From an optimization exercise on the open Yosys and OpenROAD flow, aimed at small area and a short achievable clock period; shortcuts taken in it are not production practice. Where RTL was checked, it was by simulation tests only, not by an equivalence proof against the original. Not every run is shown, and edits may drop behaviour that the tests do not exercise. Only the layout flow was run in run 5; the RTL was not checked for function there. No driver is modelled on the clock port, so clocking that relies on it looks cheaper here than on a real chip. No activity file was given, so power comes from the tool's default toggle rates.

==> run_1/zoom.png <==
Bar = 20 um. Window x 200 to 250, y 200 to 250 um. Cells in gray, sequential cells in the stronger gray; small squares are vias.
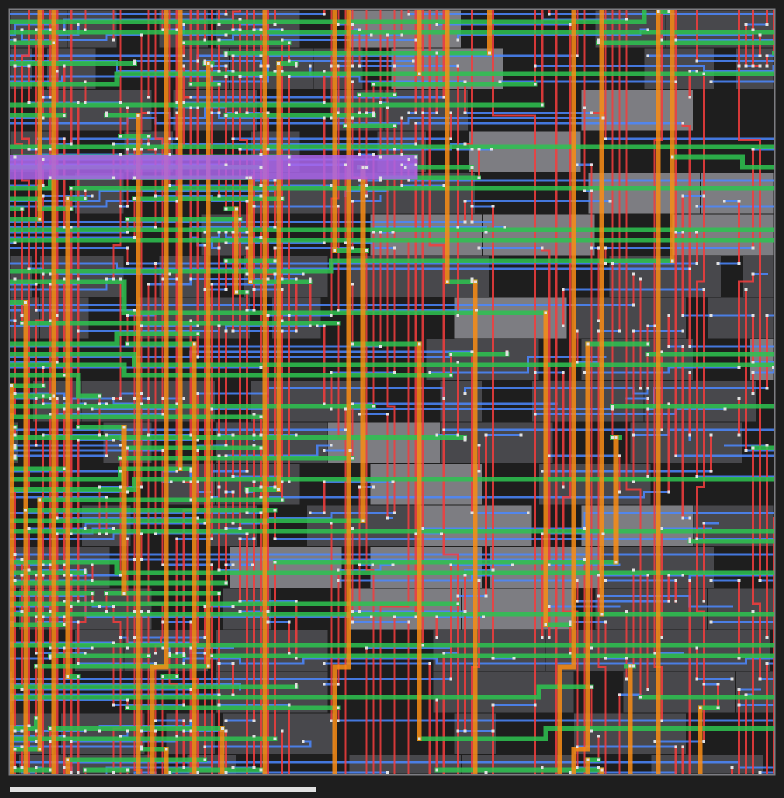
==> run_1/clock_map.png <==
Bar = 100 um.
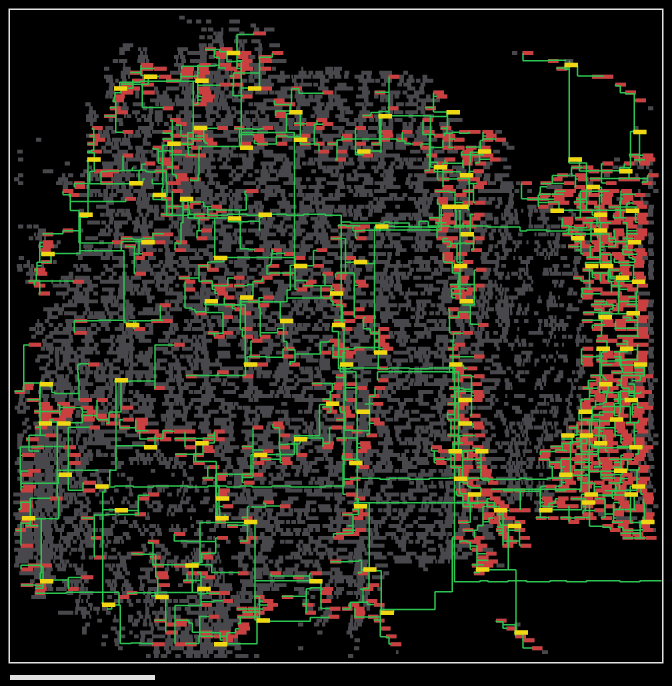
==> run_1/final_clocks.png <==
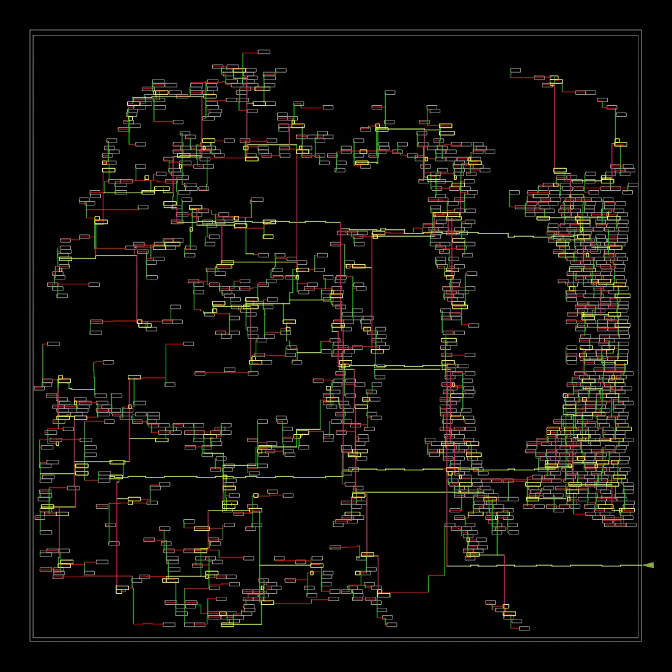
## flow/design.v in outline (module list and top-level ports)
// module multiplier: 6718 lines
// module bsel8: 3 lines
// module mfa: 4 lines
// module cpa_gp_a: 4 lines
// module cpa_gp_o: 4 lines
// module cpa_g_a: 3 lines
// module cpa_g_o: 3 lines
// module cpa_p_a: 3 lines
// module cpa_p_o: 3 lines
// module mha: 4 lines
module multiplier (
  input clock, reset,
  input unsigned [63:0] mcand, mplier,
  input [6-1:0] insn_tag_in,
  input [6-1:0] result_tag_in,
  input start,
  output [63:0] product,
  output [6-1:0] insn_tag,
  output [6-1:0] result_tag,
  output done
);
  // ...
==> flow/run.sh <==
#!/bin/bash
# synth_recipe.tcl (not shown) runs the flow's synth.tcl, then flattens the netlist and writes it again
# the make line also repeats each setting of config.mk as NAME=value (left out here)
make -C /OpenROAD-flow-scripts/flow DESIGN_CONFIG=/design/flow/config.mk WORK_HOME=/design/flow/orfs CLKGATE_MAP_FILE= SYNTH_SCRIPT=/design/flow/synth_recipe.tcl finish
==> flow/config.mk <==
export PLATFORM = sky130hd
export DESIGN_NAME = multiplier
export DESIGN_NICKNAME = multiplier
export VERILOG_FILES = /design/flow/design.v
export SDC_FILE = /design/flow/constraint.sdc
export NUM_CORES = 4
export LEC_CHECK = 0
export CAP_MARGIN = 20
export CORE_MARGIN = 2
export CORE_UTILIZATION = 35
export SETUP_SLACK_MARGIN = 3.4
export SLEW_MARGIN = 20
export SYNTH_HIERARCHICAL = 1
==> flow/constraint.sdc <==
create_clock -name core_clock -period 6.0 [get_ports {clock}]
set_input_delay 1.2000 -clock core_clock [delete_from_list [all_inputs] [get_ports {clock}]]
set_output_delay 1.2000 -clock core_clock [all_outputs]
set_load 0.01 [all_outputs]
==> flow_metrics.py, run 1 <==
metrics = {
    "pwr": {
        "power_frac_seq": 0.254,
        "power_frac_clock": 0.155,
        "powerComb_uw": 31600,
        "vdd.ir_drop.worst_uv": 611,
        "pwr_density_cell_mw_per_mm2": 610,
        "net-switching-power_uw": 24600,
        "pg_seq_uw": 13500,
        "pwr-share-comb": 0.592,
        "p_sw_frac": 0.461,
        "leakagePower_uw": 0.0314,
        "p_int_uw": 28800,
        "power-top-group": "combinational logic",
    },
    "timing": {
        "worstMarginPinSlew_ns": 1.08,
        "slew_viol_final": 0,
        "period_share": 0.450,
        "fin_tns_setup_ns": 0,
        "hold_viol": 0,
        "maxSlewHeadroom": 0.283,
        "clock.fmax_mhz": 370,
        "rsz0062_at_grt": "yes",
        "setup_viol": 0,
        "hold_ws_ns": 0.319,
        "min_period_ns": 2.70,
    },
    "routing": {
        "antenna_left": 0,
        "routedWlPerCell_um": 36.1,
        "drtIter0Drc": 7197,
        "dr.pass1.iters": 6,
        "routed-wl-met2_mm": 136,
        "dr.max_layer_used": "met5",
        "vias_per_cell": 6.32,
        "drc": 0,
        "met1Wirelength_mm": 117,
        "dr_wl_met3_mm": 44.6,
        "wl_mm": 327,
        "dr_total_vias": 57273,
    },
    "placed_design": {
        "port_buffers": 219,
        "gp_congestion": 1.00,
        "hpwl_mm": 201,
        "placed_cells": 8594,
    },
    "min_path": {
        "whs_path_depth": 0,
        "hp-class": "flip-flop to flip-flop",
    },
    "critical_path": {
        "max_stage_delay_ns": 0.65,
        "cpLargestDelayFamily": "adder cells",
        "path_class": "flip-flop to flip-flop",
        "ff2ff_setup_slack_ns": 3.30,
        "cp.depth": 4,
        "worstPathRequired_ns": 6.73,
        "cp_slowest_cell": "fa_2",
        "crit_path_frequent_cell": "fa_2",
        "critPathMaxFanout": 2,
        "cp_data_arrival_time_ns": 3.43,
        "end_kind": "flip-flop",
        "path_cells": "fa_2 -> fa_2 -> fa_2 -> fa_2",
        "worstSetupStartpointType": "flip-flop",
        "rr_worst_depth": 4,
        "cp_num_buf_inv": 0,
    },
    "clock_tree": {
        "cts-root-buf": "clkbuf_16",
        "cts_buffers": 119,
        "clock_latency_ns": 0.86,
        "hold_buffers": 0,
        "cts_tree": "done",
        "htree_levels": 3,
        "cts_buffer_depth": 3,
        "clkTransAtPathRegs_ns": 0.07,
    },
    "global_route": {
        "grt_usage": 0.308,
        "grt_max_degree": 55,
        "grt_first_pass_wirelength_mm": 445,
        "grt_pass1_vias": 57424,
        "overflow": 0,
        "antenna_found_initial": 22,
    },
    "logic_synthesis": {
        "yosysWarnings": 10,
        "netlist_instances": 5532,
        "syn_area_sq_mm": 0.0696,
        "avgSynthCellArea_sq_um": 12.6,
    },
    "run": {
        "cap_violations": 0,
    },
    "cells_and_area": {
        "final_common_cell": "dfxtp_1",
        "layout.nets": 7205,
        "stdcell_count": 9063,
        "area_growth_pct": 25.7,
        "drive_above_1_share": 0.376,
        "layout_common_cells": "dfxtp_1 (963), xnor2_1 (770), a22o_1 (714), a221oi_2 (714), fa_1 (571)",
        "largest_reg_flops": 320,
    },
    "die": {
        "die_w_um": 450,
        "die_h_um": 450,
        "initial_core_util": 0.353,
        "ios": 220,
        "dieArea_sq_mm": 0.202,
        "row_count": 163,
        "core_sq_mm": 0.197,
    },
    "status": {
        "status": "complete, no violations",
    },
}
Back to the opening pictures, zoom.png:
legend:
  met1:
    color: blue
  met5:
    color: purple
  met4:
    color: orange
  met2:
    color: red
  met3:
    color: green
most frequent: fa_1 (28), dfxtp_1 (19), xnor2_1 (16)
cells with their middle in the window: 95
sequential cells in the window: 19

Back to the opening pictures, clock_map.png:
legend:
  cells driving clock nets:
    color: yellow
    count: 119
  flip-flops:
    color: red
    count: 1,138
  clock wires:
    color: green
    length: 15,500 um
routed clock nets: 120
flops lie: all over the die

Back to the opening pictures, final_clocks.png:
# clk buffers: 146
P_clk: 8260 uW
total clock sinks: 1,138
Final Skew: 0.0992 ns

## run 1: final cells by class
type,instances,area [sq um]
clock inverter,82,1160
fill,18130,110000
antenna,21,52.6
tap,2640,3300
multi-input combinational,4430,49800
inverter,39,146
timing repair buffer,567,6590
sequential,1138,23300
clock buffer,146,3250
## run 1: worst register-to-register path: cells and delay by family (launching register included)
kind | cells | cell delay, ns
flops | 1 | 0.32
fa+ha+maj | 4 | 2.25
## run 1: per-stage QoR
stage	cell area [sq um]	worst slack (ns)	util	total power [uW]
after floorplan	70500	3.40	-	29500
after global placement	77100	2.05	0.390	41400
after detailed placement	77100	2.00	0.390	41800
after CTS	85200	3.27	0.432	51200
after global routing	87500	3.32	0.443	56000
final	87500	3.30	0.443	53400
## run 1: layer usage
metal / GRT usage / vias to the layer above
li1: - / 22855
met1: 0.350 / 28342
met2: 0.454 / 4533
met3: 0.145 / 1515
met4: 0.215 / 28
met5: 0.0152 / -
## run 1: timing repair
action                                 in CTS  in global routing
resized for setup                         665                353
setup endpoints to repair                 459                191
buffers inserted                          124                 96
endpoints found under the hold margin       0                  0
pin swaps                                  34                 75
==> run 1 -> run 2 <==
==> flow/flow/run.sh (new file) <==
#!/bin/bash
# Standard layout, with one extra step after global placement: cells that synthesis sized up
# but that are off the critical paths are sized back down (OpenROAD power recovery, which
# keeps every path within the same setup margin the flow repairs to).
set -uo pipefail
R=orfs/results/$FLOW_PLATFORM/multiplier/base
bash standard.sh synth > log_synth.txt 2>&1 || exit 1
bash standard.sh place > log_place.txt 2>&1 || exit 1
openroad -no_init -exit flow/downsize.tcl > log_downsize.txt 2>&1 || exit 1
bash standard.sh > log_rest.txt 2>&1 || exit 1
==> flow/flow/downsize.tcl (new file) <==
# Size every combinational cell that synthesis sized up back to its smallest (_1) variant.
# The later repair steps of the standard flow size up again only what timing needs.
set R orfs/results/$::env(FLOW_PLATFORM)/multiplier/base
set P $::env(FLOW_HOME)/platforms/$::env(FLOW_PLATFORM)
read_db $R/3_place.odb
read_liberty $P/lib/sky130_fd_sc_hd__tt_025C_1v80.lib
read_sdc $R/3_place.sdc
source $P/setRC.tcl
estimate_parasitics -placement
puts "before: area [rsz::design_area] ws [worst_slack -max]"
set n 0
foreach inst [get_cells *] {
  set name [get_property $inst full_name]
  if {[string match input* $name] || [string match output* $name]} { continue }
  set lc [get_property $inst ref_name]
  if {[regexp {^(sky130_fd_sc_hd__[a-z0-9]+)_([0-9]+)$} $lc -> base drive] && $drive > 1} {
    if {[regexp {df|dl|sdf|edf|clk|conb|tap|fill|decap|diode|probe|lpflow} $base]} { continue }
    set new [get_lib_cells -quiet ${base}_1]
    if {[llength $new]} { replace_cell $inst $new; incr n }
  }
}
puts "downsized $n"
detailed_placement
estimate_parasitics -placement
puts "after: area [rsz::design_area] ws [worst_slack -max]"
write_db $R/3_place.odb
==> flow/standard.sh (new file) <==
#!/bin/bash
# synth_recipe.tcl (not shown) runs the flow's synth.tcl, then flattens the netlist and writes it again
# the make line also repeats each setting of config.mk as NAME=value (left out here)
make -C /OpenROAD-flow-scripts/flow DESIGN_CONFIG=/design/flow/config.mk WORK_HOME=/design/flow/orfs CLKGATE_MAP_FILE= SYNTH_SCRIPT=/design/flow/synth_recipe.tcl "${@:-finish}"
removed: flow/run.sh
==> run_2/final_clocks.png <==
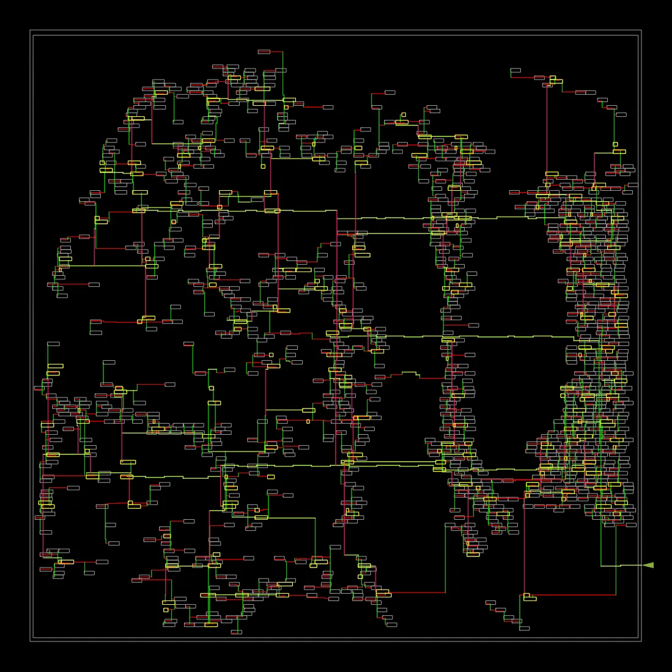
# clk buffers: 160
Final Skew: 0.0642 ns

==> run_2/met1.png <==
Cells faint in the background.
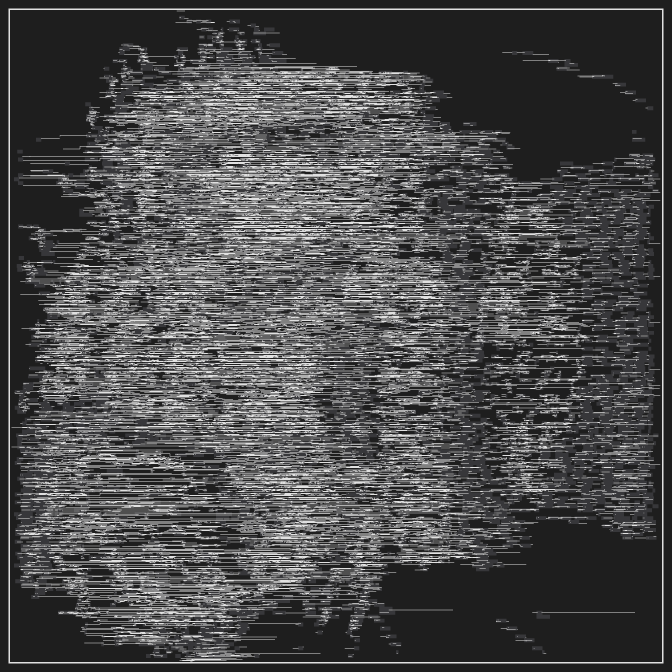
share of all routed wire: 36%
wire length on this layer: 116 mm
met1 Usage GRT: 0.353
Post-Route WL: 324 mm
Via Count: 57,043

==> run_2/drive_strength.png <==
Bar = 100 um.
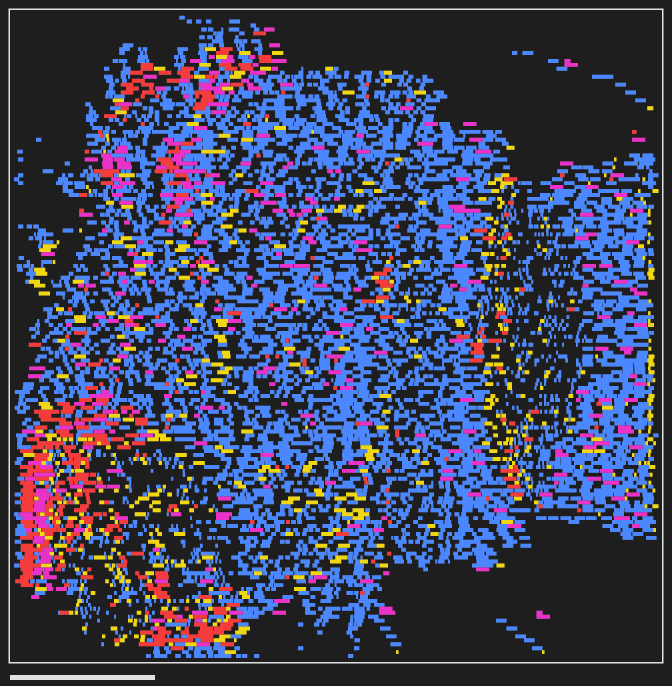
legend:
  drive 1 or less:
    color: blue
    cells: 5,010
    share: 79%
  drive 6 and up:
    color: magenta
    cells: 347
    share: 5.4%
  drive 3 to 4:
    color: red
    cells: 409
    share: 6.4%
  drive 2:
    color: yellow
    cells: 606
    share: 9.5%

==> run_2/zoom.png <==
Bar = 20 um. Window x 200 to 250, y 200 to 250 um. Cells in gray, sequential cells in the stronger gray; small squares are vias.
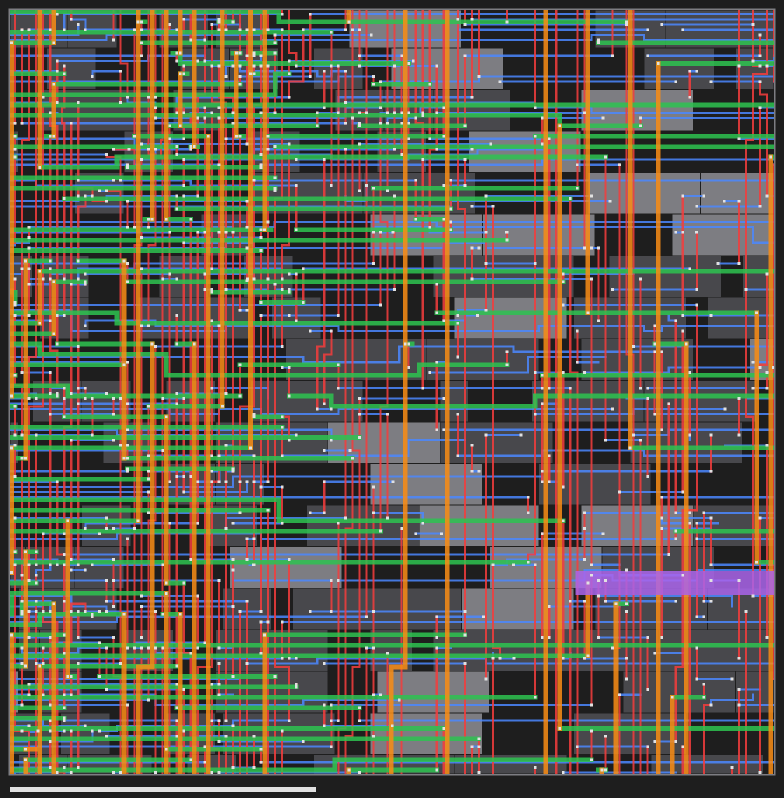
legend:
  met2:
    color: red
  met1:
    color: blue
  met5:
    color: purple
  met4:
    color: orange
  met3:
    color: green
sequential cells in the window: 19
most frequent: fa_1 (28), dfxtp_1 (18), xnor2_1 (16)
cells with their middle in the window: 99

==> run 2 against run 1 <==
Net effect: still clean; worst setup slack gained 0.031 ns; largest cell class unchanged; worst hold slack gained 0.0041 ns; flip-flop and latch count is the same; register-to-register slack improved by 0.03 ns; die area is the same; core utilization decreased by 3.2 points; synthesized area unchanged; maximum frequency rose by 1.2%; critical path depth unchanged; critical endpoint unchanged; sequential power is essentially flat; combinational power is 6.3% lower.
==> flow_metrics.py, run 2 <==
metrics = {
    "status": {
        "status": "complete, no violations",
    },
    "critical_path": {
        "path_class": "flip-flop to flip-flop",
        "cp_data_arrival_time_ns": 3.41,
        "end_kind": "flip-flop",
        "ff2ff_setup_slack_ns": 3.33,
        "rr_worst_depth": 4,
        "max_stage_delay_ns": 0.62,
        "cp_slowest_cell": "fa_2",
        "cp_num_buf_inv": 0,
        "critPathMaxFanout": 1,
    },
    "pwr": {
        "power_frac_seq": 0.263,
        "vdd.ir_drop.worst_uv": 572,
        "p_sw_frac": 0.457,
        "pwr_density_cell_mw_per_mm2": 632,
    },
    "logic_synthesis": {
        "avgSynthCellArea_sq_um": 12.6,
        "syn_area_sq_mm": 0.0696,
    },
    "clock_tree": {
        "hold_buffers": 0,
        "cts-root-buf": "clkbuf_16",
        "cts_buffer_depth": 3,
    },
    "routing": {
        "dr.max_layer_used": "met5",
        "dr.pass1.iters": 7,
        "drc": 0,
        "drtIter0Drc": 7269,
        "antenna_left": 0,
        "met1Wirelength_mm": 116,
    },
    "cells_and_area": {
        "final_common_cell": "dfxtp_1",
        "largest_reg_flops": 320,
        "layout.nets": 7175,
    },
    "timing": {
        "maxSlewHeadroom": 0.306,
        "worstMarginPinSlew_ns": 1.04,
        "rsz0062_at_grt": "yes",
        "period_share": 0.445,
    },
    "die": {
        "die_w_um": 450,
        "core_sq_mm": 0.197,
        "die_h_um": 450,
        "ios": 220,
    },
    "placed_design": {
        "port_buffers": 219,
    },
    "global_route": {
        "grt_max_degree": 55,
        "overflow": 0,
        "grt_pass1_vias": 57176,
        "antenna_found_initial": 25,
        "top_usage_layer": "met2",
    },
}
run 2: power by group through the flow:
stage               combinational (uW)  sequential, uW  clock [uW]
floorplan                        16400           13100           0
CTS                              27400           13500        8330
finish                           29600           13500        8210
global placement                 27500           13900           0
detailed placement               27800           13900           0
global route                     31600           13600        8640
run 2: metrics by stage:
step            util  setup WS, ns  hold WS (ns)  total power, uW  instances
2_1_floorplan      -          3.40         0.310            29500       5607
3_3_place_gp   0.390          2.05         0.310            41400       8594
3_5_place_dp   0.390          2.00         0.312            41800       8594
4_1_cts        0.396          3.29         0.318            49300       8931
5_1_grt        0.411          3.29         0.328            53900       9016
6_report       0.411          3.33         0.324            51300       9037
run 2: repair_timing:
action,4_1_cts,5_1_grt
endpoints found under the setup margin,539,276
buffers inserted,106,81
cloned,1,0
pin swaps,49,89
resized for setup,1457,500
run 2: area by class of cell:
cell class	count	area, sq um
diodes	25	62.6
clock buffers	160	3440
clock inverters	70	1000
fillers	19214	116000
inverters	39	146
multi-input cells	4430	43900
flip-flops and latches	1138	23300
well taps	2640	3300
repair buffers	535	6010
==> run 2 -> run 3 <==
==> flow/flow/run.sh (replaced) <==
#!/bin/bash
# Standard layout with two changes, both after synthesis:
#  - after global placement, combinational cells that synthesis sized up are set back to their
#    smallest size and the port buffers to plain buffers (flow/downsize.tcl); the flow's own
#    timing repair then sizes up only what the setup margin needs;
#  - clock tree synthesis without dummy loads, with larger sink clusters (fewer leaf buffers).
# Each tool's output goes to a log file of its own in this folder.
set -uo pipefail
export CTS_ARGS="-sink_clustering_enable -repair_clock_nets -dont_use_dummy_load -sink_clustering_size 20 -sink_clustering_max_diameter 150"
bash standard.sh synth > log_1_synth.txt 2>&1 || exit 1
bash standard.sh place > log_2_floorplan_place.txt 2>&1 || exit 1
openroad -no_init -exit flow/downsize.tcl > log_3_downsize.txt 2>&1 || exit 1
bash standard.sh > log_4_cts_route_finish.txt 2>&1 || exit 1
==> flow/flow/downsize.tcl (replaced) <==
# Set every combinational cell that synthesis sized up back to its smallest (_1) variant, and
# the port buffers to plain buffers. The later repair steps of the standard flow size up again
# only what the setup margin needs.
set R orfs/results/$::env(FLOW_PLATFORM)/multiplier/base
set P $::env(FLOW_HOME)/platforms/$::env(FLOW_PLATFORM)
read_db $R/3_place.odb
read_liberty $P/lib/sky130_fd_sc_hd__tt_025C_1v80.lib
read_sdc $R/3_place.sdc
source $P/setRC.tcl
estimate_parasitics -placement
puts "before: area [rsz::design_area] ws [worst_slack -max]"
set n 0
set nport 0
set pbuf [get_lib_cells sky130_fd_sc_hd__buf_2]
foreach inst [get_cells *] {
  set name [get_property $inst full_name]
  set lc [get_property $inst ref_name]
  if {[string match input* $name] || [string match output* $name]} {
    if {[string match *clkdlybuf* $lc]} { replace_cell $inst $pbuf; incr nport }
    continue
  }
  if {[regexp {^(sky130_fd_sc_hd__[a-z0-9]+)_([0-9]+)$} $lc -> base drive] && $drive > 1} {
    if {[regexp {df|dl|sdf|edf|clk|conb|tap|fill|decap|diode|probe|lpflow} $base]} { continue }
    set new [get_lib_cells -quiet ${base}_1]
    if {[llength $new]} { replace_cell $inst $new; incr n }
  }
}
puts "downsized $n, port buffers replaced $nport"
detailed_placement
estimate_parasitics -placement
puts "after: area [rsz::design_area] ws [worst_slack -max]"
write_db $R/3_place.odb
==> run_3/drive_strength.png <==
Bar = 100 um.
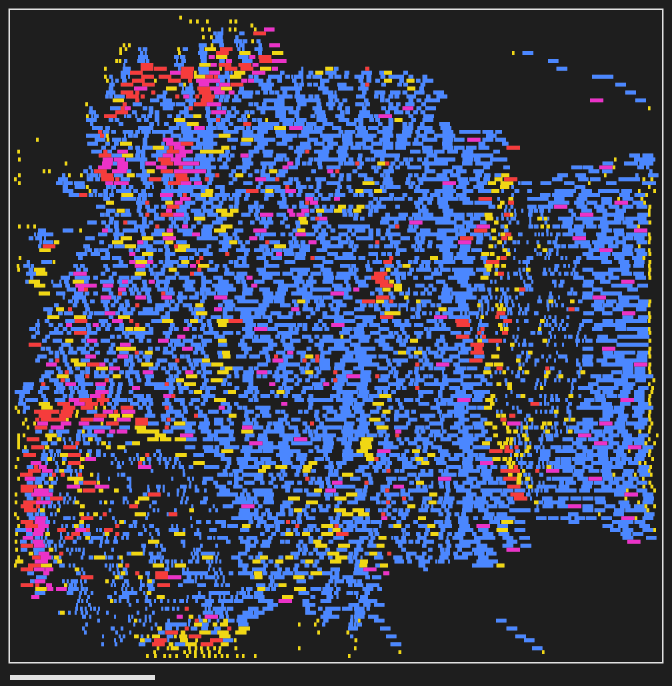
legend:
  drive 6 and up:
    color: magenta
    cells: 244
    share: 3.9%
  drive 1 or less:
    color: blue
    cells: 4,991
    share: 80%
  drive 3 to 4:
    color: red
    cells: 293
    share: 4.7%
  drive 2:
    color: yellow
    cells: 691
    share: 11%
setup slack after layout: 3.31 ns
cell area after layout: 0.0764 sq mm
Area growth, synth to finish: 9.69%

==> run_3/final_clocks.png <==
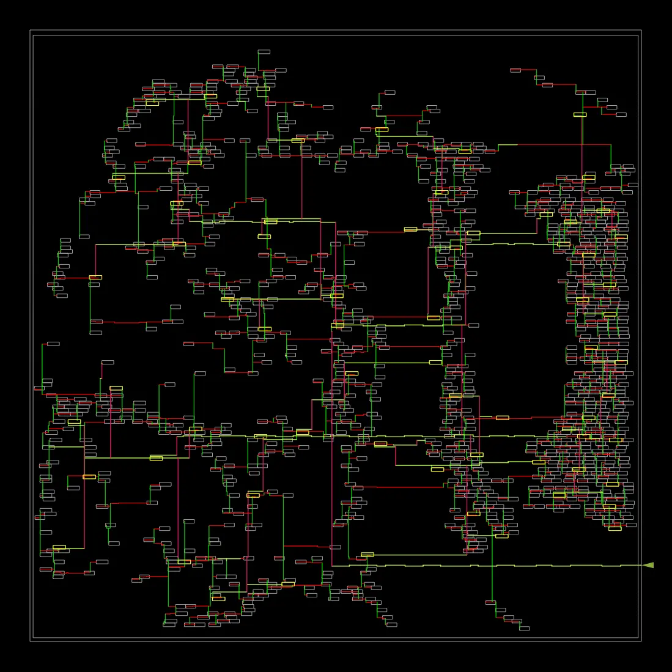
seq_cells: 1,138
Clk Latency, worst-skew pair: 0.73 ns
Num CTS Buffers: 68
Final Skew: 0.0499 ns

==> run_3/zoom.png <==
Bar = 20 um. Window x 200 to 250, y 200 to 250 um. Cells in gray, sequential cells in the stronger gray; small squares are vias.
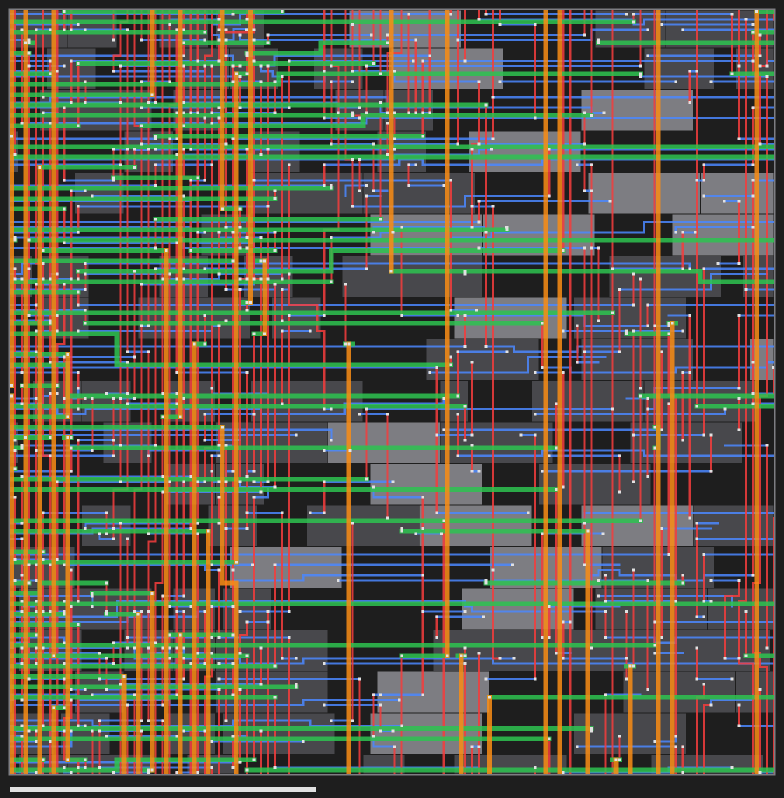
legend:
  met2:
    color: red
  met3:
    color: green
  met1:
    color: blue
  met4:
    color: orange
cells with their middle in the window: 95
sequential cells in the window: 19
most frequent: fa_1 (28), dfxtp_1 (19), xnor2_1 (16)

==> run_3/clock_map.png <==
Bar = 100 um.
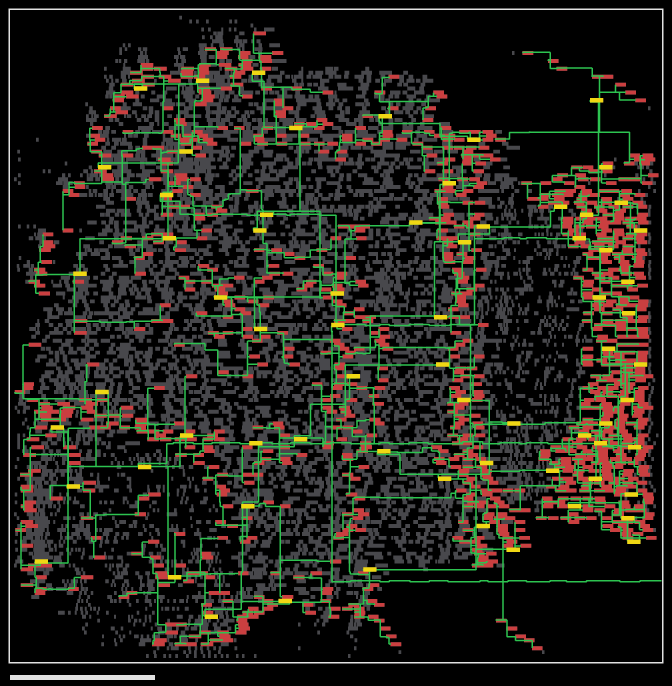
legend:
  flip-flops:
    color: red
    count: 1,138
  clock wires:
    color: green
    length: 14,200 um
  cells driving clock nets:
    color: yellow
    count: 68
routed clock nets: 69
flops lie: all over the die
Clk network pwr share: 0.097
P_clk: 4620 uW

==> run 3 against run 2 <==
Net effect: still clean; non-clock buffer count rose by 9; critical path type unchanged; first-iteration DRC count decreased by 2.0%; sequential share of layout area up 1.8 points; synthesized cell count is the same; die area unchanged; design area fell by 5.9%; maximum frequency down 0.84%; total power fell by 7.0%.
==> flow_metrics.py, run 3 <==
metrics = {
    "timing": {
        "setup_viol": 0,
        "slew_viol_final": 0,
        "min_period_ns": 2.69,
        "hold_viol": 0,
        "worstMarginPinSlew_ns": 1.03,
        "hold_ws_ns": 0.292,
        "period_share": 0.449,
        "clock.fmax_mhz": 371,
        "fin_tns_setup_ns": 0,
        "maxSlewHeadroom": 0.313,
        "rsz0062_at_grt": "yes",
    },
    "run": {
        "cap_violations": 0,
    },
    "routing": {
        "drc": 0,
        "wl_mm": 322,
        "dr_total_vias": 56336,
        "antenna_left": 0,
        "routedWlPerCell_um": 36.3,
        "drtIter0Drc": 7122,
        "vias_per_cell": 6.35,
        "dr.pass1.iters": 7,
    },
    "pwr": {
        "leakagePower_uw": 0.0276,
        "vdd.ir_drop.worst_uv": 611,
        "p_int_uw": 25100,
        "net-switching-power_uw": 22500,
        "pwr_density_cell_mw_per_mm2": 624,
        "pwr-share-comb": 0.621,
        "p_sw_frac": 0.473,
        "power_frac_seq": 0.282,
        "power_uw": 47700,
    },
    "clock_tree": {
        "htree_levels": 3,
        "cts.sinks": 1138,
        "cts_tree": "done",
        "cts_buffer_depth": 3,
        "cts-root-buf": "clkbuf_16",
        "clkTransAtPathRegs_ns": 0.10,
        "hold_buffers": 0,
    },
    "critical_path": {
        "worstSetupStartpointType": "flip-flop",
        "path_cells": "fa_1 -> fa_1 -> fa_1 -> fa_2",
        "ff2ff_setup_slack_ns": 3.31,
        "rr_worst_depth": 4,
        "max_stage_delay_ns": 0.70,
        "end_kind": "flip-flop",
        "cp_data_arrival_time_ns": 3.30,
        "worstPathRequired_ns": 6.61,
        "critPathMaxFanout": 1,
        "cp_slowest_cell": "fa_2",
        "crit_path_frequent_cell": "fa_1",
        "path_class": "flip-flop to flip-flop",
    },
    "cells_and_area": {
        "stdcell_count": 8877,
        "drive_above_1_share": 0.197,
        "largest_reg_flops": 320,
        "final_common_cell": "dfxtp_1",
        "layout.nets": 7131,
        "layout_common_cells": "dfxtp_1 (946), xnor2_1 (772), a22o_1 (715), a221oi_1 (612), fa_1 (550)",
        "final_util": 0.387,
    },
    "placed_design": {
        "hpwl_mm": 201,
        "port_buffers": 219,
        "placedInstanceArea_sq_mm": 0.0771,
        "placed_cells": 8594,
        "dpl_worst_slack_ns": 2.00,
        "gp_congestion": 1.00,
    },
    "status": {
        "status": "complete, no violations",
    },
    "die": {
        "die_w_um": 450,
        "initial_core_util": 0.353,
        "die_h_um": 450,
        "core_sq_mm": 0.197,
        "row_count": 163,
        "dieArea_sq_mm": 0.202,
        "ios": 220,
    },
    "logic_synthesis": {
        "yosysWarnings": 10,
        "netlist_instances": 5532,
        "syn_area_sq_mm": 0.0696,
        "avgSynthCellArea_sq_um": 12.6,
    },
    "global_route": {
        "grt_max_degree": 55,
        "overflow": 0,
        "grt_usage": 0.306,
        "grt_pass1_vias": 56858,
        "grt_first_pass_wirelength_mm": 443,
        "antenna_found_initial": 27,
    },
    "min_path": {
        "whs_path_depth": 0,
        "hp-class": "flip-flop to flip-flop",
    },
}
-- run 3: worst max-delay path, delay by kind of cell (launching register included) --
| family | cells | cell delay [ns] |
|---|---|---|
| adders and majority gates | 4 | 2.24 |
| DFF | 1 | 0.34 |
-- run 3: layout make-up --
| cell class | count | area, sq um |
|---|---|---|
| repair buffers | 544 | 5200 |
| clock buffers | 68 | 1700 |
| inverters | 39 | 146 |
| flip-flops and latches | 1138 | 23300 |
| multi-input cells | 4430 | 42700 |
| fillers | 19779 | 121000 |
| diodes | 18 | 45.0 |
| well taps | 2640 | 3300 |
-- run 3: timing repair --
action	CTS	global route
buffers inserted	112	84
hold endpoints to repair	0	0
pin swaps	39	79
cloned	1	0
setup endpoints to repair	447	218
gates resized for setup	1092	341
-- run 3: power by group through the flow --
stage                     clock network (uW)  registers [uW]  logic [uW]
after CTS                               4740           13400       27400
after detailed placement                   0           13900       27800
after global placement                     0           13900       27500
final                                   4620           13400       29600
after floorplan                            0           13100       16400
after global routing                    4990           13600       31700
-- run 3: layer usage --
layer  GRT usage  share of wire
met5           0         0.0014
met4       0.204          0.089
met3       0.139           0.14
met2       0.452           0.41
met1       0.354           0.36
## Run 4: large edit since run 3, in outline
flow/design.v: 6865 -> 6865 lines; modules unchanged: 9
  multiplier: edited, 6718 -> 6718 lines
--- a/flow/flow/downsize.tcl
+++ b/flow/flow/downsize.tcl
@@ -12,10 +12,15 @@
 set n 0
 set nport 0
-set pbuf [get_lib_cells sky130_fd_sc_hd__buf_2]
+set ibuf [get_lib_cells sky130_fd_sc_hd__buf_1]
+set obuf [get_lib_cells sky130_fd_sc_hd__buf_1]
 foreach inst [get_cells *] {
   set name [get_property $inst full_name]
   set lc [get_property $inst ref_name]
-  if {[string match input* $name] || [string match output* $name]} {
-    if {[string match *clkdlybuf* $lc]} { replace_cell $inst $pbuf; incr nport }
+  if {[string match input* $name]} {
+    if {[string match *clkdlybuf* $lc]} { replace_cell $inst $ibuf; incr nport }
+    continue
+  }
+  if {[string match output* $name]} {
+    if {[string match *clkdlybuf* $lc]} { replace_cell $inst $obuf; incr nport }
     continue
   }
--- a/flow/config.mk
+++ b/flow/config.mk
@@ -6,8 +6,10 @@
 export NUM_CORES = 4
 export LEC_CHECK = 0
-export CAP_MARGIN = 20
+export CAP_MARGIN = 10
 export CORE_MARGIN = 2
 export CORE_UTILIZATION = 35
+export PLACE_DENSITY = 0.7
 export SETUP_SLACK_MARGIN = 3.4
-export SLEW_MARGIN = 20
+export SLEW_MARGIN = 10
 export SYNTH_HIERARCHICAL = 1
+export TNS_END_PERCENT = 10
==> run_4/zoom.png <==
Bar = 20 um. Window x 199 to 249, y 199 to 249 um. Cells in gray, sequential cells in the stronger gray; small squares are vias.
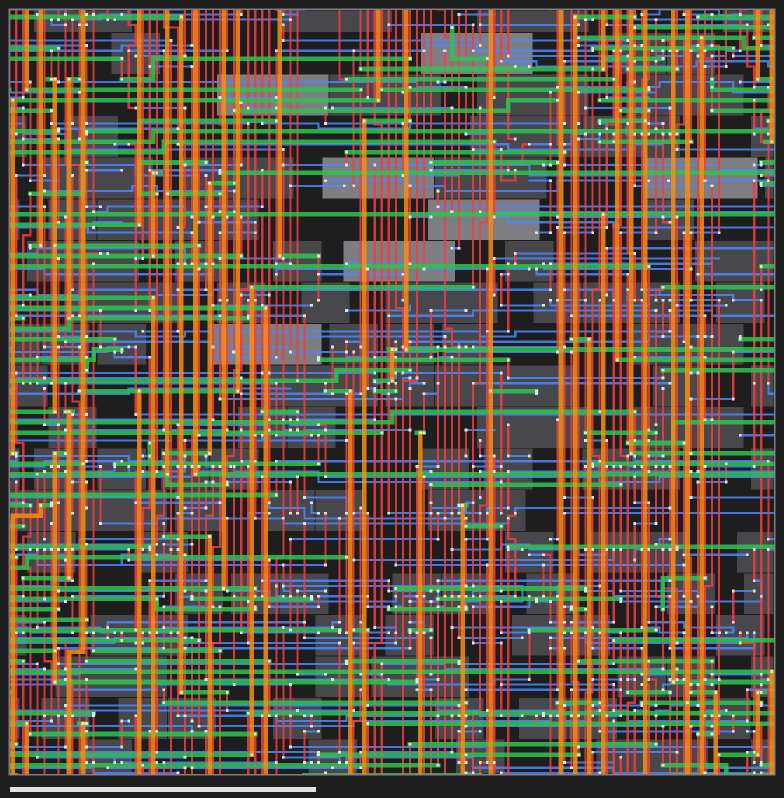
legend:
  met4:
    color: orange
  met3:
    color: green
  met2:
    color: red
  met1:
    color: blue
most frequent: xnor2_1 (28), a221oi_1 (28), a22o_1 (27)
sequential cells in the window: 7
cells with their middle in the window: 112

==> run_4/clock_map.png <==
Bar = 100 um.
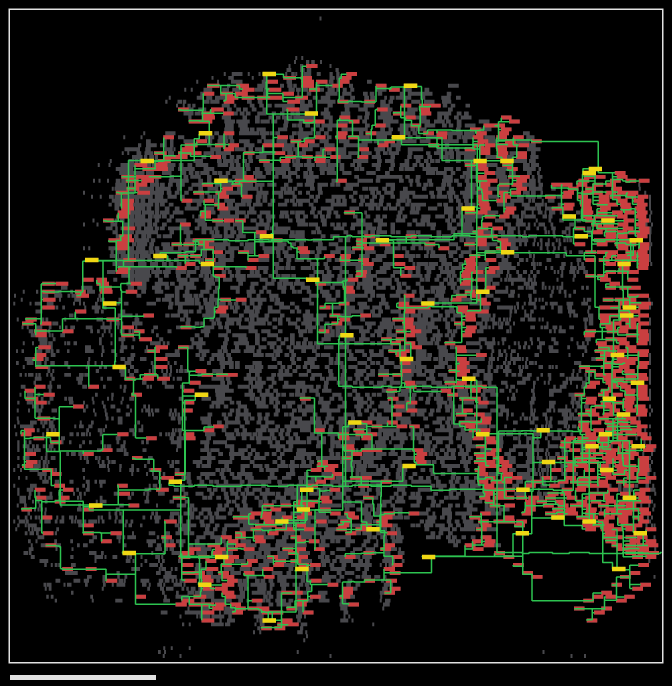
legend:
  clock wires:
    color: green
    length: 13,700 um
  flip-flops:
    color: red
    count: 1,138
  cells driving clock nets:
    color: yellow
    count: 67
flops lie: all over the die

==> run_4/met1.png <==
Cells faint in the background.
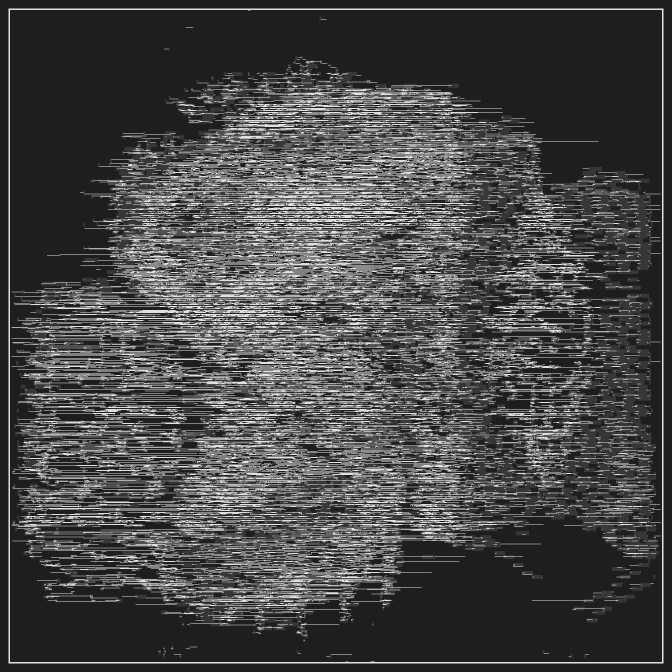
nets with wire on the layer: 6,366
longest straight run: 110 um
main direction: horizontal
share of all routed wire: 35%

==> run_4/drive_strength.png <==
Bar = 100 um.
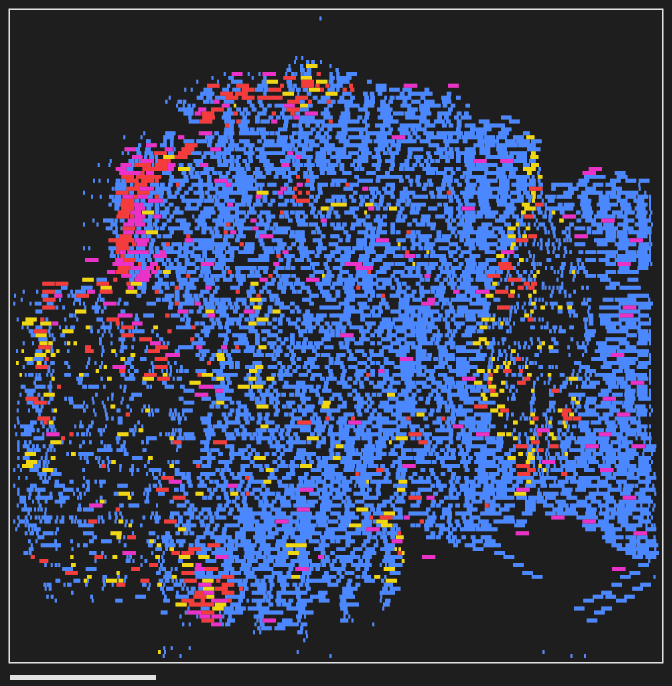
legend:
  drive 6 and up:
    color: magenta
    cells: 180
    share: 3.0%
  drive 2:
    color: yellow
    cells: 272
    share: 4.5%
  drive 1 or less:
    color: blue
    cells: 5,295
    share: 88%
  drive 3 to 4:
    color: red
    cells: 258
    share: 4.3%
nonclk buf count: 451
Area growth, synth to finish: 6.18%
setup slack after layout: 3.19 ns
cell area after layout: 0.0732 sq mm

==> run 4 against run 3 <==
Net effect: sequential share of layout area increased by 1.2 points; critical path type unchanged; critical path depth increased by 2; flip-flop and latch count unchanged; synthesized cell count decreased by 0.65%; wire length decreased by 3.4%; via count about the same; combinational power decreased by 6%.
==> flow_metrics.py, run 4 <==
metrics = {
    "status": {
        "status": "complete, no violations",
    },
    "critical_path": {
        "worstPathRequired_ns": 6.59,
        "end_kind": "flip-flop",
        "cp.depth": 6,
        "rr_worst_depth": 6,
        "worstSetupStartpointType": "flip-flop",
        "cpLargestDelayFamily": "adder cells",
        "path_class": "flip-flop to flip-flop",
        "cp_data_arrival_time_ns": 3.39,
        "critPathMaxFanout": 24,
        "cp_num_buf_inv": 1,
        "path_cells": "buf_6 -> a22o_1 -> a221oi_1 -> xnor2_1 -> fa_2 -> fa_1",
    },
    "timing": {
        "min_period_ns": 2.81,
        "setup_viol": 0,
        "clock.fmax_mhz": 356,
        "rsz0062_at_grt": "yes",
        "maxSlewHeadroom": 0.236,
        "hold_ws_ns": 0.269,
        "fin_tns_setup_ns": 0,
        "period_share": 0.468,
        "finalClockSkew_ns": 0.0757,
        "hold_viol": 0,
        "slew_viol_final": 0,
    },
    "clock_tree": {
        "cts_buffer_depth": 3,
        "clock_latency_ns": 0.73,
        "hold_buffers": 0,
        "cts-root-buf": "clkbuf_16",
        "cts.sinks": 1138,
        "cts_buffers": 67,
        "cts_tree": "done",
        "htree_levels": 3,
        "clkTransAtPathRegs_ns": 0.09,
    },
    "global_route": {
        "top_usage_layer": "met2",
        "grt_usage": 0.299,
        "met3_usage": 0.145,
        "grt_pass1_vias": 56187,
        "grt_max_degree": 53,
        "grt_first_pass_wirelength_mm": 426,
        "antenna_found_initial": 51,
        "grt_use_met1": 0.337,
    },
    "die": {
        "die_w_um": 448,
        "ios": 220,
        "die_h_um": 448,
        "initial_core_util": 0.353,
        "row_count": 162,
        "core_sq_mm": 0.195,
        "dieArea_sq_mm": 0.201,
    },
    "placed_design": {
        "gp_congestion": 0.996,
        "port_buffers": 219,
        "hpwl_mm": 195,
        "dpl_worst_slack_ns": 1.96,
    },
    "min_path": {
        "whs_path_depth": 0,
        "hp-class": "flip-flop to flip-flop",
    },
    "pwr": {
        "vdd.ir_drop.worst_uv": 618,
        "leakagePower_uw": 0.0258,
        "pwr_density_cell_mw_per_mm2": 629,
    },
    "routing": {
        "routedWlPerCell_um": 35.9,
        "met1Wirelength_mm": 108,
        "dr.pass1.iters": 13,
        "vias_per_cell": 6.51,
        "routed-wl-met2_mm": 125,
        "wl_mm": 311,
        "drtIter0Drc": 8551,
        "dr.max_layer_used": "met5",
        "antenna_left": 0,
        "drc": 0,
    },
    "run": {
        "cap_violations": 0,
    },
    "cells_and_area": {
        "largest_reg_flops": 320,
        "final_common_cell": "dfxtp_1",
        "layout.nets": 6917,
        "drive_above_1_share": 0.118,
        "layout_common_cells": "dfxtp_1 (995), xnor2_1 (777), a22o_1 (672), a221oi_1 (635), fa_1 (579)",
    },
    "logic_synthesis": {
        "yosysWarnings": 10,
        "netlist_instances": 5496,
        "syn_area_sq_mm": 0.0689,
    },
}
-- run 4: final cells by class --
type / count / area, sq um
Antenna cell: 23 / 57.6
Clock buffer: 67 / 1680
Fill cell: 19665 / 122000
Inverter: 39 / 146
Multi-Input combinational cell: 4310 / 41200
Sequential cell: 1138 / 23200
Tap cell: 2624 / 3280
Timing Repair Buffer: 451 / 3600
-- run 4: metrics by stage --
step / power, uW / util / area [sq um] / cells
floorplan: 28300 / - / 69300 / 5496
global placement: 40100 / 0.388 / 75800 / 8453
detailed placement: 40600 / 0.388 / 75800 / 8453
CTS: 43700 / 0.368 / 71800 / 8589
global route: 47800 / 0.375 / 73200 / 8641
finish: 46000 / 0.375 / 73200 / 8652
-- run 4: power breakdown --
part	switching (uW)	total [uW]	leakage, uW	internal [uW]
clock network	2580	4570	0.000826	1990
registers	2480	13600	0.00964	11100
logic	17000	27800	0.0153	10800
-- run 4: what timing repair did --
action	in CTS	in global routing
setup endpoints to repair	437	264
buffers inserted	66	40
pin swaps	15	22
cloned	3	0
resized for setup	886	230
## Run 5: large edit since run 4, in outline
flow/design.v: 6865 -> 6488 lines; modules unchanged: 9
  multiplier: edited, 6718 -> 6341 lines
--- a/flow/flow/downsize.tcl
+++ b/flow/flow/downsize.tcl
@@ -13,5 +13,5 @@
 set nport 0
 set ibuf [get_lib_cells sky130_fd_sc_hd__buf_1]
-set obuf [get_lib_cells sky130_fd_sc_hd__buf_1]
+set obuf [get_lib_cells sky130_fd_sc_hd__buf_2]
 foreach inst [get_cells *] {
   set name [get_property $inst full_name]
--- a/flow/config.mk
+++ b/flow/config.mk
@@ -6,10 +6,9 @@
 export NUM_CORES = 4
 export LEC_CHECK = 0
-export CAP_MARGIN = 10
+export CAP_MARGIN = 20
 export CORE_MARGIN = 2
 export CORE_UTILIZATION = 35
 export PLACE_DENSITY = 0.7
 export SETUP_SLACK_MARGIN = 3.4
-export SLEW_MARGIN = 10
+export SLEW_MARGIN = 20
 export SYNTH_HIERARCHICAL = 1
-export TNS_END_PERCENT = 10
==> run_5/final_clocks.png <==
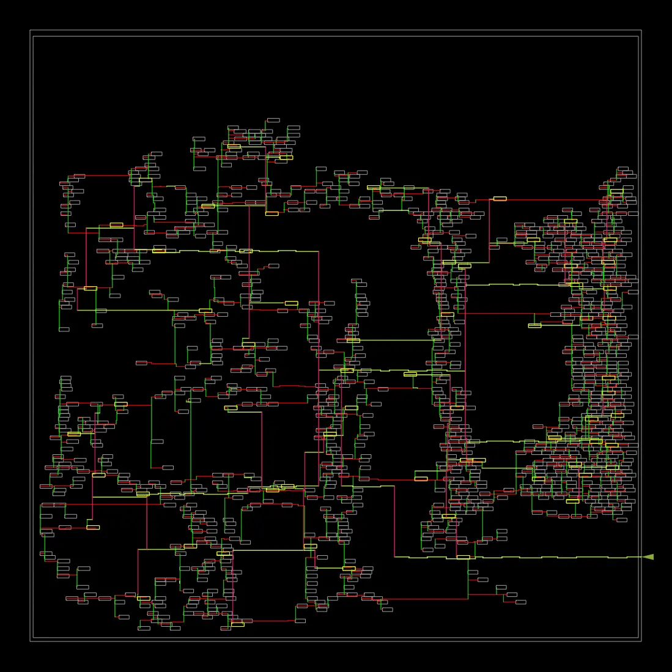
# clk buffers: 66
Final Skew: 0.0859 ns
Num CTS Buffers: 66
Clk Latency, worst-skew pair: 0.76 ns
P_clk: 4510 uW

==> run_5/zoom.png <==
Bar = 20 um. Window x 198 to 248, y 198 to 248 um. Cells in gray, sequential cells in the stronger gray; small squares are vias.
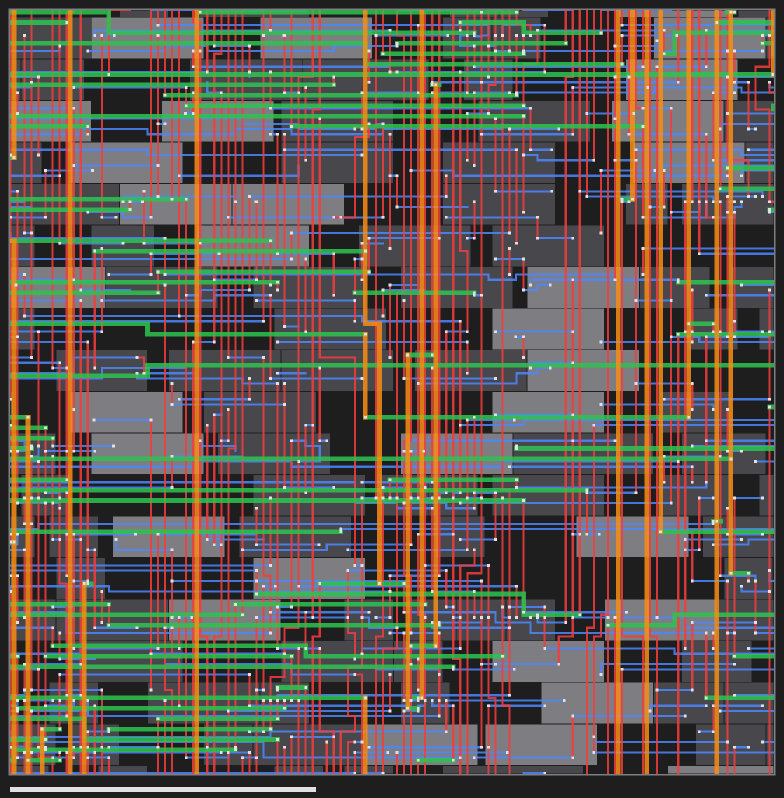
legend:
  met2:
    color: red
  met3:
    color: green
  met1:
    color: blue
  met4:
    color: orange
sequential cells in the window: 29
cells with their middle in the window: 102
most frequent: dfxtp_1 (29), fa_1 (26)

==> run_5/met1.png <==
Cells faint in the background.
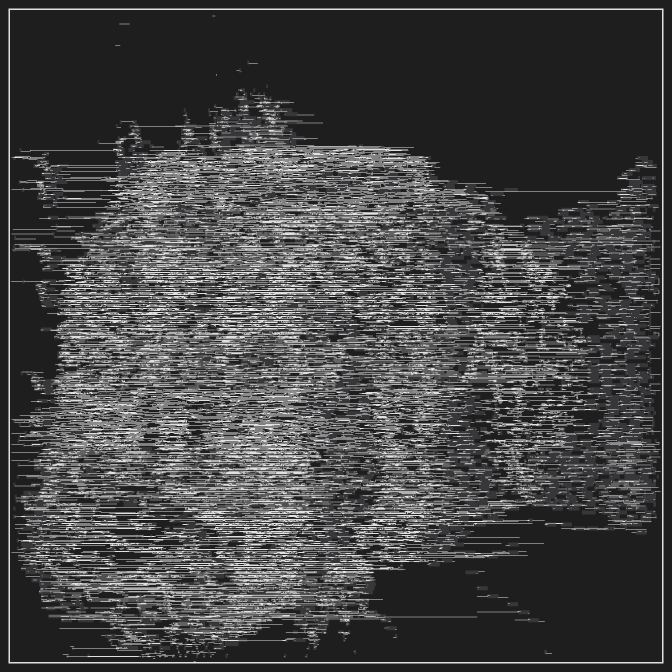
share of all routed wire: 35%
main direction: horizontal
Post-Route WL: 286 mm
Via Count: 53,924

==> run_5/drive_strength.png <==
Bar = 100 um.
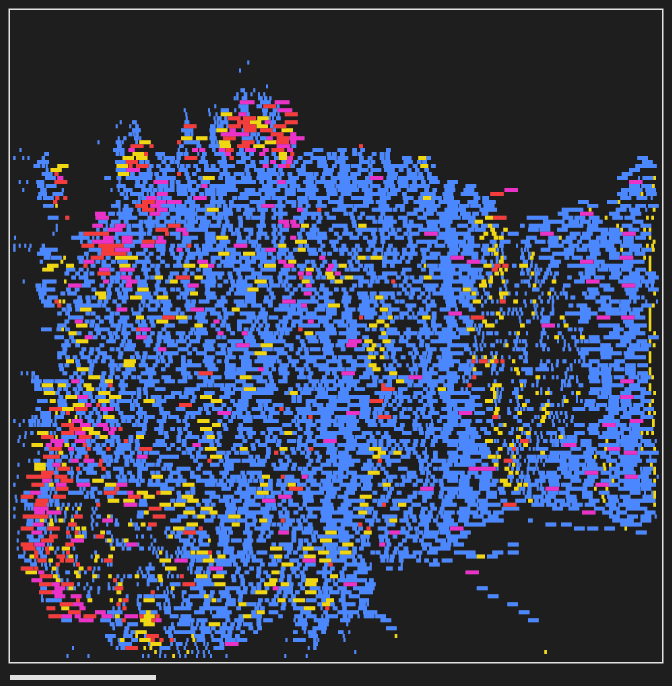
legend:
  drive 3 to 4:
    color: red
    cells: 212
    share: 3.6%
  drive 6 and up:
    color: magenta
    cells: 209
    share: 3.5%
  drive 1 or less:
    color: blue
    cells: 4,976
    share: 84%
  drive 2:
    color: yellow
    cells: 496
    share: 8.4%

==> run 5 against run 4 <==
Net effect: still clean; worst setup slack improved by 0.13 ns; die area is 1.2% lower; clock power shrank 1%; core utilization rose by 0.53 points; flip-flop and latch count is the same; synthesized cell count down 3.9%; critical path type unchanged; largest power group unchanged.
==> flow_metrics.py, run 5 <==
metrics = {
    "timing": {
        "min_period_ns": 2.67,
        "rsz0062_at_grt": "yes",
        "hold_viol": 0,
        "hold_ws_ns": 0.296,
        "fin_tns_setup_ns": 0,
        "slew_viol_final": 0,
        "setup_viol": 0,
        "clock.fmax_mhz": 374,
        "worstMarginPinSlew_ns": 1.01,
        "maxSlewHeadroom": 0.330,
        "period_share": 0.446,
    },
    "clock_tree": {
        "cts_tree": "done",
        "postCtsSetupRepairBufs": 64,
        "cts_buffer_depth": 3,
        "cts_resized": 995,
        "clkTransAtPathRegs_ns": 0.11,
        "cts.sinks": 1138,
        "cts-root-buf": "clkbuf_16",
        "hold_buffers": 0,
        "htree_levels": 3,
    },
    "logic_synthesis": {
        "avgSynthCellArea_sq_um": 12.9,
        "netlist_instances": 5284,
        "syn_area_sq_mm": 0.0681,
        "ys_types": 25,
        "synthFlopType": "dfxtp_1",
        "yosysWarnings": 10,
        "synth_top_area_cell": "dfxtp_1",
    },
    "global_route": {
        "grtUsageMet2": 0.403,
        "grt_first_pass_wirelength_mm": 393,
        "grt_use_met1": 0.313,
        "grt_pass1_vias": 54115,
        "grt_usage": 0.272,
        "overflow": 0,
        "top_usage_layer": "met2",
        "grt_max_degree": 56,
        "met3_usage": 0.126,
        "antenna_found_initial": 19,
    },
    "cells_and_area": {
        "largest_reg_flops": 320,
        "drive_above_1_share": 0.156,
        "area_growth_pct": 7.62,
        "layout_common_cells": "dfxtp_1 (967), xnor2_1 (794), a22o_1 (715), a221oi_1 (643), fa_1 (550)",
        "final_common_cell": "dfxtp_1",
        "layout.nets": 6805,
    },
    "critical_path": {
        "cp_num_buf_inv": 1,
        "path_cells": "buf_6 -> xnor2_1 -> fa_1 -> fa_2",
        "ff2ff_setup_slack_ns": 3.33,
        "worstPathRequired_ns": 6.66,
        "critPathMaxFanout": 28,
        "cp.depth": 4,
        "cp_data_arrival_time_ns": 3.33,
        "end_kind": "flip-flop",
        "max_stage_delay_ns": 0.74,
        "path_class": "flip-flop to flip-flop",
        "worstSetupStartpointType": "flip-flop",
        "cp_slowest_cell": "fa_2",
        "rr_worst_depth": 4,
    },
    "routing": {
        "vias_per_cell": 6.40,
        "drc": 0,
        "dr.pass1.iters": 9,
        "dr.max_layer_used": "met5",
        "routed-wl-met2_mm": 118,
        "dr_wl_met3_mm": 42.1,
        "antenna_left": 0,
        "routedWlPerCell_um": 33.9,
        "met1Wirelength_mm": 99.4,
        "drtIter0Drc": 7475,
    },
    "pwr": {
        "power-top-group": "combinational logic",
        "pg_seq_uw": 13400,
        "leakagePower_uw": 0.0263,
        "p_int_uw": 24500,
        "pwr_density_cell_mw_per_mm2": 633,
        "power_frac_clock": 0.097,
        "powerComb_uw": 28500,
        "net-switching-power_uw": 21800,
        "pwr-share-comb": 0.614,
        "power_frac_seq": 0.289,
        "vdd.ir_drop.worst_uv": 608,
    },
    "min_path": {
        "hp-class": "flip-flop to flip-flop",
        "whs_path_depth": 0,
    },
    "run": {
        "cap_violations": 0,
    },
    "die": {
        "dieArea_sq_mm": 0.198,
        "core_sq_mm": 0.193,
        "row_count": 161,
        "initial_core_util": 0.353,
        "die_h_um": 445,
        "die_w_um": 445,
        "ios": 220,
    },
    "placed_design": {
        "hpwl_mm": 180,
        "gp_congestion": 1.00,
        "port_buffers": 219,
    },
    "status": {
        "status": "complete, no violations",
    },
}
## run 5: stage by stage
stage | instances | setup slack (ns) | util | total power, uW | instance area [sq um]
after detailed placement | 8232 | 2.03 | 0.391 | 41300 | 75400
after CTS | 8363 | 3.32 | 0.369 | 44400 | 71300
final | 8430 | 3.33 | 0.380 | 46400 | 73300
after global placement | 8232 | 2.02 | 0.391 | 40700 | 75400
after global routing | 8422 | 3.32 | 0.380 | 48800 | 73300
after floorplan | 5359 | 3.24 | - | 29300 | 69000
## run 5: cell type report
type / count / area [sq um]
Antenna cell: 11 / 27.5
Clock buffer: 66 / 1650
Fill cell: 19105 / 120000
Inverter: 39 / 146
Multi-Input combinational cell: 4182 / 41000
Sequential cell: 1138 / 23200
Tap cell: 2526 / 3160
Timing Repair Buffer: 468 / 4090
## run 5: cell families after synthesis
family	after synthesis	share of synthesized area
adder cells (fa/ha/maj)	767	0.207
multiplexers	19	0.00279
flip-flops	1138	0.334
AO/OA/AOI/OAI	1945	0.310
AND/OR/NAND/NOR	490	0.0298
other	2	0.000110
buffers and inverters	39	0.00215
XOR/XNOR	884	0.114
## Run 6: large edit since run 5, in outline
flow/design.v: 6488 -> 6488 lines; modules unchanged: 9
  multiplier: edited, 6341 -> 6341 lines
--- a/flow/flow/downsize.tcl
+++ b/flow/flow/downsize.tcl
@@ -13,5 +13,5 @@
 set nport 0
 set ibuf [get_lib_cells sky130_fd_sc_hd__buf_1]
-set obuf [get_lib_cells sky130_fd_sc_hd__buf_2]
+set obuf [get_lib_cells sky130_fd_sc_hd__buf_1]
 foreach inst [get_cells *] {
   set name [get_property $inst full_name]
--- a/flow/config.mk
+++ b/flow/config.mk
@@ -6,9 +6,10 @@
 export NUM_CORES = 4
 export LEC_CHECK = 0
-export CAP_MARGIN = 20
+export CAP_MARGIN = 10
 export CORE_MARGIN = 2
 export CORE_UTILIZATION = 35
 export PLACE_DENSITY = 0.7
 export SETUP_SLACK_MARGIN = 3.4
-export SLEW_MARGIN = 20
+export SLEW_MARGIN = 10
 export SYNTH_HIERARCHICAL = 1
+export TNS_END_PERCENT = 10
==> run_6/zoom.png <==
Bar = 20 um. Window x 197 to 247, y 197 to 247 um. Cells in gray, sequential cells in the stronger gray; small squares are vias.
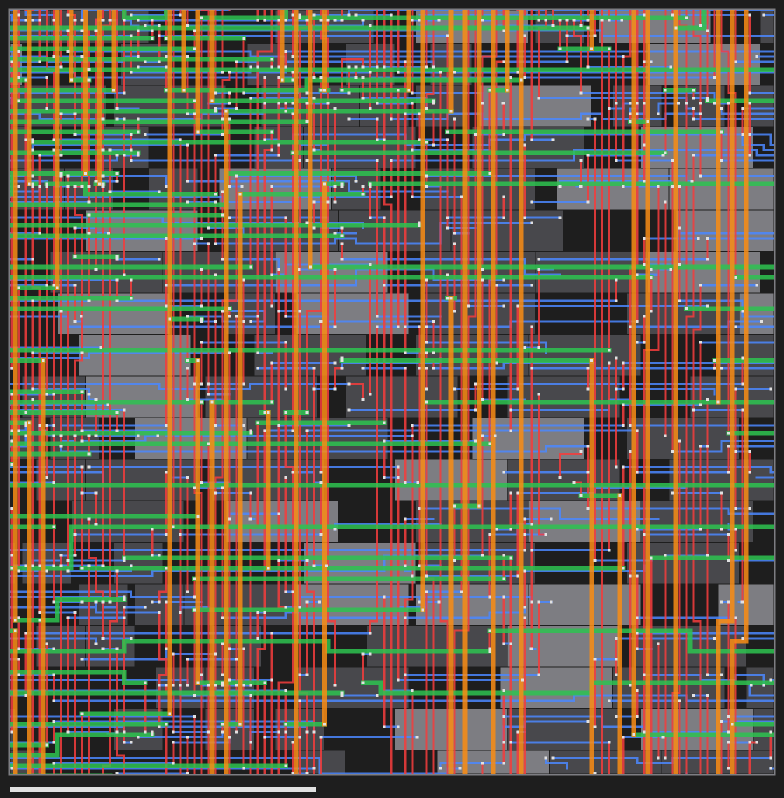
legend:
  met1:
    color: blue
  met4:
    color: orange
  met3:
    color: green
  met2:
    color: red
sequential cells in the window: 30
cells with their middle in the window: 112
most frequent: fa_1 (38), dfxtp_1 (30), xnor2_1 (14)

==> run_6/met1.png <==
Cells faint in the background.
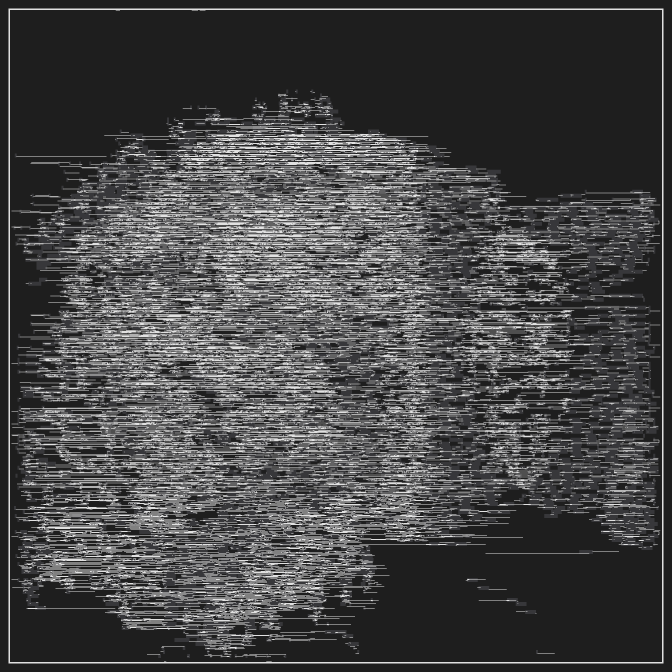
share of all routed wire: 36%
wire length on this layer: 101 mm

==> run_6/clock_map.png <==
Bar = 100 um.
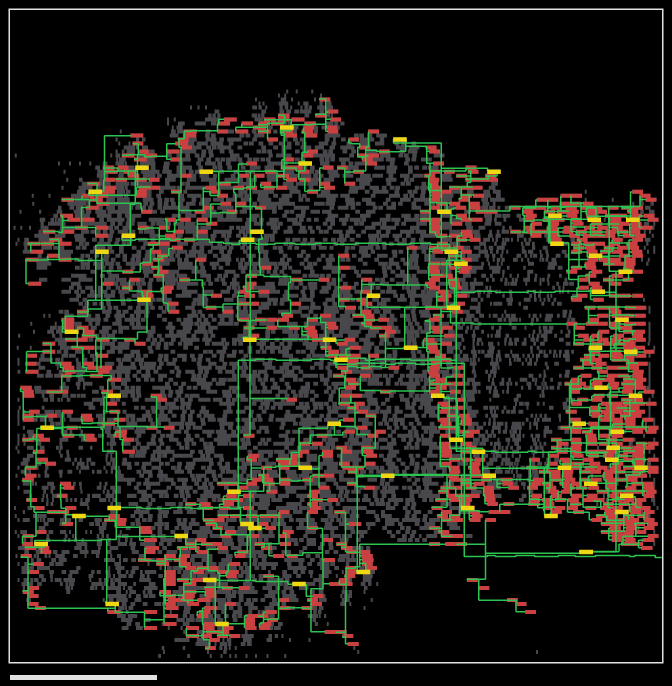
legend:
  cells driving clock nets:
    color: yellow
    count: 67
  flip-flops:
    color: red
    count: 1,138
  clock wires:
    color: green
    length: 13,400 um
routed clock nets: 68

==> run_6/drive_strength.png <==
Bar = 100 um.
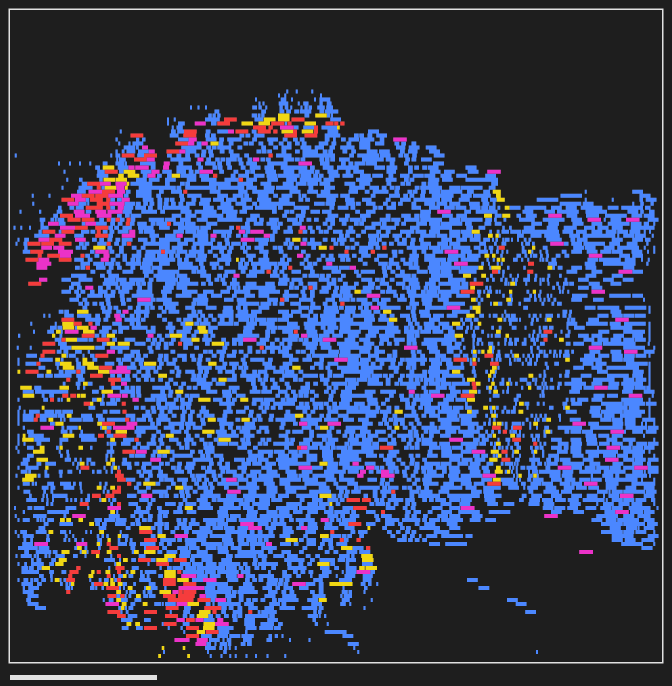
legend:
  drive 2:
    color: yellow
    cells: 282
    share: 4.9%
  drive 1 or less:
    color: blue
    cells: 5,064
    share: 88%
  drive 3 to 4:
    color: red
    cells: 219
    share: 3.8%
  drive 6 and up:
    color: magenta
    cells: 174
    share: 3.0%

==> run 6 against run 5 <==
Net effect: critical endpoint is now r1_1552; design area fell by 2.5%; synthesized area fell by 0.98%; highest routed layer unchanged; still clean; via count fell by 1.0%.
==> flow_metrics.py, run 6 <==
metrics = {
    "logic_synthesis": {
        "yosysWarnings": 10,
        "yosys.area_share.simple": 0.0304,
        "avgSynthCellArea_sq_um": 12.9,
        "synthFlopType": "dfxtp_1",
        "synth_top_family_by_area": "compound AO/OA/AOI/OAI gates",
        "synth_top_area_cell": "dfxtp_1",
        "synthAdderAreaFrac": 0.209,
        "netlist_instances": 5248,
        "syn_area_sq_mm": 0.0675,
        "synth_xor_area_frac": 0.115,
        "synth_mux_area_frac": 0.00297,
    },
    "critical_path": {
        "rr_worst_depth": 5,
        "worstPathRequired_ns": 6.58,
        "max_stage_delay_ns": 0.93,
        "critPathMaxFanout": 15,
        "path_class": "flip-flop to flip-flop",
        "crit_path_frequent_cell": "fa_1",
        "ff2ff_setup_slack_ns": 3.24,
        "worstSetupStartpointType": "flip-flop",
        "cp_data_arrival_time_ns": 3.34,
        "end_kind": "flip-flop",
        "cp.depth": 5,
        "cp_slowest_cell": "dfxtp_2",
    },
    "cells_and_area": {
        "layout_common_cells": "dfxtp_1 (999), xnor2_1 (796), a22o_1 (672), a221oi_1 (644), fa_1 (584)",
        "largest_reg_flops": 320,
        "stdcell_count": 8282,
        "multi_input_gates": 4062,
        "diodes": 17,
        "drive_above_1_share": 0.118,
        "nFillCells": 19195,
        "multi_input_area_share": 0.559,
        "multi_input_area_sq_mm": 0.0399,
        "final_common_cell": "dfxtp_1",
        "clock_area_frac": 0.0235,
        "layout.nets": 6651,
        "ff_latch_area_sq_mm": 0.0232,
        "clock_buffers": 67,
        "largest_cell_class": "multi-input gates",
        "seq_share": 0.324,
    },
    "min_path": {
        "hp-class": "flip-flop to flip-flop",
        "whs_path_depth": 0,
    },
    "die": {
        "dieArea_sq_mm": 0.196,
        "die_w_um": 443,
        "die_h_um": 443,
        "row_count": 161,
        "ios": 220,
        "initial_core_util": 0.351,
        "core_sq_mm": 0.192,
        "tap_cells": 2526,
    },
    "pwr": {
        "net-switching-power_uw": 21400,
        "power_frac_clock": 0.101,
        "p_int_uw": 23600,
        "leakagePower_uw": 0.0253,
        "p_sw_frac": 0.475,
        "vdd.ir_drop.worst_uv": 617,
        "pwr-share-comb": 0.597,
        "power_frac_seq": 0.301,
    },
    "global_route": {
        "antenna_found_initial": 13,
        "grt_pass1_vias": 53084,
        "overflow": 0,
        "grt_usage": 0.270,
        "grt_use_met1": 0.320,
        "met3_usage": 0.123,
        "grt_first_pass_wirelength_mm": 389,
    },
    "run": {
        "cap_violations": 0,
    },
    "clock_tree": {
        "clock_latency_ns": 0.72,
        "cts_resized": 763,
        "hold_buffers": 0,
        "htree_levels": 3,
        "cts_tree": "done",
        "cts.sinks": 1138,
        "cts-root-buf": "clkbuf_16",
        "clkTransAtPathRegs_ns": 0.09,
        "cts_buffer_depth": 3,
        "postCtsSetupRepairBufs": 37,
        "cts_buffers": 67,
    },
    "routing": {
        "dr.pass1.iters": 12,
        "drc": 0,
        "vias_per_cell": 6.44,
        "wl_mm": 281,
        "routed-wl-met2_mm": 113,
        "dr_wl_met3_mm": 40.0,
        "dr_total_vias": 53358,
        "antenna_left": 0,
        "drtIter0Drc": 8108,
        "dr.max_layer_used": "met5",
    },
    "timing": {
        "period_share": 0.460,
        "hold_viol": 0,
        "finalClockSkew_ns": 0.0587,
        "clock.fmax_mhz": 363,
        "setup_viol": 0,
        "maxSlewHeadroom": 0.292,
        "rsz0062_at_grt": "yes",
        "min_period_ns": 2.76,
        "fin_tns_setup_ns": 0,
        "worstMarginPinSlew_ns": 1.06,
    },
    "placed_design": {
        "placed_cells": 8101,
        "hpwl_mm": 176,
        "port_buffers": 219,
        "gp_congestion": 0.985,
    },
    "status": {
        "status": "complete, no violations",
    },
}
## run 6: cell types whose count changed after synthesis, sizes merged, moves of 6 or more
cell | previous run | this run
buf | 0 | 9
nand2 | 239 | 245
a22o | 715 | 672
a221oi | 715 | 672
o21ai | 211 | 226
a222oi | 0 | 21
## run 6: kinds of logic (layout without fill, tap and decap cells)
group,Yosys count,after routing
compound gates,1892,1892
flops,1138,1138
xor+xnor,884,884
fa+ha+maj,767,767
simple gates,499,499
buf+inv,48,539
mux,20,20
other cells,0,17
## run 6: metrics by stage
stage	setup WS [ns]	hold WS [ns]	power, uW	util	area [sq um]
6_report	3.24	0.312	45000	0.372	71500
5_1_grt	3.29	0.315	46900	0.372	71500
4_1_cts	3.25	0.305	42600	0.363	69600
3_5_place_dp	1.84	0.312	40200	0.387	74200
3_3_place_gp	1.83	0.310	39700	0.387	74200
2_1_floorplan	3.24	0.310	28200	-	68000
## run 6: power by group through the flow
stage          logic, uW  registers (uW)  clock network [uW]
3_5_place_dp       26400           13800                   0
5_1_grt            28300           13700                4880
3_3_place_gp       26000           13700                   0
6_report           26900           13600                4550
4_1_cts            24500           13400                4630
2_1_floorplan      15100           13100                   0
==> run 6 -> run 7 <==
==> flow/flow/run.sh (replaced) <==
#!/bin/bash
# Standard layout with three changes, all after synthesis:
#  - after global placement, combinational cells that synthesis sized up are set back to their
#    smallest size and the port buffers to plain buffers (flow/downsize.tcl); the flow's own
#    timing repair then sizes up only what the setup margin needs;
#  - clock tree synthesis without dummy loads, with larger sink clusters (fewer leaf buffers);
#  - after clock tree synthesis and its timing repair, cells whose paths keep ample slack are
#    sized back down (flow/recover.tcl), checking the worst slack after every change.
# Each tool's output goes to a log file of its own in this folder.
set -uo pipefail
export CTS_ARGS="-sink_clustering_enable -repair_clock_nets -dont_use_dummy_load -sink_clustering_size 20 -sink_clustering_max_diameter 150"
bash standard.sh synth > log_1_synth.txt 2>&1 || exit 1
bash standard.sh place > log_2_floorplan_place.txt 2>&1 || exit 1
openroad -no_init -exit flow/downsize.tcl > log_3_downsize.txt 2>&1 || exit 1
bash standard.sh cts > log_4_cts.txt 2>&1 || exit 1
openroad -no_init -exit flow/recover.tcl > log_5_recover.txt 2>&1 || exit 1
bash standard.sh > log_6_route_finish.txt 2>&1 || exit 1
==> flow/flow/recover.tcl (new file) <==
# Area recovery after clock tree synthesis: size down cells whose paths keep ample slack.
# A cell is set to a smaller drive of the same type only if the slack through its output
# stays at least GUARD above the design's worst slack; otherwise it is put back.
set R orfs/results/$::env(FLOW_PLATFORM)/multiplier/base
set P $::env(FLOW_HOME)/platforms/$::env(FLOW_PLATFORM)
read_db $R/4_cts.odb
read_liberty $P/lib/sky130_fd_sc_hd__tt_025C_1v80.lib
read_sdc $R/4_cts.sdc
source $P/setRC.tcl
set_propagated_clock [all_clocks]
estimate_parasitics -placement
set ws [worst_slack -max]
set guard 0.12
puts "before: area [rsz::design_area] ws $ws"
set cands {}
foreach inst [get_cells *] {
  set lc [get_property $inst ref_name]
  if {![regexp {^(sky130_fd_sc_hd__[a-z0-9]+)_([0-9]+)$} $lc -> base drive] || $drive < 2} { continue }
  if {[regexp {df|dl|sdf|edf|clk|conb|tap|fill|decap|diode|probe|lpflow} $base]} { continue }
  set opin ""
  foreach p [get_pins -of_objects $inst] {
    if {[get_property $p direction] eq "output"} { set opin $p; break }
  }
  if {$opin eq ""} { continue }
  set s [get_property $opin slack_max]
  if {$s eq "INF" || $s < $ws + 2*$guard} { continue }
  lappend cands [list $inst $base $drive $opin $s]
}
set cands [lsort -real -decreasing -index 4 $cands]
set n 0
foreach c $cands {
  lassign $c inst base drive opin s0
  set orig [get_lib_cells ${base}_$drive]
  foreach d {1 2 4} {
    if {$d >= $drive} { break }
    set new [get_lib_cells -quiet ${base}_$d]
    if {![llength $new]} { continue }
    replace_cell $inst $new
    estimate_parasitics -placement
    set s [get_property $opin slack_max]
    if {$s ne "INF" && $s >= $ws + $guard && [worst_slack -max] >= $ws - 0.002} { incr n; break }
    replace_cell $inst $orig
    estimate_parasitics -placement
  }
}
puts "downsized $n of [llength $cands]"
detailed_placement
estimate_parasitics -placement
puts "after: area [rsz::design_area] ws [worst_slack -max]"
write_db $R/4_cts.odb
==> run_7/clock_map.png <==
Bar = 100 um.
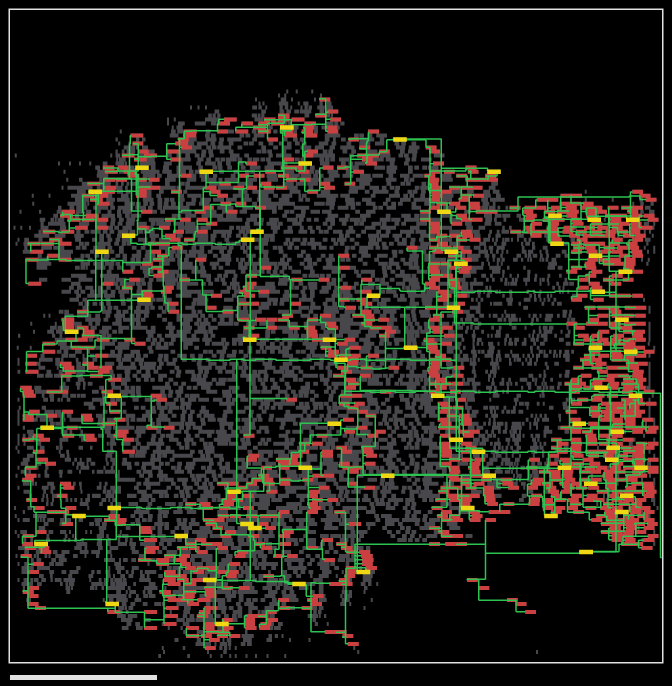
legend:
  flip-flops:
    color: red
    count: 1,138
  clock wires:
    color: green
    length: 13,400 um
  cells driving clock nets:
    color: yellow
    count: 67
routed clock nets: 68
P_clk: 4550 uW
Clk Latency, worst-skew pair: 0.71 ns
Clk network pwr share: 0.101
Final Skew: 0.0563 ns

==> run_7/zoom.png <==
Bar = 20 um. Window x 197 to 247, y 197 to 247 um. Cells in gray, sequential cells in the stronger gray; small squares are vias.
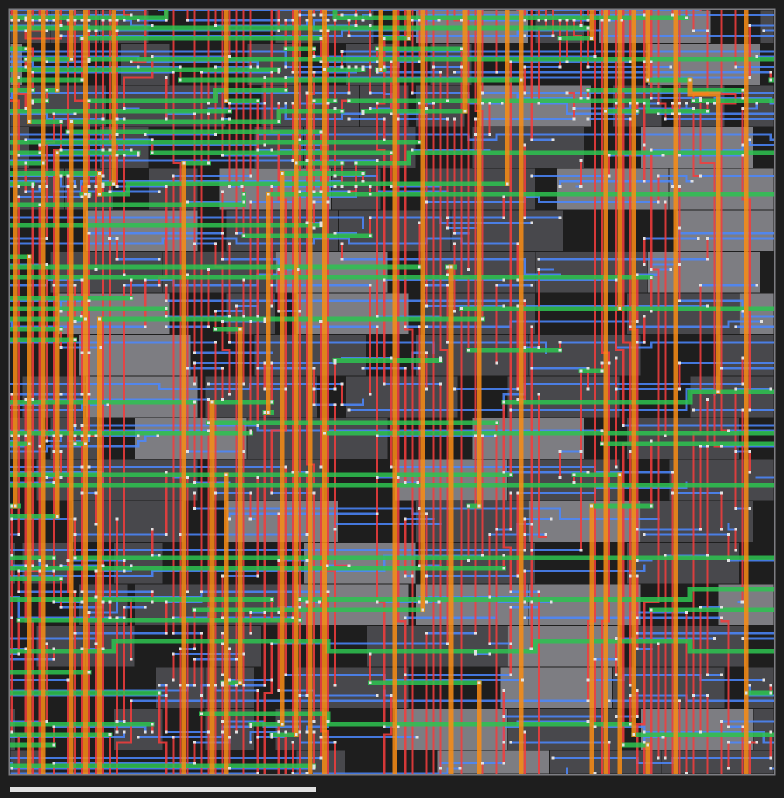
legend:
  met1:
    color: blue
  met4:
    color: orange
  met3:
    color: green
  met2:
    color: red
most frequent: fa_1 (38), dfxtp_1 (30), xnor2_1 (14)
cells with their middle in the window: 112
sequential cells in the window: 30

==> run_7/drive_strength.png <==
Bar = 100 um.
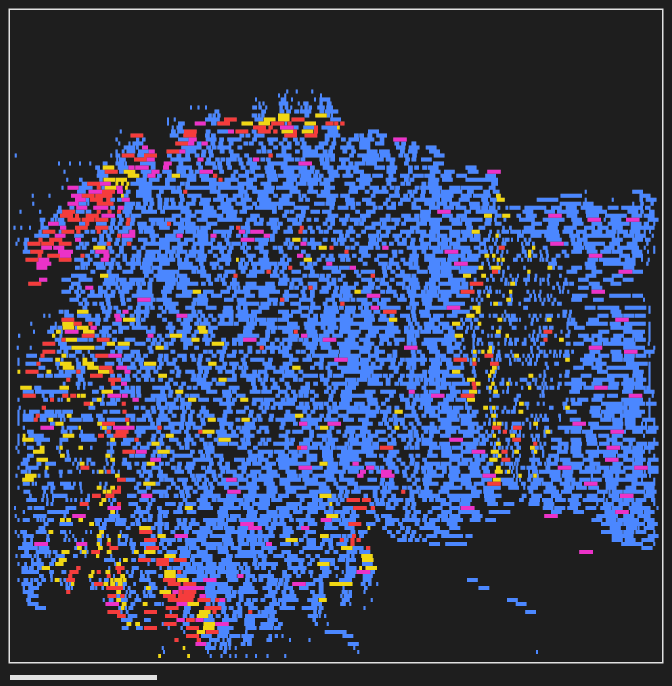
legend:
  drive 6 and up:
    color: magenta
    cells: 162
    share: 2.8%
  drive 3 to 4:
    color: red
    cells: 231
    share: 4.0%
  drive 1 or less:
    color: blue
    cells: 5,064
    share: 88%
  drive 2:
    color: yellow
    cells: 283
    share: 4.9%
cell area after layout: 0.0713 sq mm
setup slack after layout: 3.24 ns
nonclk buf count: 434

==> run_7/met1.png <==
Cells faint in the background.
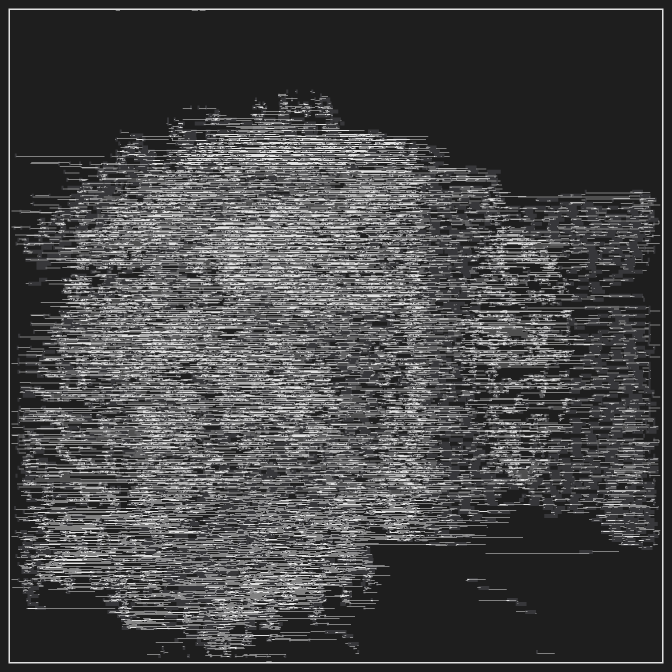
share of all routed wire: 36%
nets with wire on the layer: 6,190
wire length on this layer: 100 mm
longest straight run: 75.7 um
main direction: horizontal
Via Count: 53,337
Post-Route WL: 281 mm
met1 Usage GRT: 0.320

==> run 7 against run 6 <==
Net effect: register-to-register slack about the same; via count about the same; worst hold slack about the same; combinational power hardly changed; total power about the same; core utilization fell by 0.097 points; die area stayed put; worst setup slack got worse by 0.0046 ns; global-route usage hardly changed.
==> flow_metrics.py, run 7 <==
metrics = {
    "status": {
        "status": "complete, no violations",
    },
    "global_route": {
        "grt_max_degree": 56,
        "antenna_found_initial": 15,
        "overflow": 0,
        "grt_usage": 0.270,
        "grt_pass1_vias": 53108,
        "grt_first_pass_wirelength_mm": 389,
    },
    "logic_synthesis": {
        "synth-compound-area-share": 0.302,
        "synth_mux_area_frac": 0.00297,
        "netlist_instances": 5248,
        "synthFlopType": "dfxtp_1",
        "ys_types": 25,
        "synth-edff-count": 0,
        "synth_xor_area_frac": 0.115,
        "ys_ff_latch": 1138,
        "synth_top_area_cell": "dfxtp_1",
        "yosysWarnings": 10,
        "synth_top_family_by_area": "compound AO/OA/AOI/OAI gates",
        "avgSynthCellArea_sq_um": 12.9,
        "synthTopCellsByArea": "dfxtp_1 (34%), fa_1 (18%), a221oi_2 (15%)",
        "synthAdderAreaFrac": 0.209,
        "syn_area_sq_mm": 0.0675,
        "yosys.area_share.simple": 0.0304,
        "synth_common_cells": "dfxtp_1 (1,138), xnor2_1 (799), a221oi_2 (672), a22o_1 (672), fa_1 (597)",
    },
    "placed_design": {
        "placed_cells": 8101,
        "dpl_worst_slack_ns": 1.84,
        "gp_congestion": 0.985,
        "placedInstanceArea_sq_mm": 0.0742,
        "hpwl_mm": 176,
        "port_buffers": 219,
    },
    "min_path": {
        "hp-class": "flip-flop to flip-flop",
        "whs_path_depth": 0,
    },
    "timing": {
        "worstMarginPinSlew_ns": 1.10,
        "slew_viol_final": 0,
        "clock.fmax_mhz": 362,
        "rsz0062_at_grt": "yes",
        "min_period_ns": 2.76,
        "setup_viol": 0,
        "fin_tns_setup_ns": 0,
        "period_share": 0.460,
        "hold_ws_ns": 0.313,
        "maxSlewHeadroom": 0.266,
        "hold_viol": 0,
    },
    "die": {
        "core_sq_mm": 0.192,
        "dieArea_sq_mm": 0.196,
        "ios": 220,
        "row_count": 161,
        "die_h_um": 443,
        "initial_core_util": 0.351,
        "die_w_um": 443,
    },
    "routing": {
        "routedWlPerCell_um": 33.9,
        "drc": 0,
        "vias_per_cell": 6.44,
        "drtIter0Drc": 8048,
        "dr.pass1.iters": 11,
        "antenna_left": 0,
    },
    "clock_tree": {
        "hold_buffers": 0,
        "cts_buffer_depth": 3,
        "cts_tree": "done",
        "cts-root-buf": "clkbuf_16",
        "clkTransAtPathRegs_ns": 0.10,
        "htree_levels": 3,
        "cts_buffers": 67,
        "cts.sinks": 1138,
    },
    "cells_and_area": {
        "largest_reg_flops": 320,
        "stdcell_count": 8283,
        "final_common_cell": "dfxtp_1",
        "layout.nets": 6652,
        "drive_above_1_share": 0.118,
        "area_growth_pct": 5.67,
        "final_util": 0.371,
        "layout_common_cells": "dfxtp_1 (999), xnor2_1 (796), a22o_1 (672), a221oi_1 (641), fa_1 (583)",
    },
    "critical_path": {
        "critPathMaxFanout": 16,
        "end_kind": "flip-flop",
        "cp_data_arrival_time_ns": 3.33,
        "path_class": "flip-flop to flip-flop",
        "worstSetupStartpointType": "flip-flop",
        "worstPathRequired_ns": 6.57,
        "rr_worst_depth": 6,
        "ff2ff_setup_slack_ns": 3.24,
    },
    "pwr": {
        "vdd.ir_drop.worst_uv": 634,
        "leakagePower_uw": 0.0252,
        "pwr_density_cell_mw_per_mm2": 631,
        "power_uw": 45000,
    },
    "run": {
        "cap_violations": 0,
    },
}
-- run 7: worst max-delay path, stage by stage, from the launching register on --
cell,delay (ns)
dfxtp_4,0.66
buf_2,0.42
a22o_1,0.19
a221oi_1,0.06
xnor2_1,0.32
fa_1,0.47
fa_1,0.50
-- run 7: per-layer routing --
metal	track usage	share of wire	routed length, um	vias up
met5	0.0166	0.0020	568	-
met1	0.320	0.36	100000	26014
met2	0.393	0.40	114000	4728
met3	0.122	0.15	40900	1593
li1	-	-	-	20976
met4	0.174	0.091	25500	26
-- run 7: where the power goes --
group | internal [uW] | switching, uW
Clock | 1990 | 2550
Sequential | 11100 | 2420
Combinational | 10500 | 16400
Total | 23600 | 21400
-- run 7: cell type report --
cell class / instances / area [sq um]
Tap cell: 2526 / 3160
Fill cell: 19230 / 121000
Clock buffer: 67 / 1680
Multi-Input combinational cell: 4062 / 39900
Sequential cell: 1138 / 23200
Antenna cell: 17 / 42.5
Timing Repair Buffer: 434 / 3160
Inverter: 39 / 146
-- run 7: timing repair --
action,4_1_cts,5_1_grt
setup endpoints to repair,427,301
pin swaps,1,25
setup buffers,37,60
cloned,1,0
resized for setup,763,365

static timing again, ports no longer ideal:
In the flow no input, the clock included, has a driving cell. The finished layouts below were timed again as built, in two steps. Step 1, drivers: a clkbuf_16 drives clock and a buf_2 each remaining input, both assumed. Step 2 times the ports against the registers' clock, not the clock port: input delays grow and output delays shrink by t, the midpoint of the rising clock arrivals with the driver on. a / b / c = ideal ports / drivers / drivers and shift; a / b = the first two.
run | t (ns) | slack for setup (ns) | worst data-port slew with drivers (ns) | pins driven straight from the clock port
run 1 | 0.899 | 3.298 / 3.298 / 2.615 | 0.10 | 1
run 2 | 0.898 | 3.329 / 3.329 / 2.501 | 0.10 | 1
run 3 | 0.792 | 3.306 / 3.306 / 2.691 | 0.09 | 1
run 4 | 0.785 | 3.194 / 3.194 / 2.566 | 0.09 | 1
run 5 | 0.796 | 3.326 / 3.326 / 2.668 | 0.07 | 1
run 6 | 0.781 | 3.243 / 3.243 / 2.652 | 0.08 | 1
run 7 | 0.774 | 3.238 / 3.238 / 2.662 | 0.08 | 1
After both steps every run listed still meets setup and hold. The setup slack of run 2, which loses most, moves by 0.000 ns with the drivers and by -0.828 ns with both steps.
